From an optimization exercise on the open Yosys and OpenROAD flow, aimed at small area and a short achievable clock period; shortcuts taken in it are not production practice. Where RTL was checked, it was by simulation tests only, not by an equivalence proof against the original. The series may have gaps, and a smaller design here may also do less where the tests do not look. No functional check of the RTL was part of runs 5, 6 and 13 to 15.

==> run_1/m3.png <==
Drawn at 1 px/µm.
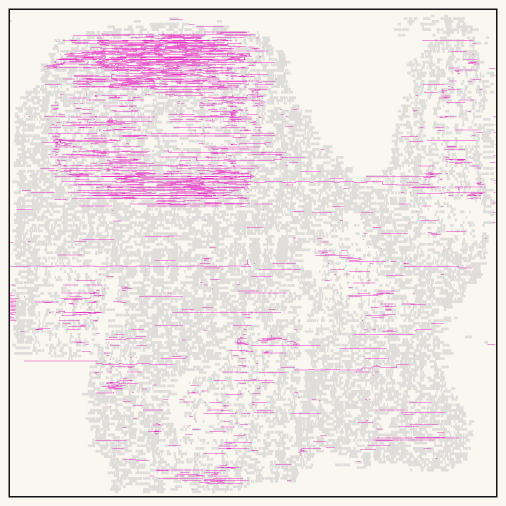
==> run_1/ir_map.png <==
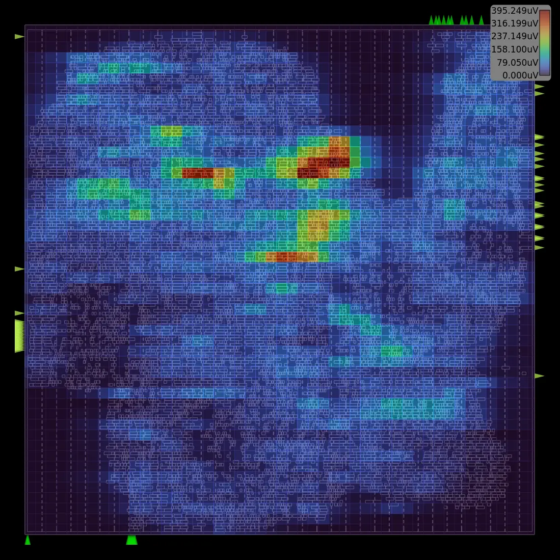
==> run_1/clock_wires.png <==
Drawn at 1 px/µm.
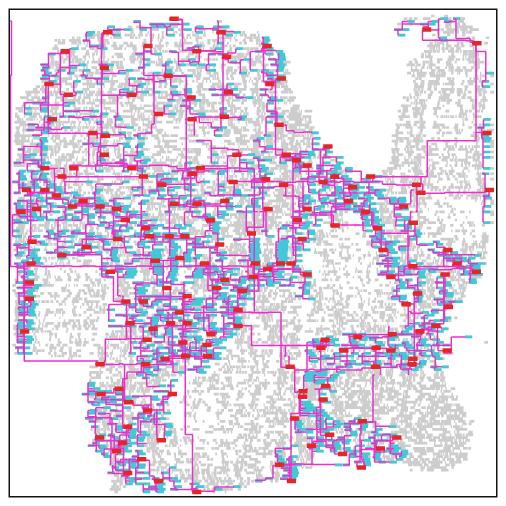
==> run_1/port_trees.png <==
Drawn at 1 px/µm.
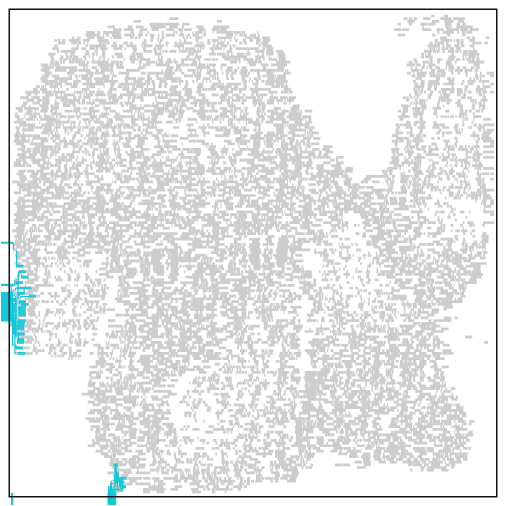
File: design/flow/run.sh
#!/bin/bash
# synth_recipe.tcl (not shown) runs the flow's synth.tcl, then flattens the netlist and writes it again
# the make line also repeats each setting of config.mk as NAME=value (left out here)
make -C /OpenROAD-flow-scripts/flow DESIGN_CONFIG=/design/flow/config.mk WORK_HOME=/design/flow/orfs CLKGATE_MAP_FILE= SYNTH_SCRIPT=/design/flow/synth_recipe.tcl finish
File: design/flow/config.mk
export PLATFORM = sky130hd
export DESIGN_NAME = fp_logarithm
export DESIGN_NICKNAME = fp_logarithm
export VERILOG_FILES = /design/flow/design.v
export SDC_FILE = /design/flow/constraint.sdc
export NUM_CORES = 4
export LEC_CHECK = 0
export CAP_MARGIN = 20
export CORE_MARGIN = 2
export CORE_UTILIZATION = 40
export SLEW_MARGIN = 20
File: design/flow/constraint.sdc
create_clock -name core_clock -period 16.0 [get_ports {clk}]
set_input_delay 3.2000 -clock core_clock [delete_from_list [all_inputs] [get_ports {clk}]]
set_output_delay 3.2000 -clock core_clock [all_outputs]
set_load 0.01 [all_outputs]
File: design/flow/design.v
`timescale 1ns / 1ps
	module int_to_float(output [31:0] flt_value,  input [31:0] int_value);
    integer i;
    reg [7:0] exp;
    reg [22:0] mantissa;
    assign flt_value = {int_value[31], exp, mantissa};
    always @* begin
        exp = 0;
        mantissa = 0;
        if(int_value != 32'b0) begin
            for(i = 0; i < 32; i = i + 1)
                if(int_value[i]) exp = i;
            if(exp > 23)
                mantissa = int_value >> (exp - 23);
            else if(exp < 23)
                mantissa = int_value << (23 - exp);
            else
                mantissa = int_value;
            exp = exp + 127;
        end
    end
endmodule
`timescale 1ns / 1ps
module fp_multiplier(input [32-1:0]  fp_input1,
            input [32-1:0]  fp_input2,
            input 			 clock,
            input 	  		 enable,
            output [32-1:0] fp_output,
            output 		    fp_exception
    );
wire [2*32+-2*8-1:0]result_man;
main_multiplier_fpu_test m1(.a({1'b1,fp_input1[32-2-8:0]}),.b({1'b1,fp_input2[32-2-8:0]}),.clk(clock),.c_reg(result_man));
wire overflow_exception;
wire underflow_exception;
reg [8-1:0]result_exp;
reg [8-1:0]out_exp;
reg [32-8-2:0] out_man;
reg [32-2:0] out_res;
reg out_inf;
reg out_zero;
reg out_nan;
reg out_inf_fw_1;
reg out_zero_fw_1;
reg out_nan_fw_1;
reg out_inf_fw_2;
reg out_zero_fw_2;
reg out_nan_fw_2;
reg do_norm;
reg overflow_exception_1;
reg underflow_exception_1;
reg overflow_exception_1_fw;
reg underflow_exception_1_fw;
reg overflow_exception_2;
reg norm_done;
reg exp_adj_done;
reg output_sign;
reg output_sign_fw_1;
reg output_sign_fw_2;
always @(posedge clock)
begin	
  if (enable)
  begin
    output_sign <= fp_input1[32-1] ^ fp_input2[32-1];   
    if (fp_input1[32-2:0] == 31'h7f800000 && fp_input2[32-2:0] == 31'b0)
    begin
      out_nan  <= 1;   
      out_zero <= 0; 
      out_inf  <= 0; 
      do_norm	<= 0;
    end	
    else if(fp_input2[32-2:0] == 31'h7f800000 && fp_input1[32-2:0] == 31'b0)
    begin
      out_nan  <= 1;   
      out_zero <= 0; 
      out_inf  <= 0; 
      do_norm	<= 0;
    end
    else if(fp_input1[32-2:0] == 31'h7f800000 || fp_input2[32-2:0] == 31'h7f800000)
    begin
      out_inf  <= 1;   
      out_zero <= 0;
      out_nan  <= 0;
      do_norm	<= 0;
    end			
    else if(fp_input1[32-2:0] == 31'b0 || fp_input2[32-2:0] == 31'b0)
    begin
      out_zero <= 1;   
      out_inf  <= 0;  
      out_nan  <= 0;
      do_norm	<= 0;
    end	
    else
    begin		
      out_inf  	<= 0;  
      out_zero 	<= 0;
      out_nan		<= 0;
      do_norm		<= 1;
      result_exp  <= fp_input1[32-2:32-1-8] + fp_input2[32-2:32-1-8] - 7'd127;						
    end
  end
  else
  begin
    out_zero      <= out_zero;
    out_nan		  <= out_nan;
    out_inf		  <= out_inf;
    result_exp	  <= result_exp;
    output_sign	  <= output_sign;		
    do_norm 		  <= do_norm;
  end
end
always @(posedge clock)
begin
  norm_done  	  			 <= 0;
  out_man	     			 <= 0;
  overflow_exception_1  <= 0;
  underflow_exception_1 <= 0;
  out_zero_fw_1 			 <= out_zero;
  out_nan_fw_1  			 <= out_nan;
  out_inf_fw_1  			 <= out_inf;
  output_sign_fw_1		 <= output_sign;
  if(do_norm)
  begin
    if (result_exp > 254)
    begin
      overflow_exception_1 	<= 1;   
      underflow_exception_1 	<= 0;
    end
    else if (result_exp < 1)
    begin
      underflow_exception_1 	<= 1;
      overflow_exception_1 	<= 0;
    end
    else
    begin
      if(result_man[2*32+-2*8-1])
      begin
        out_exp <= result_exp + 1'b1;  
        out_man <= result_man [2*32+-2*8-2 : 2*32+-2*8-2 -(32-8-2)];  
        norm_done  <= 1;
      end
      else if (result_man[2*32+-2*8-2])
      begin
        out_exp <= result_exp;  
        out_man <= result_man [2*32+-2*8-3 : 2*32+-2*8-3 -(32-8-2)];
        norm_done  <= 1;
      end		
      else
        out_man <= 23'b0;
    end
  end
end
always @(posedge clock)
begin
  exp_adj_done 				 <= 0;
  overflow_exception_2 	 <= 0;
  out_res						 <= 0;
  overflow_exception_1_fw  <= overflow_exception_1;
  underflow_exception_1_fw <= underflow_exception_1;
  out_zero_fw_2 			 	 <= out_zero_fw_1;
  out_nan_fw_2  			 	 <= out_nan_fw_1;
  out_inf_fw_2  			 	 <= out_inf_fw_1;
  output_sign_fw_2		 	 <= output_sign_fw_1;
  if(norm_done)
  begin		
    if (out_exp > 254)
      overflow_exception_2 <= 1;
    else
    begin
      exp_adj_done <= 1;
      out_res      <= {out_exp,out_man};
    end
  end
end
assign fp_output[32-1]     = output_sign_fw_2;
assign fp_output[32-2:0]   = exp_adj_done ? out_res : underflow_exception ? 31'b0: overflow_exception ? 31'h7f800000 : out_nan_fw_2 ? 31'h7f800001 : 31'b0;
assign overflow_exception  = overflow_exception_1_fw || overflow_exception_2 || out_inf_fw_2;
assign underflow_exception = underflow_exception_1_fw || out_zero_fw_2;
assign fp_exception        = overflow_exception || underflow_exception;
endmodule
module main_multiplier_fpu_test(
 input [23:0]	a,
 input [23:0] 	b,
 input 			clk,
 input 			en,
 output reg [47:0] 	c_reg
    );
  reg [23:0]  a_reg;
  reg [23:0]  b_reg;
  wire [47:0] c ; 
  always @(posedge clk) begin
    a_reg <= a ; 
    b_reg <= b ; 
    c_reg <= c ; 
    end 
  multiplier_fpu_test mul(
            .a(a_reg), 
            .b(b_reg), 
            .c(c),
            .clk(clk)
            );
endmodule
module multiplier_fpu_test(
 input [23:0] 	a,
 input [23:0]	b,
 input 			clk,
 output reg [47:0] 	c
    );
   wire [47:0]	c0;
   wire [47:0]	c1;
   wire [47:0]	c2;
   wire [47:0]	c3;
   wire [47:0]	c4;
   wire [47:0]	c5;
   wire [47:0]	c6;
   wire [47:0]	c7;
   wire [47:0]	c8;
   wire [47:0]	c9;
   wire [47:0]	c10;
   wire [47:0]	c11;
   wire [47:0]	c12;
   reg [47:0]	d0;
   reg [47:0]	d1;
   reg [47:0]	d2;
   reg [47:0]	d3;
   reg [47:0]	d4;
   reg [47:0]	d5;
   reg [47:0]	d6;
   reg [47:0]	d7;
   reg [47:0]	d8;
   reg [47:0]	d9;
   reg [47:0]	d10;
   reg [47:0]	d11;
   reg [47:0]	d12;
   mini_multiplier_fpu_test mmul0(
                .a(a),
                .b({b[1:0],1'b0}),
                .c(c0)
                );
   mini_multiplier_fpu_test mmul1(
                .a(a),
                .b(b[3:1]),
                .c(c1)
                );
   mini_multiplier_fpu_test mmul2(
                .a(a),
                .b(b[5:3]),
                .c(c2)
                );							
   mini_multiplier_fpu_test mmul3(
                .a(a),
                .b(b[7:5]),
                .c(c3)
                );
   mini_multiplier_fpu_test mmul4(
                .a(a),
                .b(b[9:7]),
                .c(c4)
                );
   mini_multiplier_fpu_test mmul5(
                .a(a),
                .b(b[11:9]),
                .c(c5)
                );
    mini_multiplier_fpu_test mmul6(
                .a(a),
                .b(b[13:11]),
                .c(c6)
                );
    mini_multiplier_fpu_test mmul7(
                .a(a),
                .b(b[15:13]),
                .c(c7)
                );
    mini_multiplier_fpu_test mmul8(
                .a(a),
                .b(b[17:15]),
                .c(c8)
                );
    mini_multiplier_fpu_test mmul9(
                .a(a),
                .b(b[19:17]),
                .c(c9)
                );
    mini_multiplier_fpu_test mmul10(
                .a(a),
                .b(b[21:19]),
                .c(c10)
                );
    mini_multiplier_fpu_test mmul11(
                .a(a),
                .b(b[23:21]),
                .c(c11)
                );
   mini_multiplier_fpu_test mmul12(
                .a(a),
                .b({2'b0,b[23]}),
                .c(c12)
                );
   always @( posedge clk) begin
    d0 <= c0 ;
    d1 <= {c1[45:0],2'b0} ;
    d2 <= {c2[43:0],4'b0} ;
    d3 <= {c3[41:0],6'b0} ;
    d4 <= {c4[39:0],8'b0} ;
    d5 <= {c5[37:0],10'b0} ;
    d6 <= {c6[35:0],12'b0} ;
    d7 <= {c7[33:0],14'b0} ;
    d8 <= {c8[31:0],16'b0} ;
    d9 <= {c9[29:0],18'b0} ;
    d10 <= {c10[27:0],20'b0} ;
    d11 <= {c11[25:0],22'b0} ;	
    d12 <= {c12[23:0],24'b0} ;	
   end
   reg [47:0] c_temp1, c_temp2, c_temp3, c_temp4, c_temp5, c_temp6, c_temp7, c_temp9, c_temp10, c_temp11, c_temp12; 
   always @(*) begin
    c_temp1 = d0 + d1 ; 
    c_temp2 = d2 + d3 ; 
    c_temp3 = d4 + d5 ; 
    c_temp4 = d6 + d7 ;
    c_temp5 = d8 + d9 ; 
    c_temp6 = d10 + d11 ; 		
    c_temp9 = c_temp1 + c_temp2 ;
    c_temp10 = c_temp3 + c_temp4 ;
    c_temp11 = c_temp5 + c_temp6 ;		
    c_temp12 = c_temp9 + c_temp10;
    c_temp7 = d12 + c_temp11;
    c = c_temp12 + c_temp7;
   end
endmodule
module mini_multiplier_fpu_test(
  input [23:0]	a,
  input [2:0] 	b,
  output reg [47:0] 		c
    );
  always @(*) begin
    case (b)
      3'b000 : c <= 1'b0 ; 
      3'b010 : c <= {{24{1'b0}},a} ; 
      3'b100 : c <= ~{{23{1'b0}},a,1'b0} + 48'b1 ;
      3'b110 : c <= ~{{24{1'b0}},a} + 48'b1 ; 
      3'b001 : c <= {{24{1'b0}},a} ;
      3'b011 : c <= {{23{1'b0}},a,1'b0} ; 
      3'b101 : c <= ~{{24{1'b0}},a} + 48'b1 ;
      3'b111 : c <= 1'b0 ;  			
    endcase
  end 
endmodule
`timescale 1ns / 1ps
module fp_adder(a,b,clk,out);
input[31:0]a,b;
input clk;
output [31:0]out;
wire [7:0]e1,e2,ex,ey,exy,ex1,ey1,ex2,ex3;
wire s1,s2,s,s3,sr,sn,s4,sx1,sy1,sn1,sn2,sn3,sn4,sr1,sr2,sn5,sn6;
wire [23:0]m1,m2,mx,my,mxy,mx1,my1;
wire [24:0]mxy1,mxy2;
assign s1=a[31];
assign s2=b[31];
assign e1=a[30:23];
assign e2=b[30:23];
assign m1[23]=1'b1;
assign m2[23]=1'b1;
assign m1[22:0]=a[22:0];
assign m2[22:0]=b[22:0];
cmpshift as(e1[7:0],e2[7:0],s1,s2,m1[23:0],m2[23:0],clk,ex,ey,mx,my,s,sx1,sy1);
buffer1 buff1(ex,ey,sx1,sy1,mx,my,s,clk,ex1,ey1,mx1,my1,sn,sn1,sn2);
faddsub as1(mx1,my1,sn1,sn2,sn,ex1,clk,mxy1,ex2,sn3,sn4,s3,sr1);
buffer2 buff2(mxy1,s3,sr1,ex2,sn3,sn4,clk,mxy2,ex3,sn5,sn6,s4,sr2);
normalized as2(mxy2,sr2,sn5,sn6,s4,clk,ex3,sr,exy,mxy);
assign out={sr,exy,mxy[22:0]};
endmodule
module buffer2(mxy1,s3,sr1,ex,sn3,sn4,clk,mxy2,ex3,sn5,sn6,s4,sr2);
input [24:0]mxy1;
input s3,clk,sr1,sn3,sn4;
input [7:0]ex;
output reg[24:0]mxy2;
output reg[7:0]ex3;
output reg s4,sn5,sn6,sr2;
always@(posedge clk)
begin
sr2<=sr1;
sn5<=sn3;
sn6<=sn4;
ex3<=ex;
mxy2<=mxy1;
s4<=s3;
end
endmodule
module buffer1(ex,ey,sx1,sy1,mx,my,s,clk,ex1,ey1,mx1,my1,sn,sn1,sn2);
input [7:0]ex,ey;
input [23:0]mx,my;
input s,clk,sx1,sy1;
output reg [7:0]ex1,ey1;
output reg [23:0]mx1,my1;
output reg sn,sn1,sn2;
always@(posedge clk)
begin
sn1<=sx1;
sn2<=sy1;
ex1<=ex;
ey1<=ey;
mx1<=mx;
my1<=my;
sn<=s;
end
endmodule
module normalized(mxy1,s,s1,s2,s3,clk,ex,sr,exy,mxy);
input[24:0]mxy1;
input s,s1,s2,s3,clk;
input[7:0]ex;
output reg sr;
output reg[7:0]exy;
output reg[23:0]mxy;
reg [24:0]mxy2;
reg [23:0]mxy_t;
reg [7:0]exy_t;
always@(posedge clk)
begin
sr<=s?s1^(mxy1[24]&s3):s2^(mxy1[24]&s3);
mxy2=(mxy1[24]&s3)?~mxy1+25'b1:mxy1;
mxy_t=mxy2[24:1];
exy_t=ex;
repeat(24)
begin
if(mxy_t[23]==1'b0)
begin
mxy_t=mxy_t<<1'b1;
exy_t=exy_t-8'b1;
end
end
mxy<=mxy_t;
exy<=exy_t;
end
endmodule
module faddsub(a,b,s1,s2,sn,ex1,clk,out,ex2,sn3,sn4,s,sr1);  
input [23:0]a,b;
input[7:0]ex1;
input s1,s2,clk,sn;
output reg [23:0]ex2;
output reg[24:0]out;
output reg s,sn3,sn4,sr1;
always@(posedge clk)
begin
ex2<=ex1;
sr1<=sn;
sn3<=s1;
sn4<=s2;
s<=s1^s2;
if(s1^s2)
begin
out<=a-b;
end
else
begin
out<=a+b;
end
end
endmodule
module cmpshift(e1,e2,s1,s2,m1,m2,clk,ex,ey,mx,my,s,sx1,sy1);  
input [7:0]e1,e2;
input [23:0]m1,m2;
input clk,s1,s2;
output reg[7:0]ex,ey;
output reg[23:0]mx,my;
output reg s,sx1,sy1;
reg [7:0]diff;
always@(posedge clk)
begin
sx1<=s1;
sy1<=s2;
if(e1==e2)
begin
ex<=e1+8'b1;
ey<=e2+8'b1;
mx<=m1;
my<=m2;
s<=1'b1;
end
else if(e1>e2)
begin
diff=e1-e2;
ex<=e1+8'b1;
ey<=e1+8'b1;
mx<=m1;
my<=m2>>diff;
s<=1'b1;
end
else
begin
diff=e2-e1;
ex<=e2+8'b1;
ey<=e2+8'b1;
mx<=m2;
my<=m1>>diff;
s<=1'b0;
end
end
endmodule
`timescale 1ns / 1ps
module fp_logarithm(in_val, clk, ln_output,rst);
input[31:0] in_val;
input clk,rst;
output[31:0] ln_output;
wire[31:0] frac, frac_by_2, add_1,log_mant,exp_ln2, mant_flt, exp_flt;
reg[31:0] frac_pipe1,frac_by_2_pipe1, add_pipe1, log_mant_pipe1, exp_ext, exp_ln2_pipe1,mant_ext,exp_flt_val;
reg[22:0] mant;
reg[7:0] exp,exp_val;
reg s;
int_to_float itf1(.int_value(mant_ext), .flt_value(mant_flt));
int_to_float itf2(.int_value(exp_ext), .flt_value(exp_flt));
fp_multiplier 	fpm1(.fp_input1(mant_flt), 		.fp_input2(32'h34000000),  .clock(clk), .enable(1'b1), .fp_output(frac)		);
fp_multiplier 	fpm2(.fp_input1(frac_pipe1), 		.fp_input2(32'hbf000000),  .clock(clk), .enable(1'b1), .fp_output(frac_by_2));
fp_adder 		fpa1(.a(frac_by_2_pipe1),.b(32'h3f800000),  .clk(clk), .out(add_1)	);
fp_multiplier 	fpm3(.fp_input1(frac_pipe1), 		.fp_input2(add_pipe1),	   .clock(clk), .enable(1'b1), .fp_output(log_mant)	);
fp_multiplier	fpm4(.fp_input1(exp_flt_val),			.fp_input2(32'h3f317218),  .clock(clk), .enable(1'b1),.fp_output(exp_ln2));
fp_adder			fpa2(.a(exp_ln2_pipe1),	.b(log_mant_pipe1),.clk(clk),.out(ln_output));
always@(posedge clk)
begin
mant<=in_val[22:0];
exp <=in_val[30:23] -127;
if(exp[7]==1'b1)
begin
exp_val<=-exp;
s=1'b1;end
else
begin
exp_val<=exp;
s=1'b0;
end
exp_ext[7:0]<= exp_val;
exp_ext[31:8]<={24{exp_val[7]}};
exp_flt_val<={s,exp_flt[30:0]};
mant_ext<={8'h00,mant};
frac_pipe1<=frac;
frac_by_2_pipe1<=frac_by_2;
add_pipe1<=add_1;
log_mant_pipe1<=log_mant;
exp_ln2_pipe1<=exp_ln2;
end
endmodule
==> run notes, run 1 <==
- Commonest cells in the netlist: 1591 x dfxtp_1, 813 x nor2_1, 782 x inv_1, 782 x nand2_1, 573 x a21oi_1
- Port Buffers: 63
- Tightest hold margin: 0.283 ns
- Longest Clk Path Bufs: 3
- Wl on met1: 119000 µm
- Crit Path Category: reg2reg
- WP data required: 16.68 ns
- Slew Limit Headroom: 14.1%
- Post-CTS Setup Bufs: 0
- Multi-input logic area: 54300 µm²
- Post-synth ARST share: 0%
- Initial antenna violation count: 11
- Core Region: 231000 µm²
- Final hold viol count: 0
- Compound-Gate Fraction of Synth Area: 17.2%
- Later-pin clock latency in the skew report: 0.88 ns
- Final ANT Viol Nets: 0
- DR WL met3: 21300 µm
- Seq_cells: 1655
- Top-area cell type share of the netlist area: 34.3%
- Status: complete, no violations
- Final worst path period share: 94.3%
- Critical Path Stages: 79
- Die area: 236000 µm²
- Max-cap viol count: 0
- Number of synthesized flops with an enable pin: 64
- Worst-path clk slew: 0.06 ns
-- m3.png (at the start) --
- longest straight run: 138 µm
- wire length on this layer: 21.3 mm
- nets with wire on the layer: 764
- main direction: horizontal
- share of all routed wire: 7.5%

-- ir_map.png (at the start) --

-- clock_wires.png (at the start) --
- flip-flops: cyan (count 1655)
- clock wires: magenta (length 20.3 mm)
- clock-net drivers: red (count 174)
- flops lie: all over the die

-- port_trees.png (at the start) --
- in_val: cyan (direction input; edge 23 left, 9 bottom; end cells 37; wire 684 µm)

--- run 2 (changed files replaced; the others as in run 1) ---
==> design/flow/design.v <==
`timescale 1ns / 1ps
module fp_logarithm(in_val, clk, ln_output, rst);
input  [31:0] in_val;
input         clk, rst;
output [31:0] ln_output;
localparam [20:0] K8 = 21'h162E43;    
reg [22:0] cM;
reg [7:0]  cE;
reg [3:0]  st;
reg signed [29:0] acc;
reg [31:0] outr;
reg        a2d;
reg [2:0]  h;
reg        nz1, two1, neg1, nz2, two2, neg2, holdr;
assign ln_output = outr;
always @(posedge clk) begin
  cM <= in_val[22:0];
  cE <= in_val[30:23];
  st <= st + 4'd1;
end
wire e127c = (cE == 8'd127);
wire subc  = ~cE[7] & ~(&cE[6:0]);           
wire [6:0] ev = subc ? ~cE[6:0] : (cE[6:0] + 7'd1);
reg  [2:0] msbev;
always @* begin
  casez (ev)
    7'b1??????: msbev = 3'd6;
    7'b01?????: msbev = 3'd5;
    7'b001????: msbev = 3'd4;
    7'b0001???: msbev = 3'd3;
    7'b00001??: msbev = 3'd2;
    7'b000001?: msbev = 3'd1;
    default:    msbev = 3'd0;
  endcase
end
wire [6:0] evn   = ev << (3'd6 - msbev);
wire       ovfc  = (evn >= 7'd93);
reg e127, e255, sub, ovf;
reg [2:0] delta;
always @(posedge clk) begin
  e127  <= e127c;
  e255  <= (cE == 8'd255);
  sub   <= subc;
  ovf   <= ovfc;
  delta <= msbev + {2'b0, ovfc};
end
wire [3:0]  ns   = st + 4'd1;
wire [24:0] mext = {1'b0, cM, 1'b0};
wire [8:0]  eext = {1'b0, evn, 1'b0};
reg  [4:0]  win;
reg         hnext;
always @* begin
  win = 5'd0;
  hnext = 1'b0;
  case (ns)
    4'd0: win = mext[4:0];
    4'd1: begin win = mext[8:4];   hnext = e127 & (cM[22:3]  == 20'd0); end
    4'd2: begin win = mext[12:8];  hnext = e127 & (cM[22:7]  == 16'd0); end
    4'd3: begin win = mext[16:12]; hnext = e127 & (cM[22:11] == 12'd0); end
    4'd4: begin win = mext[20:16]; hnext = e127 & (cM[22:15] == 8'd0);  end
    4'd5: begin win = mext[24:20]; hnext = e127 & (cM[22:19] == 4'd0);  end
    4'd11: win = e127 ? 5'd0 : eext[4:0];
    4'd12: win = e127 ? 5'd0 : eext[8:4];
    default: win = 5'd0;
  endcase
  if (hnext) win = 5'd0;
end
always @(posedge clk) begin
  nz1  <= ~((win[2] & win[1] & win[0]) | ~(win[2] | win[1] | win[0]));
  two1 <= (win[2] & ~win[1] & ~win[0]) | (~win[2] & win[1] & win[0]);
  neg1 <= win[2] & ~(win[1] & win[0]);
  nz2  <= ~((win[4] & win[3] & win[2]) | ~(win[4] | win[3] | win[2]));
  two2 <= (win[4] & ~win[3] & ~win[2]) | (~win[4] & win[3] & win[2]);
  neg2 <= win[4] & ~(win[3] & win[2]);
  holdr <= hnext;
end
wire isQ  = (st <= 4'd5);
wire isPA = (st == 4'd11);
wire isPB = (st == 4'd12);
wire isAl = (st >= 4'd6) & (st <= 4'd10);
wire c1   = isQ & ~cM[1];
reg [28:0] X;
always @* begin
  if (isQ)       X = {1'b1, ~cM[22:2], 7'b0};
  else if (isPA) X = ovf ? {8'b0, K8} : {7'b0, K8, 1'b0};
  else if (isPB) X = ovf ? {4'b0, K8, 4'b0} : {3'b0, K8, 5'b0};
  else           X = 29'd0;
end
wire [33:0] lowm = isQ ? 34'h7F : (isPB ? 34'hF : 34'h0);
wire [29:0] c1v  = {22'd0, c1, 7'd0};
wire [29:0] base1 = two1 ? ({X, 1'b0} | c1v) : (nz1 ? {1'b0, X} : 30'd0);
wire [29:0] base2 = two2 ? ({X, 1'b0} | c1v) : (nz2 ? {1'b0, X} : 30'd0);
wire [33:0] r1 = neg1 ? ({4'hF, ~base1} & ~lowm) : {4'h0, base1};
wire [33:0] r2 = neg2 ? ({4'hF, ~base2} & ~lowm) : {4'h0, base2};
wire a1 = nz1 & (neg1 ^ c1);
wire a2 = nz2 & (neg2 ^ c1);
wire [33:0] ex_a1 = isQ ? ({33'd0, a1} << 7) : (isPB ? ({33'd0, a1} << 4) : {33'd0, a1});
wire [33:0] ex_a2 = isPB ? ({33'd0, a2d} << 2) : ({33'd0, a2d} << 5);
wire [33:0] r2s = {r2[31:0], 2'b00} | ex_a1 | ex_a2;
wire mask = isPA & ~e127;
wire [29:0] acc_in = (st == 4'd0) ? 30'd0 :
                     mask ? {acc[29:4] ^ {26{sub}}, {4{sub}}} : acc;
wire cin = mask & sub;
wire [33:0] sum = {{4{acc_in[29]}}, acc_in} + r1 + r2s + {33'd0, cin};
wire ge24 = |acc[29:24];
reg [1:0] shs;  
always @* begin
  shs = 2'd0;
  if (isQ) shs = holdr ? 2'd0 : 2'd2;
  else if (isAl) begin
    if (e127) shs = (st != 4'd6 && ge24) ? 2'd1 : 2'd0;
    else case (st)
      4'd6: shs = delta[2] ? 2'd2 : 2'd0;
      4'd7, 4'd8: shs = delta[1] ? 2'd1 : 2'd0;
      4'd9: shs = delta[0] ? 2'd1 : 2'd0;
      default: shs = 2'd0;
    endcase
  end
  else if (isPB) shs = e127 ? 2'd0 : 2'd2;
end
always @(posedge clk) begin
  case (shs)
    2'd2:    acc <= sum[33:4];
    2'd1:    acc <= sum[30:1];
    default: acc <= sum[29:0];
  endcase
  a2d <= ((isQ & ~holdr) | isPA) ? a2 : 1'b0;
  if (st == 4'd0) h <= 3'd0;
  else if (isAl & e127 & (shs == 2'd1)) h <= h + 3'd1;
end
wire [24:0] xv = acc[24:0];
reg  [22:0] field;
reg  [1:0]  pofs;  
always @* begin
  if (xv[24])      begin field = xv[23:1];                  pofs = 2'd3; end
  else if (xv[23]) begin field = {xv[22:1], 1'b0};          pofs = 2'd2; end
  else if (xv[22]) begin field = {xv[21:1], 2'b00};         pofs = 2'd1; end
  else             begin field = {xv[20:1], 3'b000};        pofs = 2'd0; end
end
wire [2:0] z = {2'b0, cM[22:3] == 20'd0} + {2'b0, cM[22:7] == 16'd0} + {2'b0, cM[22:11] == 12'd0}
             + {2'b0, cM[22:15] == 8'd0} + {2'b0, cM[22:19] == 4'd0};
wire [7:0] expo = e127 ? (8'd120 - {3'b0, z, 2'b00} + {5'b0, h} + {6'b0, pofs})
                       : (8'd124 + {5'b0, delta} + {6'b0, pofs});
always @(posedge clk) begin
  if (st == 4'd13) begin
    if (e255)                    outr <= 32'hcf317216;
    else if (e127 && cM == 23'd0) outr <= 32'h00800000;
    else                         outr <= {sub, expo, field};
  end
end
endmodule
==> run_2/m3.png <==
Drawn at 3 px/µm.
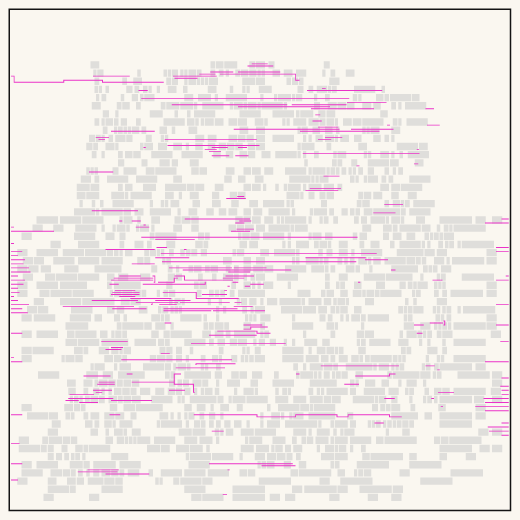
- main direction: horizontal
- nets with wire on the layer: 172
- wire length on this layer: 2150 µm
- longest straight run: 71.8 µm
- share of all routed wire: 7.2%

==> run_2/clock_wires.png <==
Drawn at 3 px/µm.
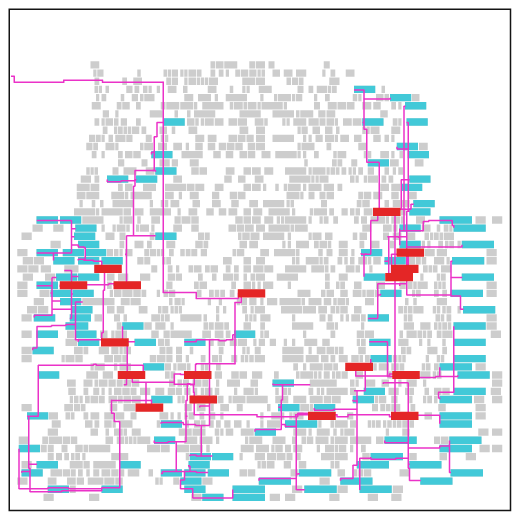
later-pin clock latency in the skew report: 0.43 ns
Layout Skew: 0.0111 ns

==> run_2/util_map.png <==
Drawn at 2 px/µm. The die is cut into 17 by 17 equal tiles; white is low, dark blue is high, 0 to 100% covered.
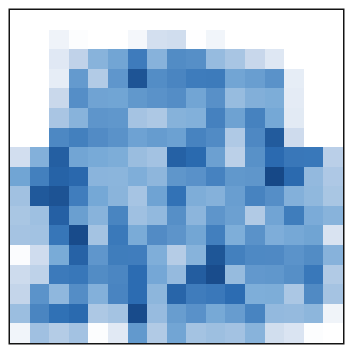
- emptiest ninth of the die: upper right
- mean over tiles: 42%
- nearly empty tiles: 19%
- tiles over 75% full: 8.3%
- densest ninth of the die: bottom centre

==> run notes, run 2 <==
- Status: complete, no violations
- Commonest cells in the netlist: 124 x nor2_1, 121 x nand2_1, 109 x a21oi_1
- Final ANT Viol Nets: 0 (unchanged)
- Multi-input logic area: 7280 µm² (-87%)
- DR WL met3: 2150 µm (-90%)
- Met1 usage: 28.8%
- Core Region: 26000 µm² (-89%)
- Tightest hold margin: 0.534 ns (+0.251 ns)
- Final worst path period share: 39.3% (-55 points)
- Number of synthesized flops with an enable pin: 32 (-50%)
- Crit Path Category: reg2reg
- Longest Clk Path Bufs: 2 (-1)
- Fin nets: 1458
- Initial antenna violation count: 1 (-10)
- Post-CTS Setup Bufs: 0 (unchanged)
- Buffering overhead: 6.14%
- Port Buffers: 63 (unchanged)
- Final hold viol count: 0 (unchanged)
- Wl on met1: 13600 µm (-89%)
- Post-synth ARST share: 0% (unchanged)
- Crit-path cells: ha_1 > nor2b_1 > nand2_1 > nor2_1 > nand2_1 > buf_4 > xnor2_1 > nand2_1 > fa_1 > inv_1 > ha_1 > and4_1 > and2_0 > nand3_1 > o32a_1 > o21ai_0 > o21ai_0 > mux2i_1 > a221oi_1 > a22oi_1
- Critical Path Stages: 20 (-75%)
- Syn avg cell area: 8.04 µm²
- Compound-Gate Fraction of Synth Area: 25.2% (+7.9 points)
- Top-area cell type share of the netlist area: 15.7% (-19 points)
- Slew Limit Headroom: 33.5% (+19 points)
- Seq_cells: 115 (-93%)
- Max-cap viol count: 0 (unchanged)
- Worst-path clk slew: 0.06 ns (about the same)
- WP data required: 16.26 ns (-0.42 ns)
==> run 2 -> run 3 <==
--- a/design/flow/design.v
+++ b/design/flow/design.v
@@ -76,6 +76,10 @@
 end
-wire isQ  = (st <= 4'd5);
-wire isPA = (st == 4'd11);
-wire isPB = (st == 4'd12);
-wire isAl = (st >= 4'd6) & (st <= 4'd10);
+reg isQ, isPA, isPB, isS0, isOut;
+always @(posedge clk) begin
+  isQ   <= (ns <= 4'd5);
+  isPA  <= (ns == 4'd11);
+  isPB  <= (ns == 4'd12);
+  isS0  <= (ns == 4'd0);
+  isOut <= (ns == 4'd13);
+end
 wire c1   = isQ & ~cM[1];
@@ -100,22 +104,28 @@
 wire mask = isPA & ~e127;
-wire [29:0] acc_in = (st == 4'd0) ? 30'd0 :
+wire [29:0] acc_in = isS0 ? 30'd0 :
                      mask ? {acc[29:4] ^ {26{sub}}, {4{sub}}} : acc;
 wire cin = mask & sub;
-wire [33:0] sum = {{4{acc_in[29]}}, acc_in} + r1 + r2s + {33'd0, cin};
+wire [33:0] opa = {{4{acc_in[29]}}, acc_in};
+wire [33:0] csa_s = opa ^ r1 ^ r2s;
+wire [33:0] csa_c = {(opa[32:0] & r1[32:0]) | (opa[32:0] & r2s[32:0]) | (r1[32:0] & r2s[32:0]), 1'b0};
+wire [33:0] sum = csa_s + csa_c + {33'd0, cin};
+reg [1:0] shn, shr;
+reg e127al;
+always @* begin
+  shn = 2'd0;
+  if (ns <= 4'd5) shn = hnext ? 2'd0 : 2'd2;
+  else if (~e127) case (ns)
+    4'd6:  shn = delta[2] ? 2'd2 : 2'd0;
+    4'd7, 4'd8: shn = delta[1] ? 2'd1 : 2'd0;
+    4'd9:  shn = delta[0] ? 2'd1 : 2'd0;
+    4'd12: shn = 2'd2;
+    default: shn = 2'd0;
+  endcase
+end
+always @(posedge clk) begin
+  shr    <= shn;
+  e127al <= e127 & (ns >= 4'd7) & (ns <= 4'd10);
+end
 wire ge24 = |acc[29:24];
-reg [1:0] shs;  
-always @* begin
-  shs = 2'd0;
-  if (isQ) shs = holdr ? 2'd0 : 2'd2;
-  else if (isAl) begin
-    if (e127) shs = (st != 4'd6 && ge24) ? 2'd1 : 2'd0;
-    else case (st)
-      4'd6: shs = delta[2] ? 2'd2 : 2'd0;
-      4'd7, 4'd8: shs = delta[1] ? 2'd1 : 2'd0;
-      4'd9: shs = delta[0] ? 2'd1 : 2'd0;
-      default: shs = 2'd0;
-    endcase
-  end
-  else if (isPB) shs = e127 ? 2'd0 : 2'd2;
-end
+wire [1:0] shs = e127al ? {1'b0, ge24} : shr;
 always @(posedge clk) begin
@@ -127,4 +137,4 @@
   a2d <= ((isQ & ~holdr) | isPA) ? a2 : 1'b0;
-  if (st == 4'd0) h <= 3'd0;
-  else if (isAl & e127 & (shs == 2'd1)) h <= h + 3'd1;
+  if (isS0) h <= 3'd0;
+  else if (e127al & ge24) h <= h + 3'd1;
 end
@@ -144,3 +154,3 @@
 always @(posedge clk) begin
-  if (st == 4'd13) begin
+  if (isOut) begin
     if (e255)                    outr <= 32'hcf317216;
--- a/design/flow/config.mk
+++ b/design/flow/config.mk
@@ -7,2 +7,3 @@
 export LEC_CHECK = 0
+export ABC_AREA = 1
 export CAP_MARGIN = 20
==> run_3/clock_wires.png <==
Drawn at 3 px/µm.
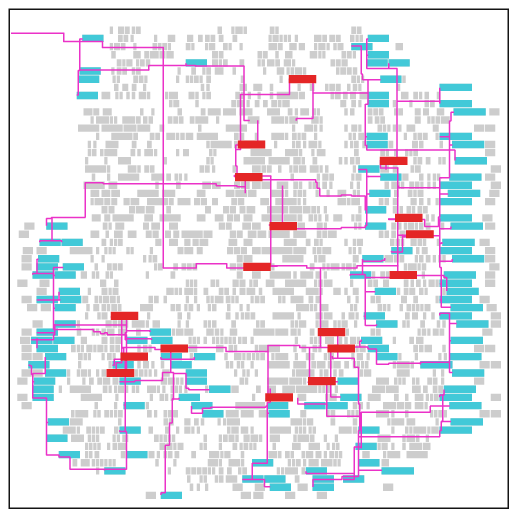
- flip-flops: cyan (count 123)
- clock-net drivers: red (count 17)
- clock wires: magenta (length 2110 µm)
- flops lie: all over the die

==> run_3/port_trees.png <==
Drawn at 3 px/µm.
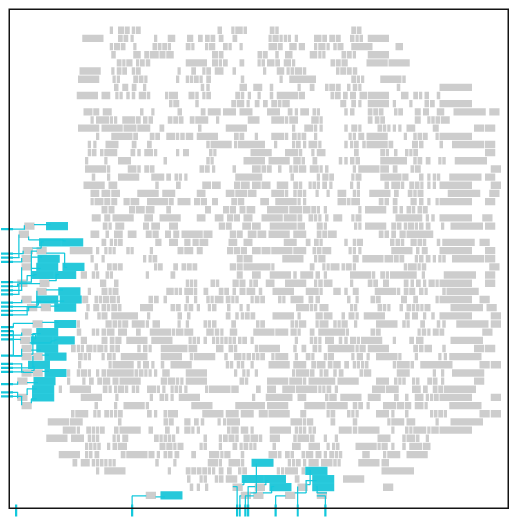
IO Count: 66
Port Buffers: 63

==> run_3/ir_map.png <==
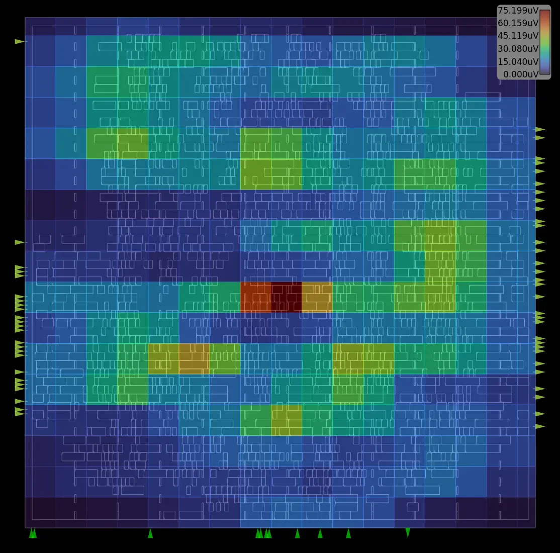

==> run notes, run 3 <==
- Status: complete, no violations
- Longest Clk Path Bufs: 2 (unchanged)
- Slew Limit Headroom: 33.3% (-0.28 points)
- Number of synthesized flops with an enable pin: 32 (unchanged)
- Initial antenna violation count: 0 (-1)
- Post-CTS Setup Bufs: 0 (unchanged)
- Post-synth ARST share: 0% (unchanged)
- Seq_cells: 123 (+7.0%)
- Final ANT Viol Nets: 0 (unchanged)
- Worst-path clk slew: 0.07 ns (about the same)
- Layout Skew: 0.0112 ns (+0.0000317 ns)
- Wl on met1: 14900 µm (+9.6%)
- Tightest hold margin: 0.438 ns (-0.0961 ns)
- Crit-path cells: inv_1 > o21ai_0 > o22ai_1 > xor2_1 > fa_1 > inv_1 > ha_1 > nand2_1 > inv_1 > a21oi_1 > a21boi_0 > nand2_1 > a21oi_1 > o21ai_0 > or2_2 > a21oi_1 > a31oi_1
- WP data required: 16.31 ns (+0.05 ns)
- Critical Path Stages: 17 (-15%)
- Later-pin clock latency in the skew report: 0.44 ns (about the same)
- Core Region: 25900 µm² (-0.28%)
- Multi-input logic area: 6750 µm² (-7.4%)
- Crit Path Category: reg2reg
- Compound-Gate Fraction of Synth Area: 19.7% (-5.5 points)
- Buffering overhead: 5.95% (-0.19 points)
- Final hold viol count: 0 (unchanged)
- Final worst path period share: 32.7% (-6.6 points)
- Met1 usage: 31.5% (+2.7 points)
- Commonest cells in the netlist: 282 x nand2_1, 191 x inv_1, 130 x nor2_1
==> run 3 -> run 4 <==
--- a/design/flow/config.mk
+++ b/design/flow/config.mk
@@ -10,3 +10,3 @@
 export CORE_MARGIN = 2
-export CORE_UTILIZATION = 40
+export CORE_UTILIZATION = 65
 export SLEW_MARGIN = 20
==> run_4/m3.png <==
Drawn at 4 px/µm.
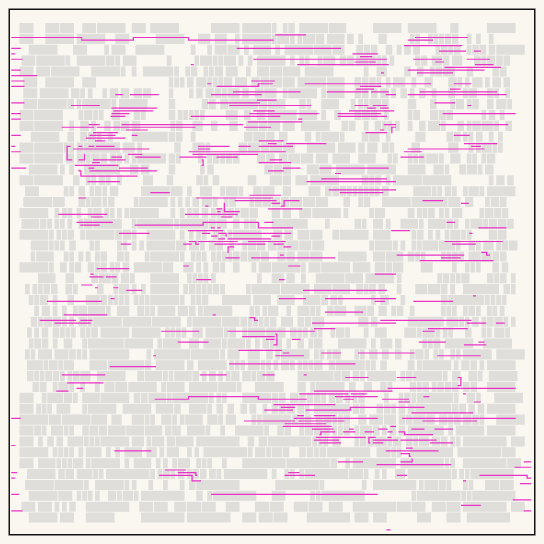
- share of all routed wire: 8.2%
- longest straight run: 41.4 µm

==> run_4/util_map.png <==
Drawn at 3 px/µm. The die is cut into 13 by 13 equal tiles; white is low, dark blue is high, 0 to 100% covered.
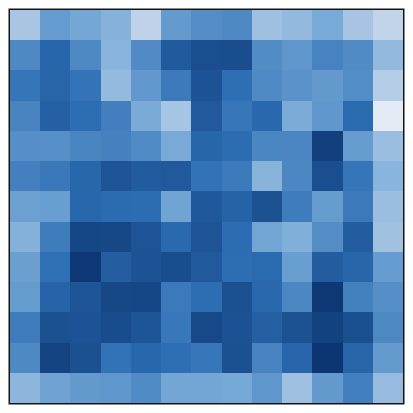
- fullest tile: 98%
- mean over tiles: 67%
- emptiest ninth of the die: upper right
- tiles over 75% full: 39%

==> run_4/ir_map.png <==
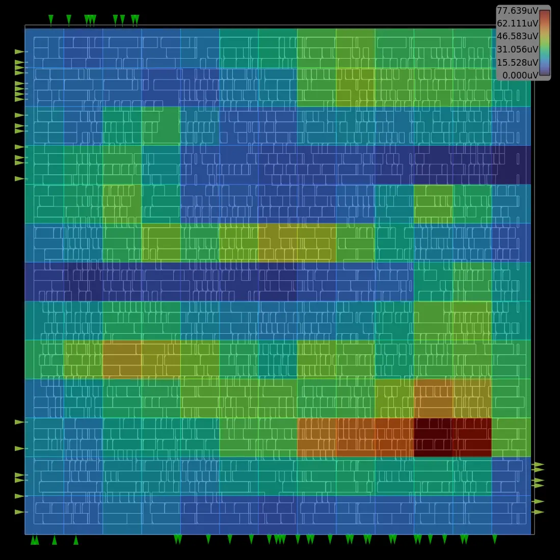

==> run notes, run 4 <==
- Status: complete, no violations
- Crit-path cells: buf_4 > clkinv_1 > nor2_1 > inv_1 > nand2_1 > o21ai_0 > fa_1 > inv_1 > ha_1 > nand2_1 > nand3_1 > a21oi_1 > o21ai_1 > nand2_1 > nand2_1 > a21boi_1 > o21ai_0 > or2_2 > nand3_1 > nand2_1 > nand2_1 > o21ai_0
- Commonest cells in the netlist: 282 x nand2_1, 191 x inv_1, 130 x nor2_1
- Port Buffers: 63 (unchanged)
- Post-CTS Setup Bufs: 0 (unchanged)
- Top-area cell type share of the netlist area: 17.4%
- Buffering overhead: 5.90% (-0.046 points)
- Multi-input logic area: 6750 µm² (unchanged)
- CP dominant cell by count: nand2_1
- Fraction of layout cells with a size suffix above 1: 5.33%
- Post-cts sizing count: 0
- Largest registers: outr: 32 flops, acc: 30 flops, cM: 23 flops
- Type of origin of the critical path: register
- Slew Viols, Final: 0
- GPL Wtd Cong: 1.03
- Met3 GRT Util: 5.66%
- Drt wl/cell: 17.3 µm
- Fin nets: 1653
- Total grt overflow: 0
- Initial core utilization: 66.2%
- CP startpoint: neg1
- Wl on met1: 12400 µm (-17%)
- Worst-path clk slew: 0.06 ns (about the same)
- IO Count: 66 (unchanged)
- Core Region: 15800 µm² (-39%)
- Longest Clk Path Bufs: 2 (unchanged)
- Final Instance Area: 11800 µm²
- Later-pin clock latency in the skew report: 0.43 ns (about the same)
- Final WS setup: 10.91 ns
- Max-cap viol count: 0
- Tightest hold margin: 0.462 ns (+0.0243 ns)
- Multiplexer share of the synthesized area: 0%
- Final ANT Viol Nets: 0 (unchanged)
- Initial antenna violation count: 0 (unchanged)
- Slew Limit Headroom: 37.1% (+3.9 points)
- Critical Path Stages: 22 (+5)
- Synth Area in Adders: 13.8%
- Layout Skew: 0.0170 ns (+0.00582 ns)
- Met1 usage: 46.6% (+15 points)
- H-tree depth: 4
- Final worst path period share: 31.8% (-0.88 points)
- Post-Synth Simple-Gate Area: 24.1%
- Worst Hold Path EP: a2d
- Seq_cells: 123 (unchanged)
- Crit Path Category: reg2reg
- Post-synth ARST share: 0% (unchanged)
- Number of synthesized flops with an enable pin: 32 (unchanged)
- Final hold viol count: 0 (unchanged)
- First-pass GRT wire length: 46500 µm
- Final Non-Filler Cells: 1754
- Seq/total area: 23.5%
- Compound-Gate Fraction of Synth Area: 19.7% (unchanged)
- WP data required: 16.22 ns (-0.09 ns)
- Clock Tree Root: clkbuf_16
==> run 4 -> run 5 <==
--- a/design/flow/design.v
+++ b/design/flow/design.v
@@ -9,3 +9,3 @@
 reg [3:0]  st;
-reg signed [29:0] acc;
+reg [33:0] accr;    
 reg [31:0] outr;
@@ -104,4 +104,4 @@
 wire mask = isPA & ~e127;
-wire [29:0] acc_in = isS0 ? 30'd0 :
-                     mask ? {acc[29:4] ^ {26{sub}}, {4{sub}}} : acc;
+wire [29:0] acc = ({30{sel4}} & accr[33:4]) | ({30{sel1}} & accr[30:1]) | ({30{sel0}} & accr[29:0]);
+wire [29:0] acc_in = {acc[29:4] ^ {26{xsub}}, lowf ? {4{sub}} : acc[3:0]};
 wire cin = mask & sub;
@@ -130,8 +130,10 @@
 wire [1:0] shs = e127al ? {1'b0, ge24} : shr;
+reg sel4, sel1, sel0, xsub, lowf;
 always @(posedge clk) begin
-  case (shs)
-    2'd2:    acc <= sum[33:4];
-    2'd1:    acc <= sum[30:1];
-    default: acc <= sum[29:0];
-  endcase
+  accr <= sum;
+  sel4 <= (shs == 2'd2) & (ns != 4'd0);
+  sel1 <= (shs == 2'd1) & (ns != 4'd0);
+  sel0 <= (shs == 2'd0) & (ns != 4'd0);
+  xsub <= (ns == 4'd11) & ~e127 & sub;
+  lowf <= (ns == 4'd11) & ~e127;
   a2d <= ((isQ & ~holdr) | isPA) ? a2 : 1'b0;
==> run_5/m3.png <==
Drawn at 4 px/µm.
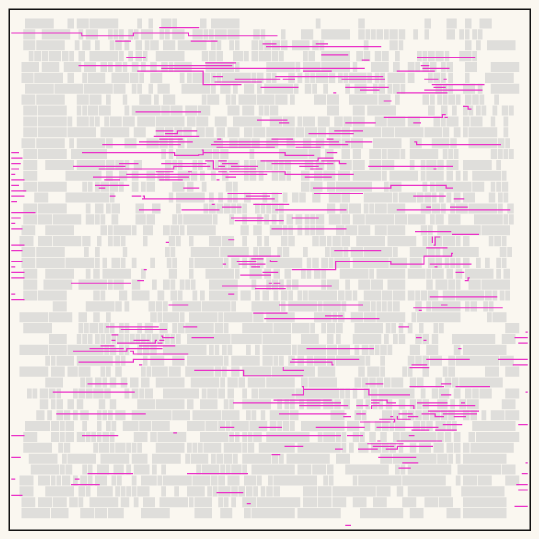
- main direction: horizontal
- longest straight run: 50.6 µm
- wire length on this layer: 2370 µm
- share of all routed wire: 8.3%
- nets with wire on the layer: 209

==> run_5/util_map.png <==
Drawn at 3 px/µm. The die is cut into 13 by 13 equal tiles; white is low, dark blue is high, 0 to 100% covered.
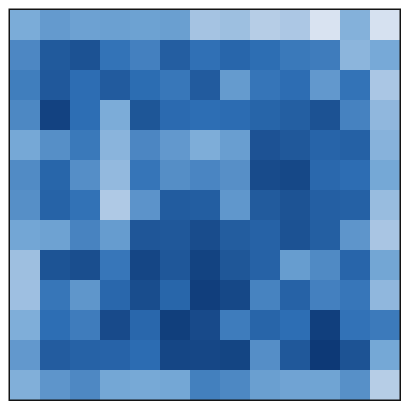
- fullest tile: 96%
- tiles over 75% full: 43%
- mean over tiles: 68%

==> run_5/port_trees.png <==
Drawn at 4 px/µm.
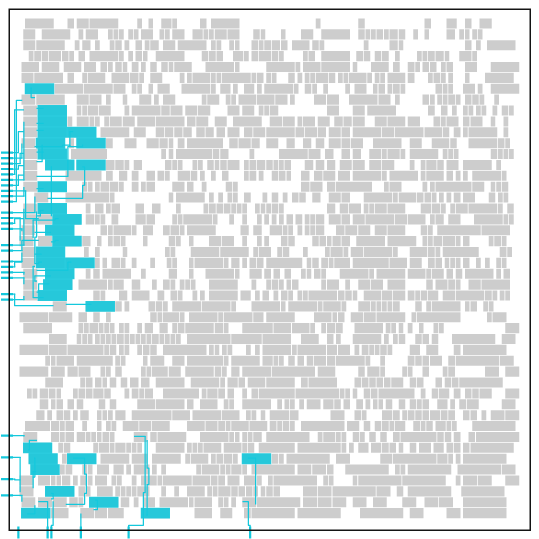
- in_val: cyan (direction input; edge 26 left, 6 bottom; end cells 31; wire 504 µm)

==> run notes, run 5 <==
- Status: complete, no violations
- Total grt overflow: 0 (unchanged)
- Final Instance Area: 11700 µm² (-1.0%)
- First-pass GRT wire length: 45600 µm (-1.8%)
- Final Non-Filler Cells: 1650 (-5.9%)
- Slew Viols, Final: 0 (unchanged)
- Max-cap viol count: 0 (unchanged)
- Synth Area in Adders: 13.8% (about the same)
- Worst-path clk slew: 0.06 ns (about the same)
- Final WS setup: 10.81 ns (-0.103 ns)
- GPL Wtd Cong: 0.948 (-7.5%)
- Post-Synth Simple-Gate Area: 20.8% (-3.3 points)
- Final hold viol count: 0 (unchanged)
- Wl on met1: 12200 µm (-1.9%)
- Worst Hold Path EP: a2d
- Tightest hold margin: 0.431 ns (-0.0309 ns)
- Crit-path cells: inv_1 > nand2_1 > nor2_1 > a21oi_1 > o22ai_1 > xor2_1 > fa_1 > ha_1 > nand2_1 > inv_1 > nand3_1 > nor2_1 > a21oi_1 > o21ai_0 > nand2_1 > a21oi_1 > a21oi_1 > xnor2_1
- Initial core utilization: 65.8% (-0.44 points)
- Clock Tree Root: clkbuf_16
- Post-cts sizing count: 0 (unchanged)
- Final ANT Viol Nets: 0 (unchanged)
- CP startpoint: isQ
- Initial antenna violation count: 0 (unchanged)
- Critical Path Stages: 18 (-18%)
- Post-synth ARST share: 0% (unchanged)
- Drt wl/cell: 17.3 µm (+0.30%)
- Type of origin of the critical path: register
- Fin nets: 1547 (-6.4%)
- Longest Clk Path Bufs: 2 (unchanged)
- Fraction of layout cells with a size suffix above 1: 5.51% (+0.18 points)
- Seq_cells: 132 (+7.3%)
- Final worst path period share: 32.5% (+0.64 points)
- Top-area cell type share of the netlist area: 19.4% (+2.1 points)
- Core Region: 15700 µm² (-1.1%)
- Multi-input logic area: 6410 µm² (-5.0%)
- Later-pin clock latency in the skew report: 0.44 ns (about the same)
- CP dominant cell by count: a21oi_1
- Buffering overhead: 5.77% (-0.13 points)
- Number of synthesized flops with an enable pin: 32 (unchanged)
- IO Count: 66 (unchanged)
- WP data required: 16.32 ns (+0.10 ns)
- Commonest cells in the netlist: 252 x nand2_1, 188 x inv_1, 100 x dfxtp_1
- Largest registers: accr: 34 flops, outr: 32 flops, cM: 23 flops
- Met1 usage: 46.7% (+0.090 points)
- Crit Path Category: reg2reg
- Seq/total area: 25.3% (+1.8 points)
- Compound-Gate Fraction of Synth Area: 17.4% (-2.3 points)
- Post-CTS Setup Bufs: 0 (unchanged)
==> run 5 -> run 6 <==
--- a/design/flow/design.v
+++ b/design/flow/design.v
@@ -6,3 +6,5 @@
 localparam [20:0] K8 = 21'h162E43;    
-reg [22:0] cM;
+reg [28:0] cX;     
+reg [1:0]  m10;    
+wire [22:0] cM = {~cX[27:7], m10};
 reg [7:0]  cE;
@@ -13,6 +15,7 @@
 reg [2:0]  h;
-reg        nz1, two1, neg1, nz2, two2, neg2, holdr;
+reg        one1, two1, neg1, one2, two2, neg2, holdr;
+reg        one1n, two1n, neg1n, one2n, two2n, neg2n;
 assign ln_output = outr;
 always @(posedge clk) begin
-  cM <= in_val[22:0];
+  m10 <= in_val[1:0];
   cE <= in_val[30:23];
@@ -47,2 +50,9 @@
 wire [3:0]  ns   = st + 4'd1;
+wire ldPA = (ns == 4'd11);
+wire ldPB = (ns == 4'd12);
+always @(posedge clk) begin
+  if (ldPA)      cX <= ovf ? {8'b0, K8} : {7'b0, K8, 1'b0};
+  else if (ldPB) cX <= ovf ? {4'b0, K8, 4'b0} : {3'b0, K8, 5'b0};
+  else           cX <= {1'b1, ~in_val[22:2], 7'b0};
+end
 wire [24:0] mext = {1'b0, cM, 1'b0};
@@ -68,8 +78,14 @@
 always @(posedge clk) begin
-  nz1  <= ~((win[2] & win[1] & win[0]) | ~(win[2] | win[1] | win[0]));
+  one1 <= win[1] ^ win[0];
   two1 <= (win[2] & ~win[1] & ~win[0]) | (~win[2] & win[1] & win[0]);
   neg1 <= win[2] & ~(win[1] & win[0]);
-  nz2  <= ~((win[4] & win[3] & win[2]) | ~(win[4] | win[3] | win[2]));
+  one2 <= win[3] ^ win[2];
   two2 <= (win[4] & ~win[3] & ~win[2]) | (~win[4] & win[3] & win[2]);
   neg2 <= win[4] & ~(win[3] & win[2]);
+  one1n <= ~(win[1] ^ win[0]);
+  two1n <= ~((win[2] & ~win[1] & ~win[0]) | (~win[2] & win[1] & win[0]));
+  neg1n <= ~(win[2] & ~(win[1] & win[0]));
+  one2n <= ~(win[3] ^ win[2]);
+  two2n <= ~((win[4] & ~win[3] & ~win[2]) | (~win[4] & win[3] & win[2]));
+  neg2n <= ~(win[4] & ~(win[3] & win[2]));
   holdr <= hnext;
@@ -84,18 +100,18 @@
 end
-wire c1   = isQ & ~cM[1];
-reg [28:0] X;
-always @* begin
-  if (isQ)       X = {1'b1, ~cM[22:2], 7'b0};
-  else if (isPA) X = ovf ? {8'b0, K8} : {7'b0, K8, 1'b0};
-  else if (isPB) X = ovf ? {4'b0, K8, 4'b0} : {3'b0, K8, 5'b0};
-  else           X = 29'd0;
-end
+wire c1 = isQ & ~m10[1];
+wire [28:0] X = cX;
 wire [33:0] lowm = isQ ? 34'h7F : (isPB ? 34'hF : 34'h0);
 wire [29:0] c1v  = {22'd0, c1, 7'd0};
-wire [29:0] base1 = two1 ? ({X, 1'b0} | c1v) : (nz1 ? {1'b0, X} : 30'd0);
-wire [29:0] base2 = two2 ? ({X, 1'b0} | c1v) : (nz2 ? {1'b0, X} : 30'd0);
-wire [33:0] r1 = neg1 ? ({4'hF, ~base1} & ~lowm) : {4'h0, base1};
-wire [33:0] r2 = neg2 ? ({4'hF, ~base2} & ~lowm) : {4'h0, base2};
-wire a1 = nz1 & (neg1 ^ c1);
-wire a2 = nz2 & (neg2 ^ c1);
+wire [29:0] one1v = {{15{~one1n}}, {15{one1}}};
+wire [29:0] two1v = {{15{~two1n}}, {15{two1}}};
+wire [29:0] neg1v = {{15{~neg1n}}, {15{neg1}}};
+wire [29:0] one2v = {{15{~one2n}}, {15{one2}}};
+wire [29:0] two2v = {{15{~two2n}}, {15{two2}}};
+wire [29:0] neg2v = {{15{~neg2n}}, {15{neg2}}};
+wire [29:0] base1 = (one1v & {1'b0, X}) | (two1v & ({X, 1'b0} | c1v));
+wire [29:0] base2 = (one2v & {1'b0, X}) | (two2v & ({X, 1'b0} | c1v));
+wire [33:0] r1 = {{4{~neg1n}}, base1 ^ (neg1v & ~lowm[29:0])};
+wire [33:0] r2 = {{4{~neg2n}}, base2 ^ (neg2v & ~lowm[29:0])};
+wire a1 = (one1 | two1) & (neg1 ^ c1);
+wire a2 = (one2 | two2) & (neg2 ^ c1);
 wire [33:0] ex_a1 = isQ ? ({33'd0, a1} << 7) : (isPB ? ({33'd0, a1} << 4) : {33'd0, a1});
@@ -109,4 +125,4 @@
 wire [33:0] csa_s = opa ^ r1 ^ r2s;
-wire [33:0] csa_c = {(opa[32:0] & r1[32:0]) | (opa[32:0] & r2s[32:0]) | (r1[32:0] & r2s[32:0]), 1'b0};
-wire [33:0] sum = csa_s + csa_c + {33'd0, cin};
+wire [33:0] csa_c = {(opa[32:0] & r1[32:0]) | (opa[32:0] & r2s[32:0]) | (r1[32:0] & r2s[32:0]), cin};
+wire [33:0] sum = csa_s + csa_c;
 reg [1:0] shn, shr;
==> run_6/ir_map.png <==
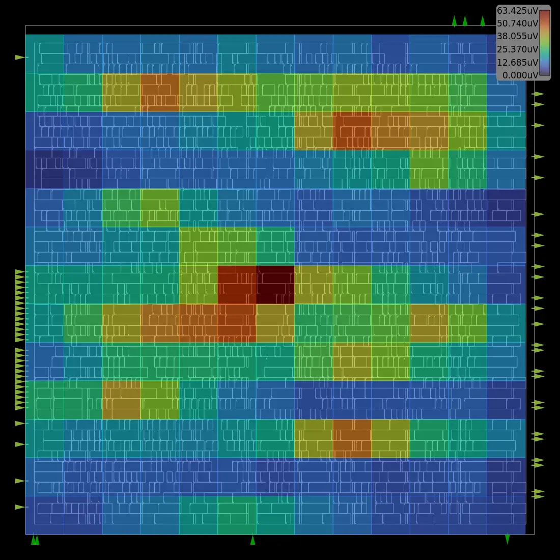

==> run_6/m3.png <==
Drawn at 4 px/µm.
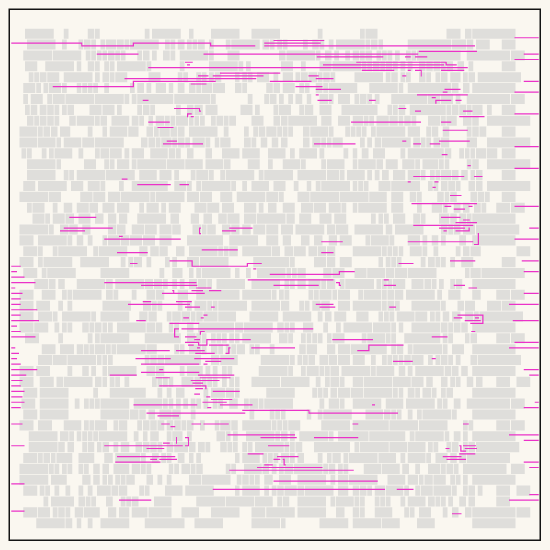
- longest straight run: 79.6 µm
- wire length on this layer: 1880 µm
- nets with wire on the layer: 210
- share of all routed wire: 7.1%

==> run_6/port_trees.png <==
Drawn at 4 px/µm.
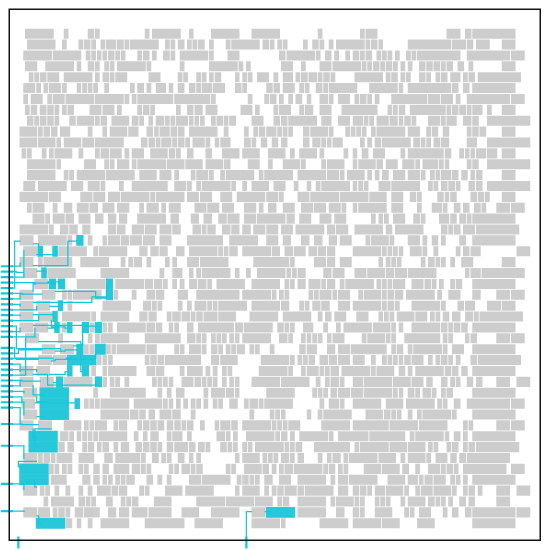

==> run notes, run 6 <==
- Status: complete, no violations
- Critical Path Stages: 17 (-1)
- Final Instance Area: 12100 µm² (+3.2%)
- Number of synthesized flops with an enable pin: 32 (unchanged)
- Initial antenna violation count: 0 (unchanged)
- WP data required: 16.35 ns (+0.03 ns)
- Largest registers: accr: 34 flops, outr: 32 flops, cX: 28 flops
- Later-pin clock latency in the skew report: 0.43 ns (about the same)
- Initial core utilization: 67.0% (+1.2 points)
- Final worst path period share: 29.5% (-2.9 points)
- Slew Limit Headroom: 24.2%
- Worst-path clk slew: 0.06 ns (about the same)
- Compound-Gate Fraction of Synth Area: 14.6% (-2.8 points)
- Crit Path Category: reg2reg
- Met1 usage: 39.5% (-7.2 points)
- Buffering overhead: 5.47% (-0.31 points)
- IO Count: 66 (unchanged)
- Final ANT Viol Nets: 0 (unchanged)
- Tightest hold margin: 0.457 ns (+0.0251 ns)
- Post-CTS Setup Bufs: 0 (unchanged)
- Worst Hold Path EP: h[0]
- Placed cell count: 1688
- Seq_cells: 144 (+9.1%)
- Commonest cells in the netlist: 290 x nand2_1, 238 x inv_1, 112 x dfxtp_1
- Drt wl/cell: 15.4 µm (-11%)
- Post-Synth Simple-Gate Area: 21.2% (+0.44 points)
- Final Non-Filler Cells: 1721 (+4.3%)
- Core Region: 16000 µm² (+2.2%)
- Wl on met1: 11300 µm (-7.4%)
- Crit-path cells: nand2_1 > nand3_1 > o21ai_0 > fa_1 > inv_1 > ha_1 > nand3_1 > nand2_1 > a21oi_1 > nor2_1 > o22ai_1 > o21ai_0 > a21boi_0 > o21ai_0 > nand2_1 > nand2_1 > xor2_1
- CP startpoint: sel4
- Final hold viol count: 0 (unchanged)
- Seq/total area: 26.5% (+1.2 points)
- Total grt overflow: 0 (unchanged)
- Final WS setup: 11.28 ns (+0.471 ns)
- Max-cap viol count: 0 (unchanged)
- Top-area cell type share of the netlist area: 20.9% (+1.5 points)
- Layout area overhead: 12.8%
- Top layer reached by signal wires: met4
- Hold-fix buffers, CTS: 0
- Longest Clk Path Bufs: 2 (unchanged)
- Post-cts sizing count: 0 (unchanged)
- Fin nets: 1619 (+4.7%)
- First-pass GRT wire length: 43700 µm (-4.3%)
- Multi-input logic area: 6410 µm² (about the same)
- Clock Tree Root: clkbuf_16
- GPL Wtd Cong: 0.942 (-0.64%)
==> run 6 -> run 7 <==
--- a/design/flow/design.v
+++ b/design/flow/design.v
@@ -15,2 +15,3 @@
 reg [2:0]  h;
+reg        sel4, sel1, sel0, sel4n, sel1n, sel0n, xsub, lowf;
 reg        one1, two1, neg1, one2, two2, neg2, holdr;
@@ -120,3 +121,6 @@
 wire mask = isPA & ~e127;
-wire [29:0] acc = ({30{sel4}} & accr[33:4]) | ({30{sel1}} & accr[30:1]) | ({30{sel0}} & accr[29:0]);
+wire [29:0] s4v = {{15{~sel4n}}, {15{sel4}}};
+wire [29:0] s1v = {{15{~sel1n}}, {15{sel1}}};
+wire [29:0] s0v = {{15{~sel0n}}, {15{sel0}}};
+wire [29:0] acc = (s4v & accr[33:4]) | (s1v & accr[30:1]) | (s0v & accr[29:0]);
 wire [29:0] acc_in = {acc[29:4] ^ {26{xsub}}, lowf ? {4{sub}} : acc[3:0]};
@@ -146,3 +150,2 @@
 wire [1:0] shs = e127al ? {1'b0, ge24} : shr;
-reg sel4, sel1, sel0, xsub, lowf;
 always @(posedge clk) begin
@@ -152,2 +155,5 @@
   sel0 <= (shs == 2'd0) & (ns != 4'd0);
+  sel4n <= ~((shs == 2'd2) & (ns != 4'd0));
+  sel1n <= ~((shs == 2'd1) & (ns != 4'd0));
+  sel0n <= ~((shs == 2'd0) & (ns != 4'd0));
   xsub <= (ns == 4'd11) & ~e127 & sub;
==> run_7/m3.png <==
Drawn at 4 px/µm.
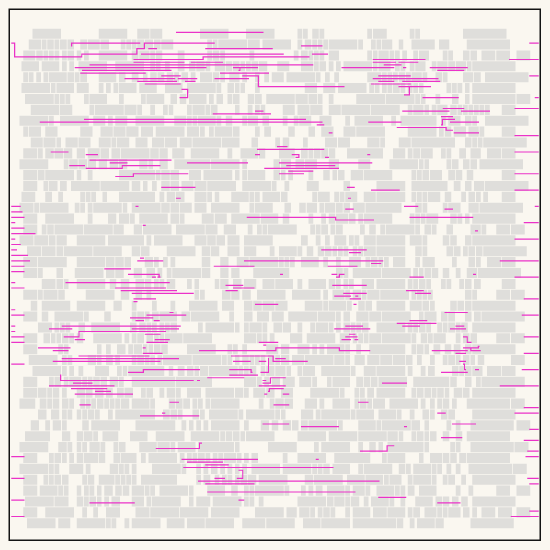
- longest straight run: 70.4 µm
- main direction: horizontal
- share of all routed wire: 8.3%
- wire length on this layer: 2220 µm

==> run_7/port_trees.png <==
Drawn at 4 px/µm.
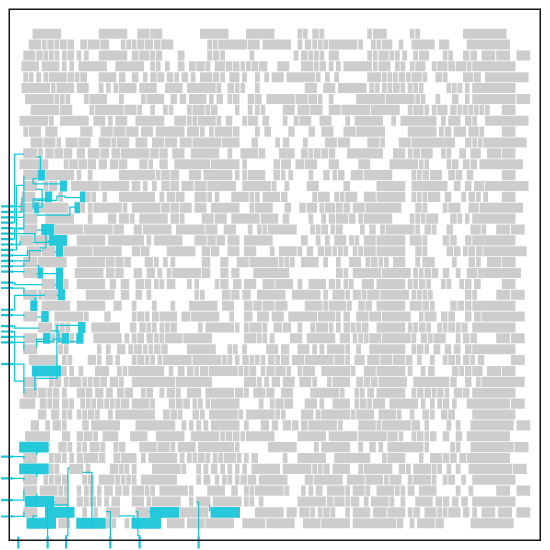

==> run_7/util_map.png <==
Drawn at 3 px/µm. The die is cut into 13 by 13 equal tiles; white is low, dark blue is high, 0 to 100% covered.
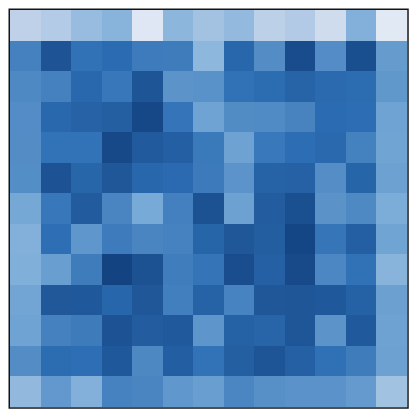
- tiles over 75% full: 40%
- fullest tile: 92%
- mean over tiles: 67%

==> run notes, run 7 <==
- Slew Limit Headroom: 36.3% (+12 points)
- Placed cell count: 1672 (-0.95%)
- Status: complete, no violations
- Initial antenna violation count: 0 (unchanged)
- GPL Wtd Cong: 0.955 (+1.4%)
- Final Non-Filler Cells: 1704 (-0.99%)
- Worst-path clk slew: 0.06 ns (about the same)
- Top layer reached by signal wires: met4
- Met1 usage: 42.3% (+2.8 points)
- Compound-Gate Fraction of Synth Area: 15.6% (+0.95 points)
- Hold-fix buffers, CTS: 0 (unchanged)
- Final worst path period share: 28.2% (-1.3 points)
- Drt wl/cell: 15.8 µm (+2.7%)
- Tightest hold margin: 0.458 ns (+0.00161 ns)
- Max-cap viol count: 0 (unchanged)
- Multi-input logic area: 6480 µm² (+1.0%)
- Wl on met1: 11700 µm (+3.9%)
- Core Region: 16000 µm² (unchanged)
- Critical Path Stages: 1 (-16)
- Buffering overhead: 5.46% (about the same)
- IO Count: 66 (unchanged)
- Post-CTS Setup Bufs: 0 (unchanged)
- Largest registers: accr: 34 flops, outr: 32 flops, cX: 28 flops
- Later-pin clock latency in the skew report: 0.43 ns (about the same)
- Top-area cell type share of the netlist area: 21.5% (+0.56 points)
- Number of synthesized flops with an enable pin: 32 (unchanged)
- Worst Hold Path EP: h[0]
- Seq_cells: 147 (+2.1%)
==> run 7 -> run 8 <==
==> design/flow/flow/run.sh (new file) <==
#!/bin/bash
set -e
export BUFFER_PORTS_ARGS="-buffer_cell sky130_fd_sc_hd__buf_2"
export CTS_ARGS="-sink_clustering_enable -repair_clock_nets -buf_list sky130_fd_sc_hd__clkbuf_16 -dont_use_dummy_load"
bash standard.sh > standard.log 2>&1
==> design/flow/standard.sh (new file) <==
#!/bin/bash
# synth_recipe.tcl (not shown) runs the flow's synth.tcl, then flattens the netlist and writes it again
# the make line also repeats each setting of config.mk as NAME=value (left out here)
make -C /OpenROAD-flow-scripts/flow DESIGN_CONFIG=/design/flow/config.mk WORK_HOME=/design/flow/orfs CLKGATE_MAP_FILE= SYNTH_SCRIPT=/design/flow/synth_recipe.tcl "${@:-finish}"
removed: design/flow/run.sh
==> run_8/m3.png <==
Drawn at 4 px/µm.
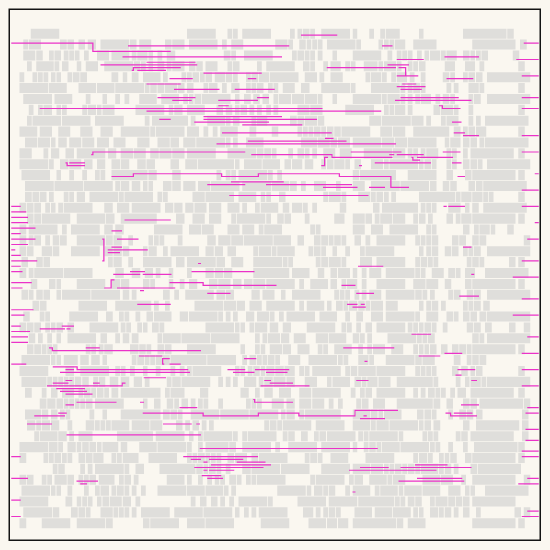
- share of all routed wire: 7.6%
- longest straight run: 70.4 µm
- nets with wire on the layer: 186
- main direction: horizontal

==> run_8/util_map.png <==
Drawn at 3 px/µm. The die is cut into 13 by 13 equal tiles; white is low, dark blue is high, 0 to 100% covered.
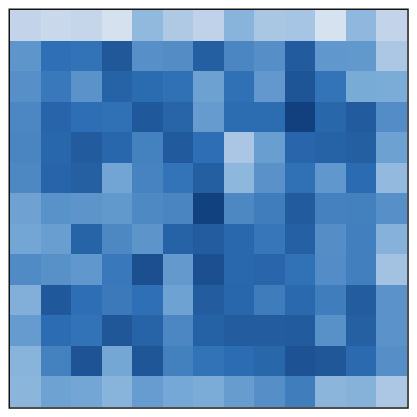
Core Region: 16000 µm²
initial core utilization: 67.0%

==> run_8/port_trees.png <==
Drawn at 4 px/µm.
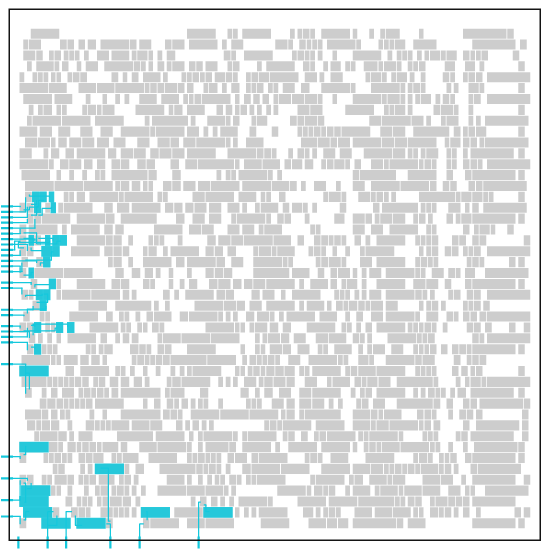

==> run notes, run 8 <==
- Placed cell count: 1672 (unchanged)
- Top layer reached by signal wires: met4
- Status: complete, no violations
- Later-pin clock latency in the skew report: 0.43 ns (about the same)
- Drt wl/cell: 15.7 µm (-0.61%)
- Layout Skew: 0.0157 ns
- Via count: 9660
- Cell taking the most area after synthesis: dfxtp_1
- Post-DP Area: 11200 µm²
- Maximum clock frequency: 0.234 GHz
- # Taps: 216
- Slew Limit Headroom: 31.7% (-4.6 points)
- Synth Area in Adders: 13.5%
- Clock Tree Root: clkbuf_16
- Worst-path clk slew: 0.05 ns (about the same)
- Worst path max stage delay: 0.52 ns
- FF-to-FF path depth: 18
- Cells after synthesis: 1424
- Clk sinks: 147
- CP endpoint: accr[32]
- Crit Path Category: reg2reg
- Hold-fix buffers, CTS: 0 (unchanged)
- IO Count: 66 (unchanged)
- Seq/Total Area, Yosys: 30.4%
- Via density: 5.72
- CP dominant cell by count: nand2_1
- Hold path depth: 1
- Critical Path Stages: 18 (+17)
- Fin nets: 1603
- Post-CTS Setup Bufs: 0 (unchanged)
- Non-CTS inverters: 226
- Met1 usage: 42.6% (+0.29 points)
- Buffering overhead: 2.97% (-2.5 points)
- Number of synthesized flops with an enable pin: 32 (unchanged)
- XOR/XNOR Fraction of Synth Area: 10.6%
- Wl on met1: 11900 µm (+1.6%)
- Met2 wire length: 12100 µm
- Worst Hold Path EP: st[0]
- Fraction of layout cells with a size suffix above 1: 8.83%
- Final worst path period share: 26.7% (-1.5 points)
- Max-cap viol count: 0 (unchanged)
- Tightest hold margin: 0.481 ns (+0.0228 ns)
- Storage cell area: 3260 µm²
- Largest registers: accr: 34 flops, outr: 32 flops, cX: 28 flops
- Seq_cells: 147 (unchanged)
- Multi-input logic area: 6480 µm² (unchanged)
- Top-area cell type share of the netlist area: 21.5% (unchanged)
- Crit path max-delay family: simple AND/OR/NAND/NOR gates
- Final Non-Filler Cells: 1689 (-0.88%)
- Compound-Gate Fraction of Synth Area: 15.6% (unchanged)
- Fin crit period: 4.27 ns
- GPL Wtd Cong: 0.944 (-1.2%)
- Initial antenna violation count: 0 (unchanged)
==> run 8 -> run 9 <==
==> design/flow/flow/run.sh (replaced) <==
#!/bin/bash
set -e
export BUFFER_PORTS_ARGS="-buffer_cell sky130_fd_sc_hd__buf_2"
export CTS_ARGS="-sink_clustering_enable -repair_clock_nets -buf_list {sky130_fd_sc_hd__clkbuf_4 sky130_fd_sc_hd__clkbuf_8} -dont_use_dummy_load"
bash standard.sh > standard.log 2>&1
==> run_9/ir_map.png <==
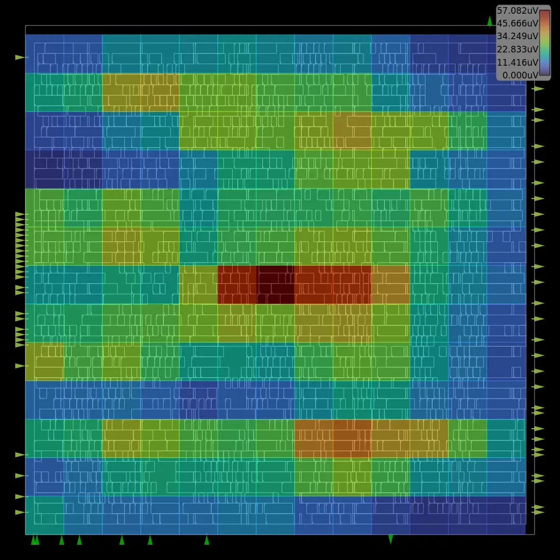

==> run_9/port_trees.png <==
Drawn at 4 px/µm.
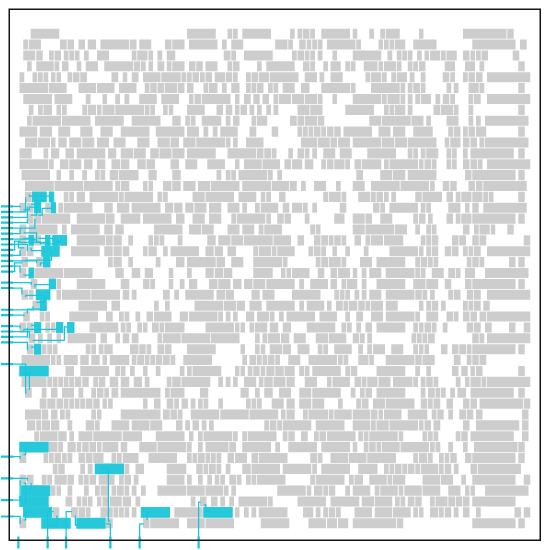
- in_val: cyan (direction input; edge 26 left, 6 bottom; end cells 31; wire 331 µm)

==> run_9/clock_wires.png <==
Drawn at 4 px/µm.
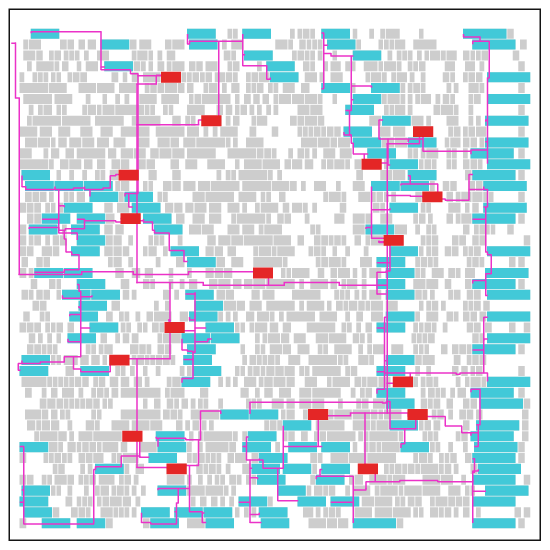
- clock-net drivers: red (count 17)
- flip-flops: cyan (count 147)
- clock wires: magenta (length 1700 µm)
- routed clock nets: 18
- flops lie: all over the die

==> run notes, run 9 <==
- Status: complete, no violations
- Post-CTS Setup Bufs: 0 (unchanged)
- Final worst path period share: 26.6% (-0.094 points)
- Via density: 5.71 (-0.22%)
- Buffering overhead: 3.02% (+0.050 points)
- Worst Hold Path EP: h[1]
- Post-DP Area: 11200 µm² (unchanged)
- Storage cell area: 3260 µm² (unchanged)
- Later-pin clock latency in the skew report: 0.47 ns (+0.04 ns)
- Wl on met1: 11700 µm (-1.9%)
- Seq_cells: 147 (unchanged)
- Via count: 9639 (-0.22%)
- CP endpoint: accr[32]
- # Taps: 216 (unchanged)
- Max-cap viol count: 0 (unchanged)
- Multi-input logic area: 6480 µm² (unchanged)
- Critical Path Stages: 18 (unchanged)
- Worst path max stage delay: 0.52 ns (about the same)
- Layout Skew: 0.0253 ns (+0.00962 ns)
- CP dominant cell by count: nand2_1
- Fin crit period: 4.25 ns (-0.0151 ns)
- Top-area cell type share of the netlist area: 21.5% (unchanged)
- Non-CTS inverters: 226 (unchanged)
- Clk sinks: 147 (unchanged)
- Tightest hold margin: 0.478 ns (-0.00284 ns)
- Number of synthesized flops with an enable pin: 32 (unchanged)
- FF-to-FF path depth: 18 (unchanged)
- Final Non-Filler Cells: 1689 (unchanged)
- Cell taking the most area after synthesis: dfxtp_1
- Met1 usage: 42.3% (-0.29 points)
- Core Region: 16000 µm² (unchanged)
- Met2 wire length: 11900 µm (-1.6%)
- Crit path max-delay family: simple AND/OR/NAND/NOR gates
- Drt wl/cell: 15.6 µm (-0.80%)
- Crit Path Category: reg2reg
- Cells after synthesis: 1424 (unchanged)
- GPL Wtd Cong: 0.944 (unchanged)
- Hold-fix buffers, CTS: 0 (unchanged)
- XOR/XNOR Fraction of Synth Area: 10.6% (unchanged)
- Fin nets: 1603 (unchanged)
==> run 9 -> run 10 <==
==> design/flow/flow/run.sh (replaced) <==
#!/bin/bash
set -e
export BUFFER_PORTS_ARGS="-buffer_cell sky130_fd_sc_hd__buf_2"
export CTS_ARGS="-sink_clustering_enable -repair_clock_nets -buf_list sky130_fd_sc_hd__clkbuf_8 -dont_use_dummy_load"
bash standard.sh > standard.log 2>&1
==> run_10/util_map.png <==
Drawn at 3 px/µm. The die is cut into 13 by 13 equal tiles; white is low, dark blue is high, 0 to 100% covered.
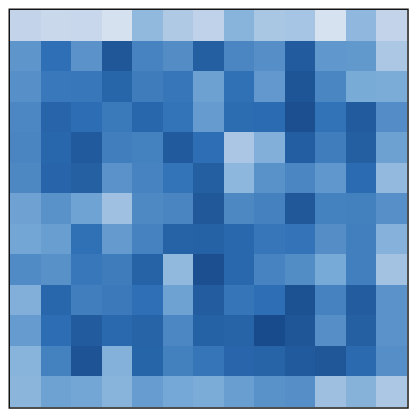
- fullest tile: 89%
- tiles over 75% full: 30%
- mean over tiles: 64%

==> run_10/m3.png <==
Drawn at 4 px/µm.
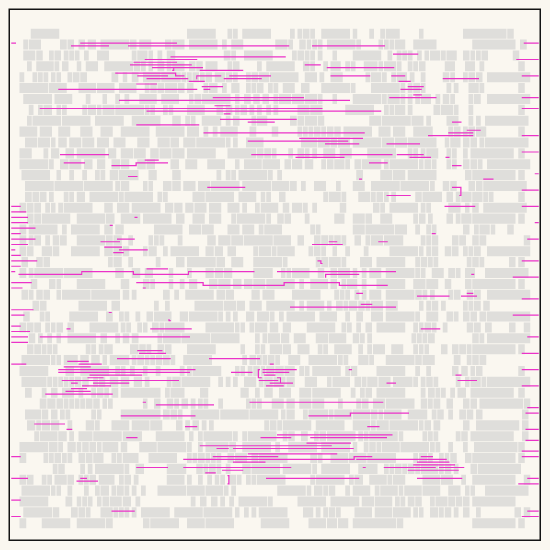
- wire length on this layer: 2120 µm
- share of all routed wire: 8.1%
- nets with wire on the layer: 184
- main direction: horizontal
- longest straight run: 70.4 µm

==> run notes, run 10 <==
- Max-cap viol count: 0 (unchanged)
- Met1 usage: 42.3% (unchanged)
- Tightest hold margin: 0.478 ns (unchanged)
- Drt wl/cell: 15.6 µm (unchanged)
- Post-DP Area: 11200 µm² (unchanged)
- Fin nets: 1603 (unchanged)
- Storage cell area: 3260 µm² (unchanged)
- Core Region: 16000 µm² (unchanged)
- CP endpoint: accr[32]
- Cells after synthesis: 1424 (unchanged)
- Wl on met1: 11700 µm (unchanged)
- Worst path max stage delay: 0.52 ns (about the same)
- GPL Wtd Cong: 0.944 (unchanged)
- Cell taking the most area after synthesis: dfxtp_1
- FF-to-FF path depth: 18 (unchanged)
- Critical Path Stages: 18 (unchanged)
- Non-CTS inverters: 226 (unchanged)
- Seq_cells: 147 (unchanged)
- Final worst path period share: 26.6% (unchanged)
- Multi-input logic area: 6480 µm² (unchanged)
- Layout Skew: 0.0253 ns (unchanged)
- Status: complete, no violations
- Top-area cell type share of the netlist area: 21.5% (unchanged)
- Fin crit period: 4.25 ns (unchanged)
- Buffering overhead: 3.02% (unchanged)
- Via count: 9639 (unchanged)
- Post-CTS Setup Bufs: 0 (unchanged)
- Via density: 5.71 (unchanged)
- Met2 wire length: 11900 µm (unchanged)
==> run 10 -> run 11 <==
--- a/design/flow/design.v
+++ b/design/flow/design.v
@@ -22,3 +22,4 @@
   cE <= in_val[30:23];
-  st <= st + 4'd1;
+  if (cE[0] == in_val[23]) st <= st + 4'd1;
+  else                     st <= 4'd0;
 end
==> run_11/ir_map.png <==
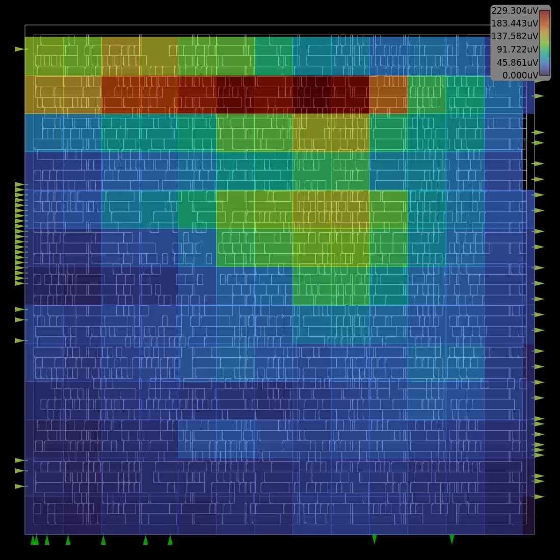

==> run_11/m3.png <==
Drawn at 4 px/µm.
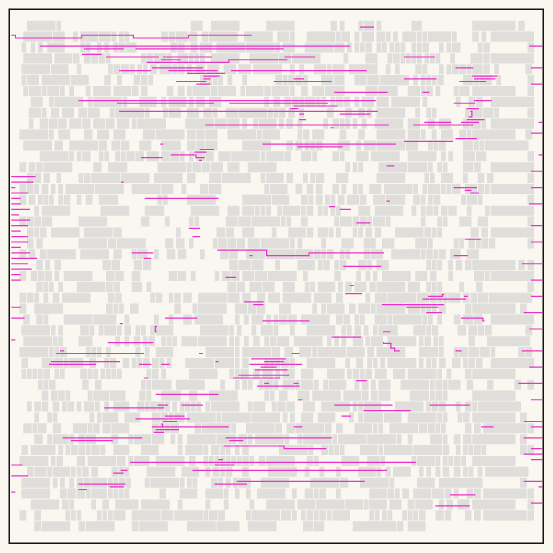
- nets with wire on the layer: 173
- longest straight run: 77.3 µm

==> run_11/util_map.png <==
Drawn at 3 px/µm. The die is cut into 13 by 13 equal tiles; white is low, dark blue is high, 0 to 100% covered.
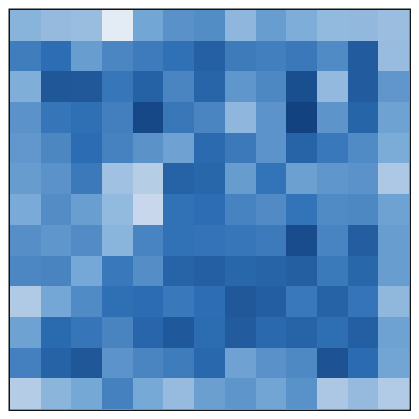
final core utilization: 70.1%
initial core utilization: 65.8%
Core Region: 16500 µm²

==> run notes, run 11 <==
- Via density: 5.66 (-0.86%)
- Met1 usage: 43.0% (+0.66 points)
- Final worst path period share: 29.7% (+3.1 points)
- Tightest hold margin: 0.468 ns (-0.00990 ns)
- Via count: 9635 (-0.041%)
- Multi-input logic area: 6540 µm² (+1.0%)
- Status: complete, no violations
- Buffering overhead: 2.86% (-0.16 points)
- Post-DP Area: 11300 µm² (+0.90%)
- Cell taking the most area after synthesis: dfxtp_1
- GPL Wtd Cong: 0.947 (+0.30%)
- Met2 wire length: 12000 µm (+0.68%)
- Cells after synthesis: 1437 (+0.91%)
- Post-CTS Setup Bufs: 0 (unchanged)
- Max-cap viol count: 0 (unchanged)
- Critical Path Stages: 15 (-3)
- Worst path max stage delay: 0.90 ns (+0.38 ns)
- Fin crit period: 4.75 ns (+0.502 ns)
- Drt wl/cell: 15.5 µm (-0.86%)
- Most frequent cells in the layout: 236 x nand2_1, 221 x inv_1, 120 x nor2_1
- FF-to-FF path depth: 15 (-3)
- Seq_cells: 147 (unchanged)
- Fin nets: 1613 (+0.62%)
==> run 11 -> run 12 <==
--- a/design/flow/design.v
+++ b/design/flow/design.v
@@ -15,3 +15,3 @@
 reg [2:0]  h;
-reg        sel4, sel1, sel0, sel4n, sel1n, sel0n, xsub, lowf;
+reg        sel4, sel1, sel0, sel4n, sel1n, sel0n, xsub, xsubn, lowf;
 reg        one1, two1, neg1, one2, two2, neg2, holdr;
@@ -126,3 +126,3 @@
 wire [29:0] acc = (s4v & accr[33:4]) | (s1v & accr[30:1]) | (s0v & accr[29:0]);
-wire [29:0] acc_in = {acc[29:4] ^ {26{xsub}}, lowf ? {4{sub}} : acc[3:0]};
+wire [29:0] acc_in = {acc[29:4] ^ {{11{~xsubn}}, {15{xsub}}}, lowf ? {4{sub}} : acc[3:0]};
 wire cin = mask & sub;
@@ -160,2 +160,3 @@
   xsub <= (ns == 4'd11) & ~e127 & sub;
+  xsubn <= ~((ns == 4'd11) & ~e127 & sub);
   lowf <= (ns == 4'd11) & ~e127;
==> run_12/m3.png <==
Drawn at 4 px/µm.
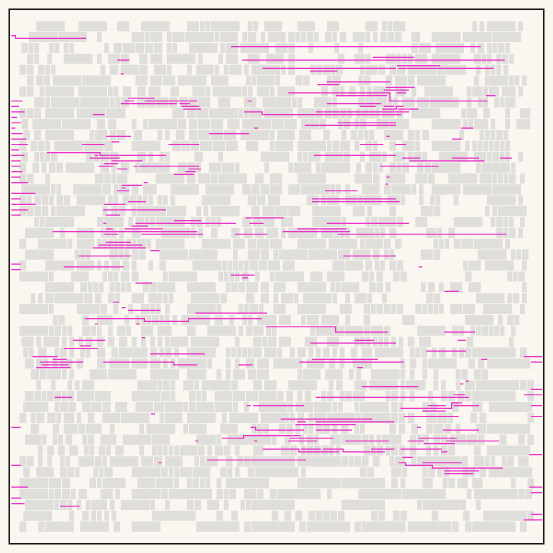
Routed Wire Length: 27300 µm
met3 GRT Util: 3.81%

==> run_12/clock_wires.png <==
Drawn at 4 px/µm.
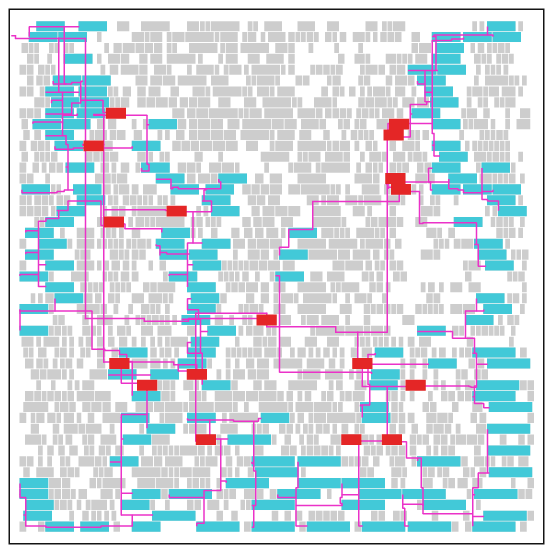
- clock wires: magenta (length 1690 µm)
- clock-net drivers: red (count 17)
- flip-flops: cyan (count 148)
- routed clock nets: 18
- flops lie: all over the die

==> run_12/ir_map.png <==
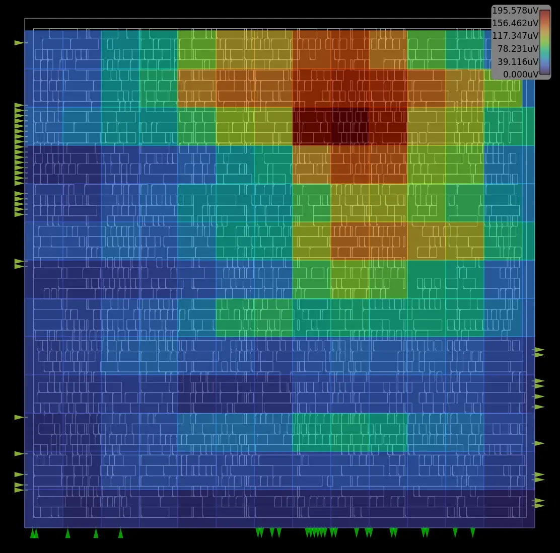

==> run notes, run 12 <==
- Status: complete, no violations
- Final worst path period share: 28.4% (-1.3 points)
- Initial core utilization: 65.9% (+0.11 points)
- Core Region: 16500 µm² (unchanged)
- Initial antenna violation count: 0
- Compound-Gate Fraction of Synth Area: 15.8%
- Buffering overhead: 3.05% (+0.19 points)
- Seq/Total Area, Yosys: 30.2%
- Tightest hold margin: 0.430 ns (-0.0378 ns)
- Syn avg cell area: 7.49 µm²
- Post-Synth Simple-Gate Area: 20.7%
- Met2 wire length: 11800 µm (-1.7%)
- Final core utilization: 70.3% (+0.21 points)
- Worst path max stage delay: 0.78 ns (-0.12 ns)
- Post-DP Area: 11300 µm² (+0.25%)
- Largest class: multi-input combinational cells
- RR Endpoint: accr[33]
- Critical Path Fanout Max: 10
- # Taps: 220
- Cell taking the most area after synthesis: dfxtp_1
- FF-to-FF path depth: 17 (+2)
- Multiplexer share of the synthesized area: 0%
- Fin nets: 1625 (+0.74%)
- Slew Limit Headroom: 12.0%
- Cells after synthesis: 1449 (+0.84%)
- Multi-input logic area: 6530 µm² (-0.27%)
- Endpoint class of the critical path: register
- Largest registers: accr: 34 flops, outr: 32 flops, cX: 28 flops
- RR Startpoint: sel0n
- GPL Wtd Cong: 0.952 (+0.51%)
- Met1 usage: 44.9% (+1.9 points)
- Post-synth ARST share: 0%
- Crit Path Category: reg2reg
- Post-detail-place hpwl: 21800 µm
- Via count: 9642 (+0.073%)
- Via density: 5.62 (-0.63%)
- Max-cap viol count: 0 (unchanged)
- Critical Path Stages: 17 (+2)
- Fin crit period: 4.55 ns (-0.206 ns)
- Drt wl/cell: 15.9 µm (+2.9%)
- IO Count: 66
- Multi-input comb cells: 1023
- Seq_cells: 148 (+0.68%)
- Post-CTS Setup Bufs: 0 (unchanged)
==> run 12 -> run 13 <==
--- a/design/flow/design.v
+++ b/design/flow/design.v
@@ -15,3 +15,3 @@
 reg [2:0]  h;
-reg        sel4, sel1, sel0, sel4n, sel1n, sel0n, xsub, xsubn, lowf;
+reg        sel4, sel1, s0p, s0x, sel4n, sel1n, s0pn, s0xn, s0q, fsub;
 reg        one1, two1, neg1, one2, two2, neg2, holdr;
@@ -124,5 +124,7 @@
 wire [29:0] s1v = {{15{~sel1n}}, {15{sel1}}};
-wire [29:0] s0v = {{15{~sel0n}}, {15{sel0}}};
-wire [29:0] acc = (s4v & accr[33:4]) | (s1v & accr[30:1]) | (s0v & accr[29:0]);
-wire [29:0] acc_in = {acc[29:4] ^ {{11{~xsubn}}, {15{xsub}}}, lowf ? {4{sub}} : acc[3:0]};
+wire [25:0] s0pv = {{11{~s0pn}}, {15{s0p}}};
+wire [25:0] s0xv = {{11{~s0xn}}, {15{s0x}}};
+wire [29:0] acc_sh = (s4v & accr[33:4]) | (s1v & accr[30:1]);
+wire [29:0] acc_in = {acc_sh[29:4] | (s0pv & accr[29:4]) | (s0xv & ~accr[29:4]),
+                      acc_sh[3:0]  | ({4{s0q}} & accr[3:0]) | {4{fsub}}};
 wire cin = mask & sub;
@@ -149,3 +151,3 @@
 end
-wire ge24 = |acc[29:24];
+wire ge24 = sel1 ? |accr[30:25] : |accr[29:24];
 wire [1:0] shs = e127al ? {1'b0, ge24} : shr;
@@ -155,9 +157,10 @@
   sel1 <= (shs == 2'd1) & (ns != 4'd0);
-  sel0 <= (shs == 2'd0) & (ns != 4'd0);
+  s0p  <= (shs == 2'd0) & (ns != 4'd0) & ~((ns == 4'd11) & ~e127 & sub);
+  s0x  <= (ns == 4'd11) & ~e127 & sub;
+  s0q  <= (shs == 2'd0) & (ns != 4'd0) & ~((ns == 4'd11) & ~e127);
+  fsub <= (ns == 4'd11) & ~e127 & sub;
   sel4n <= ~((shs == 2'd2) & (ns != 4'd0));
   sel1n <= ~((shs == 2'd1) & (ns != 4'd0));
-  sel0n <= ~((shs == 2'd0) & (ns != 4'd0));
-  xsub <= (ns == 4'd11) & ~e127 & sub;
-  xsubn <= ~((ns == 4'd11) & ~e127 & sub);
-  lowf <= (ns == 4'd11) & ~e127;
+  s0pn <= ~((shs == 2'd0) & (ns != 4'd0) & ~((ns == 4'd11) & ~e127 & sub));
+  s0xn <= ~((ns == 4'd11) & ~e127 & sub);
   a2d <= ((isQ & ~holdr) | isPA) ? a2 : 1'b0;
@@ -166,3 +169,3 @@
 end
-wire [24:0] xv = acc[24:0];
+wire [24:0] xv = e127 ? accr[24:0] : accr[28:4];
 reg  [22:0] field;
==> run_13/ir_map.png <==
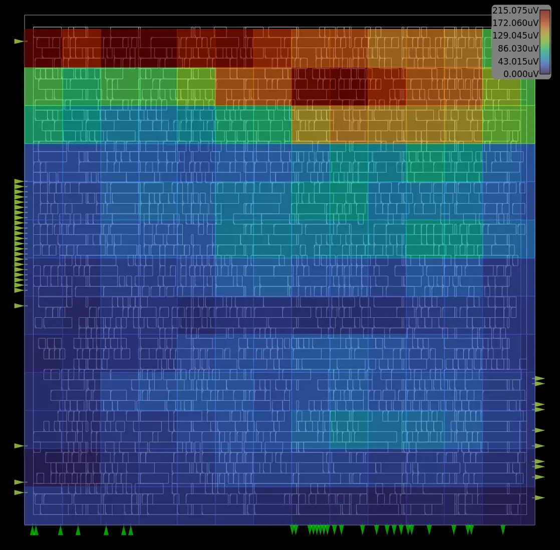

==> run_13/clock_wires.png <==
Drawn at 4 px/µm.
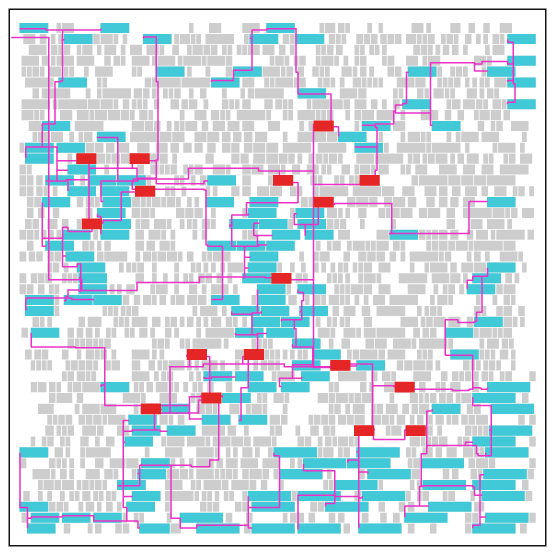
Layout Skew: 0.0292 ns

==> run_13/port_trees.png <==
Drawn at 4 px/µm.
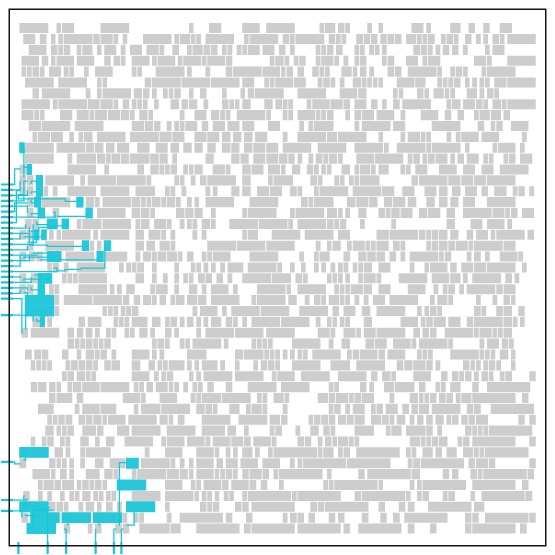
- in_val: cyan (direction input; edge 26 left, 6 bottom; end cells 32; wire 386 µm)

==> run notes, run 13 <==
- Status: complete, no violations
- RR Endpoint: accr[33]
- R2R Setup Slk: 11.50 ns
- Post-Synth Simple-Gate Area: 19.3% (-1.4 points)
- GPL Wtd Cong: 0.996 (+4.6%)
- Via count: 10203 (+5.8%)
- DR WL met3: 2130 µm
- Cell taking the most area after synthesis: dfxtp_1
- Worst path max stage delay: 0.54 ns (-0.24 ns)
- FF-to-FF path depth: 16 (-1)
- Tightest hold margin: 0.466 ns (+0.0355 ns)
- Post-synth ARST share: 0% (unchanged)
- Slew Limit Headroom: 30.9% (+19 points)
- # Taps: 220 (unchanged)
- Fin nets: 1654 (+1.8%)
- Largest registers: accr: 34 flops, outr: 32 flops, cX: 28 flops
- Met1 usage: 46.0% (+1.1 points)
- Final core utilization: 70.5% (+0.23 points)
- Storage cell area: 3280 µm²
- Multi-input logic area: 6500 µm² (-0.36%)
- Post-CTS Setup Bufs: 0 (unchanged)
- Multiplexer share of the synthesized area: 0% (unchanged)
- Compound-Gate Fraction of Synth Area: 19.2% (+3.4 points)
- Endpoint class of the critical path: register
- Cells after synthesis: 1477 (+1.9%)
- Critical Path Stages: 16 (-1)
- Met3 GRT Util: 4.95% (+1.1 points)
- Drt wl/cell: 16.6 µm (+4.5%)
- Multi-input comb cells: 1023 (unchanged)
- IO Count: 66 (unchanged)
- Syn avg cell area: 7.41 µm² (-1.2%)
- Critical Path Fanout Max: 11 (+1)
- Post-detail-place hpwl: 23000 µm (+5.4%)
- RR Startpoint: neg2
- Max-cap viol count: 0 (unchanged)
- Via density: 5.85 (+4.1%)
- Met2 wire length: 13100 µm (+11%)
- Post-DP Area: 11400 µm² (+0.74%)
- Buffering overhead: 3.03% (-0.021 points)
- Final worst path period share: 28.1% (-0.28 points)
- Core Region: 16500 µm² (+0.36%)
- Crit Path Category: reg2reg
- Initial core utilization: 66.2% (+0.25 points)
- Seq/Total Area, Yosys: 30.0% (-0.22 points)
- RSZ-0062 raised after global routing: no
- Initial antenna violation count: 0 (unchanged)
- Largest class: multi-input combinational cells
==> run 13 -> run 14 <==
--- a/design/flow/design.v
+++ b/design/flow/design.v
@@ -11,3 +11,3 @@
 reg [3:0]  st;
-reg [33:0] accr;    
+reg [32:0] accr;    
 reg [31:0] outr;
@@ -22,4 +22,3 @@
   cE <= in_val[30:23];
-  if (cE[0] == in_val[23]) st <= st + 4'd1;
-  else                     st <= 4'd0;
+  st <= st + 4'd1;
 end
@@ -104,3 +103,3 @@
 wire [28:0] X = cX;
-wire [33:0] lowm = isQ ? 34'h7F : (isPB ? 34'hF : 34'h0);
+wire [32:0] lowm = isQ ? 33'h7F : (isPB ? 33'hF : 33'h0);
 wire [29:0] c1v  = {22'd0, c1, 7'd0};
@@ -114,9 +113,9 @@
 wire [29:0] base2 = (one2v & {1'b0, X}) | (two2v & ({X, 1'b0} | c1v));
-wire [33:0] r1 = {{4{~neg1n}}, base1 ^ (neg1v & ~lowm[29:0])};
-wire [33:0] r2 = {{4{~neg2n}}, base2 ^ (neg2v & ~lowm[29:0])};
+wire [32:0] r1 = {{3{~neg1n}}, base1 ^ (neg1v & ~lowm[29:0])};
+wire [32:0] r2 = {{3{~neg2n}}, base2 ^ (neg2v & ~lowm[29:0])};
 wire a1 = (one1 | two1) & (neg1 ^ c1);
 wire a2 = (one2 | two2) & (neg2 ^ c1);
-wire [33:0] ex_a1 = isQ ? ({33'd0, a1} << 7) : (isPB ? ({33'd0, a1} << 4) : {33'd0, a1});
-wire [33:0] ex_a2 = isPB ? ({33'd0, a2d} << 2) : ({33'd0, a2d} << 5);
-wire [33:0] r2s = {r2[31:0], 2'b00} | ex_a1 | ex_a2;
+wire [32:0] ex_a1 = isQ ? ({32'd0, a1} << 7) : (isPB ? ({32'd0, a1} << 4) : {32'd0, a1});
+wire [32:0] ex_a2 = isPB ? ({32'd0, a2d} << 2) : ({32'd0, a2d} << 5);
+wire [32:0] r2s = {r2[30:0], 2'b00} | ex_a1 | ex_a2;
 wire mask = isPA & ~e127;
@@ -126,3 +125,3 @@
 wire [25:0] s0xv = {{11{~s0xn}}, {15{s0x}}};
-wire [29:0] acc_sh = (s4v & accr[33:4]) | (s1v & accr[30:1]);
+wire [29:0] acc_sh = (s4v & {accr[32], accr[32:4]}) | (s1v & accr[30:1]);
 wire [29:0] acc_in = {acc_sh[29:4] | (s0pv & accr[29:4]) | (s0xv & ~accr[29:4]),
@@ -130,6 +129,6 @@
 wire cin = mask & sub;
-wire [33:0] opa = {{4{acc_in[29]}}, acc_in};
-wire [33:0] csa_s = opa ^ r1 ^ r2s;
-wire [33:0] csa_c = {(opa[32:0] & r1[32:0]) | (opa[32:0] & r2s[32:0]) | (r1[32:0] & r2s[32:0]), cin};
-wire [33:0] sum = csa_s + csa_c;
+wire [32:0] opa = {{3{acc_in[29]}}, acc_in};
+wire [32:0] csa_s = opa ^ r1 ^ r2s;
+wire [32:0] csa_c = {(opa[31:0] & r1[31:0]) | (opa[31:0] & r2s[31:0]) | (r1[31:0] & r2s[31:0]), cin};
+wire [32:0] sum = csa_s + csa_c;
 reg [1:0] shn, shr;
==> run_14/util_map.png <==
Drawn at 3 px/µm. The die is cut into 13 by 13 equal tiles; white is low, dark blue is high, 0 to 100% covered.
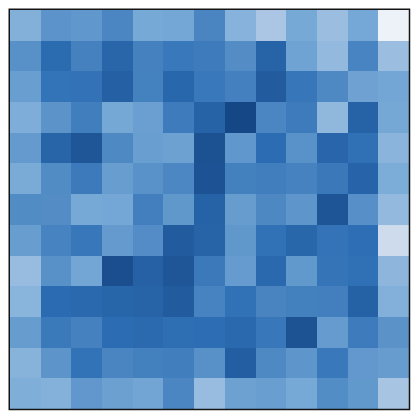
- fullest tile: 91%
- emptiest ninth of the die: upper right
- mean over tiles: 64%
- tiles over 75% full: 22%

==> run_14/ir_map.png <==
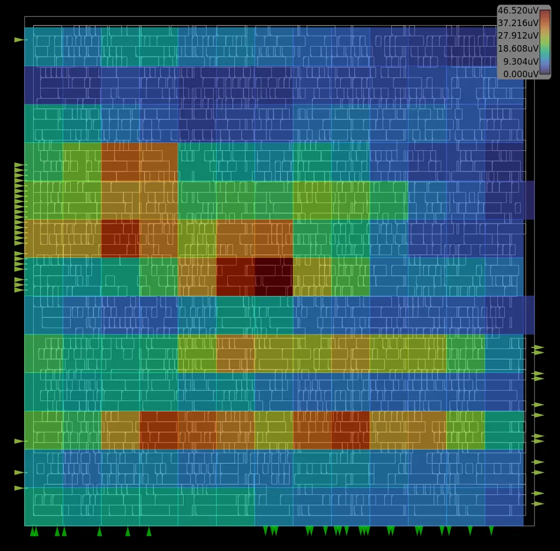

==> run_14/clock_wires.png <==
Drawn at 4 px/µm.
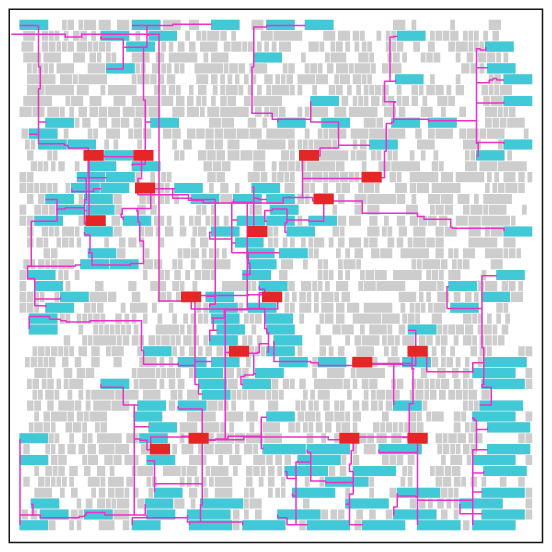
- clock-net drivers: red (count 17)
- flip-flops: cyan (count 147)
- clock wires: magenta (length 1900 µm)
- flops lie: all over the die

==> run notes, run 14 <==
- Core Region: 16400 µm² (-0.71%)
- Tightest hold margin: 0.475 ns (+0.00924 ns)
- # Taps: 220 (unchanged)
- Cell taking the most area after synthesis: dfxtp_1
- Post-Synth Simple-Gate Area: 20.0% (+0.71 points)
- Post-CTS Setup Bufs: 0 (unchanged)
- Drt wl/cell: 15.9 µm (-4.5%)
- Seq/Total Area, Yosys: 30.2% (+0.19 points)
- Crit Path Category: reg2reg
- Post-DP Area: 11300 µm² (-1.4%)
- Endpoint class of the critical path: register
- Multi-input logic area: 6390 µm² (-1.7%)
- Worst path max stage delay: 0.56 ns (+0.02 ns)
- Multi-input comb cells: 1005 (-1.8%)
- Fin nets: 1627 (-1.6%)
- Via count: 9869 (-3.3%)
- RR Endpoint: accr[22]
- Largest class: multi-input combinational cells
- Syn avg cell area: 7.41 µm² (+0.11%)
- Post-detail-place hpwl: 21800 µm (-5.2%)
- Critical Path Fanout Max: 11 (unchanged)
- GPL Wtd Cong: 0.957 (-3.9%)
- Met3 GRT Util: 4.83% (-0.12 points)
- Layout Skew: 0.0264 ns (-0.00282 ns)
- FF-to-FF path depth: 18 (+2)
- Met2 wire length: 12500 µm (-4.8%)
- Compound-Gate Fraction of Synth Area: 17.6% (-1.5 points)
- Via density: 5.74 (-1.8%)
- Post-synth ARST share: 0% (unchanged)
- RSZ-0062 raised after global routing: no
- RR Startpoint: sel1
- Multiplexer share of the synthesized area: 0% (unchanged)
- Status: complete, no violations
- Met1 usage: 44.2% (-1.8 points)
- Critical Path Stages: 18 (+2)
- Max-cap viol count: 0 (unchanged)
- R2R Setup Slk: 11.60 ns (+0.10 ns)
- Final worst path period share: 27.5% (-0.63 points)
- Initial antenna violation count: 0 (unchanged)
==> run 14 -> run 15 <==
--- a/design/flow/design.v
+++ b/design/flow/design.v
@@ -15,3 +15,3 @@
 reg [2:0]  h;
-reg        sel4, sel1, s0p, s0x, sel4n, sel1n, s0pn, s0xn, s0q, fsub;
+reg        sel4, sel1, sel0, sel4n, sel1n, sel0n, xsub, lowf;
 reg        one1, two1, neg1, one2, two2, neg2, holdr;
@@ -123,7 +123,5 @@
 wire [29:0] s1v = {{15{~sel1n}}, {15{sel1}}};
-wire [25:0] s0pv = {{11{~s0pn}}, {15{s0p}}};
-wire [25:0] s0xv = {{11{~s0xn}}, {15{s0x}}};
-wire [29:0] acc_sh = (s4v & {accr[32], accr[32:4]}) | (s1v & accr[30:1]);
-wire [29:0] acc_in = {acc_sh[29:4] | (s0pv & accr[29:4]) | (s0xv & ~accr[29:4]),
-                      acc_sh[3:0]  | ({4{s0q}} & accr[3:0]) | {4{fsub}}};
+wire [29:0] s0v = {{15{~sel0n}}, {15{sel0}}};
+wire [29:0] acc = (s4v & {accr[32], accr[32:4]}) | (s1v & accr[30:1]) | (s0v & accr[29:0]);
+wire [29:0] acc_in = {acc[29:4] ^ {26{xsub}}, lowf ? {4{sub}} : acc[3:0]};
 wire cin = mask & sub;
@@ -150,3 +148,3 @@
 end
-wire ge24 = sel1 ? |accr[30:25] : |accr[29:24];
+wire ge24 = |acc[29:24];
 wire [1:0] shs = e127al ? {1'b0, ge24} : shr;
@@ -156,10 +154,8 @@
   sel1 <= (shs == 2'd1) & (ns != 4'd0);
-  s0p  <= (shs == 2'd0) & (ns != 4'd0) & ~((ns == 4'd11) & ~e127 & sub);
-  s0x  <= (ns == 4'd11) & ~e127 & sub;
-  s0q  <= (shs == 2'd0) & (ns != 4'd0) & ~((ns == 4'd11) & ~e127);
-  fsub <= (ns == 4'd11) & ~e127 & sub;
+  sel0 <= (shs == 2'd0) & (ns != 4'd0);
   sel4n <= ~((shs == 2'd2) & (ns != 4'd0));
   sel1n <= ~((shs == 2'd1) & (ns != 4'd0));
-  s0pn <= ~((shs == 2'd0) & (ns != 4'd0) & ~((ns == 4'd11) & ~e127 & sub));
-  s0xn <= ~((ns == 4'd11) & ~e127 & sub);
+  sel0n <= ~((shs == 2'd0) & (ns != 4'd0));
+  xsub <= (ns == 4'd11) & ~e127 & sub;
+  lowf <= (ns == 4'd11) & ~e127;
   a2d <= ((isQ & ~holdr) | isPA) ? a2 : 1'b0;
@@ -168,3 +164,3 @@
 end
-wire [24:0] xv = e127 ? accr[24:0] : accr[28:4];
+wire [24:0] xv = acc[24:0];
 reg  [22:0] field;
==> run_15/port_trees.png <==
Drawn at 4 px/µm.
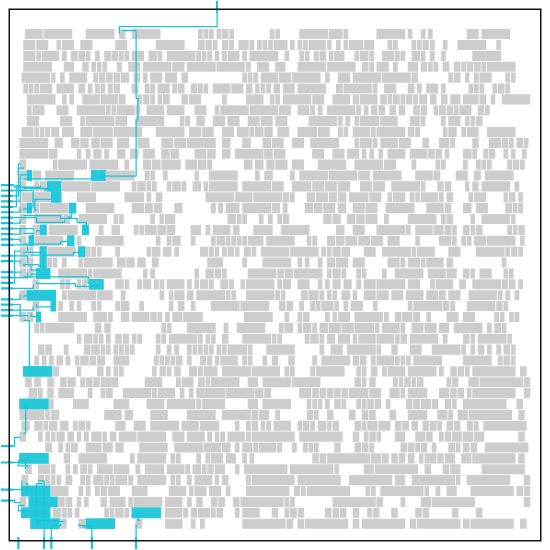
- in_val: cyan (direction input; edge 26 left, 5 bottom, 1 top; end cells 31; wire 487 µm)

==> run_15/util_map.png <==
Drawn at 3 px/µm. The die is cut into 13 by 13 equal tiles; white is low, dark blue is high, 0 to 100% covered.
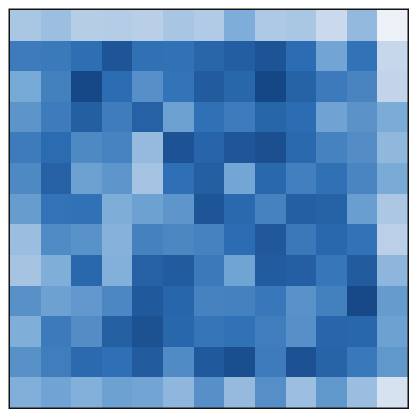
initial core utilization: 67.1%
Core Region: 16000 µm²
final core utilization: 71.4%

==> run_15/clock_wires.png <==
Drawn at 4 px/µm.
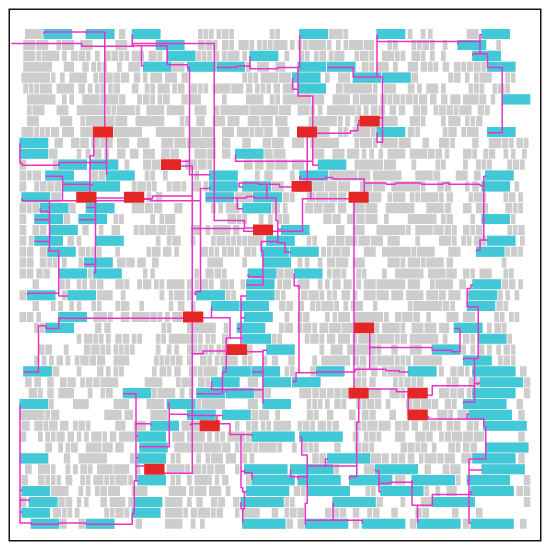
Layout Skew: 0.0263 ns
later-pin clock latency in the skew report: 0.46 ns

==> run notes, run 15 <==
- Status: complete, no violations
- Drt wl/cell: 16.0 µm (+0.54%)
- Seq/Total Area, Yosys: 30.2% (about the same)
- RSZ-0062 raised after global routing: no
- Post-synth ARST share: 0% (unchanged)
- Largest class: multi-input combinational cells
- Post-DP Area: 11200 µm² (-0.59%)
- Via density: 5.65 (-1.7%)
- Worst path max stage delay: 0.75 ns (+0.19 ns)
- Met3 GRT Util: 4.25% (-0.57 points)
- Post-CTS Setup Bufs: 0 (unchanged)
- FF-to-FF path depth: 17 (-1)
- Met2 wire length: 11800 µm (-5.4%)
- Syn avg cell area: 7.58 µm² (+2.2%)
- Final worst path period share: 27.9% (+0.38 points)
- R2R Setup Slk: 11.54 ns (-0.06 ns)
- GPL Wtd Cong: 0.955 (-0.16%)
- RR Startpoint: sel0n
- Initial antenna violation count: 0 (unchanged)
- Critical Path Fanout Max: 9 (-2)
- Max-cap viol count: 0 (unchanged)
- Commonest cells in the netlist: 240 x nand2_1, 230 x inv_1, 114 x dfxtp_1
- Met1 usage: 43.2% (-0.99 points)
- Post-Synth Simple-Gate Area: 20.3% (+0.28 points)
- Critical Path Stages: 17 (-1)
- Cell taking the most area after synthesis: dfxtp_1
- Compound-Gate Fraction of Synth Area: 15.7% (-1.9 points)
- # Taps: 216 (-1.8%)
- Multi-input comb cells: 981 (-2.4%)
- RR Endpoint: accr[28]
- Fin nets: 1589 (-2.3%)
- Endpoint class of the critical path: register
- Multiplexer share of the synthesized area: 0% (unchanged)
- Tightest hold margin: 0.439 ns (-0.0359 ns)

[separate check: timing with driven ports]
The results above use ideal ports. As a check the final layouts listed here were re-extracted and re-timed, cells and wires unchanged.
Step 1 sets driving cells, clkbuf_16 on the clock port and buf_2 on the other inputs (assumed; they add their load-dependent delay and slew).
Step 2 moves the port delays by t, midway between the first and last clock arrival at a register: inputs arrive t later, outputs are due t later. That takes back most of the time a late clock gives input paths.
Three values: ideal ports, drivers, drivers and shift; two values: the first two.
run | t (ns) | setup slack, ns | hold slack, ns | worst setup path after step 2 | worst slew at a driven data input, ns
run 1 | 0.915 | 0.916 / 0.916 / 0.916 | 0.283 / 0.283 / 0.283 | register to register | 0.05
run 2 | 0.472 | 9.716 / 9.716 / 9.716 | 0.534 / 0.534 / 0.534 | register to register | 0.03
run 3 | 0.484 | 10.769 / 10.769 / 10.769 | 0.438 / 0.438 / 0.438 | register to register | 0.03
run 4 | 0.469 | 10.910 / 10.910 / 10.910 | 0.462 / 0.462 / 0.462 | register to register | 0.04
run 5 | 0.479 | 10.807 / 10.807 / 10.807 | 0.431 / 0.431 / 0.431 | register to register | 0.04
run 6 | 0.469 | 11.278 / 11.278 / 11.278 | 0.457 / 0.457 / 0.457 | register to register | 0.03
run 7 | 0.470 | 11.487 / 11.441 / 11.728 | 0.458 / 0.458 / 0.458 | register to register | 0.04
run 8 | 0.466 | 11.735 / 11.735 / 11.735 | 0.481 / 0.481 / 0.481 | register to register | 0.03
run 9 | 0.492 | 11.750 / 11.750 / 11.750 | 0.478 / 0.478 / 0.478 | register to register | 0.03
run 10 | 0.492 | 11.750 / 11.750 / 11.750 | 0.478 / 0.478 / 0.478 | register to register | 0.03
run 11 | 0.464 | 11.248 / 11.249 / 11.249 | 0.468 / 0.468 / 0.468 | register to register | 0.03
run 12 | 0.485 | 11.455 / 11.455 / 11.455 | 0.430 / 0.430 / 0.430 | register to register | 0.04
run 13 | 0.486 | 11.499 / 11.499 / 11.499 | 0.466 / 0.466 / 0.466 | register to register | 0.03
run 14 | 0.485 | 11.600 / 11.600 / 11.600 | 0.475 / 0.475 / 0.475 | register to register | 0.03
run 15 | 0.484 | 11.539 / 11.539 / 11.539 | 0.439 / 0.439 / 0.439 | register to register | 0.04
After both steps setup and hold are still met in every run listed.
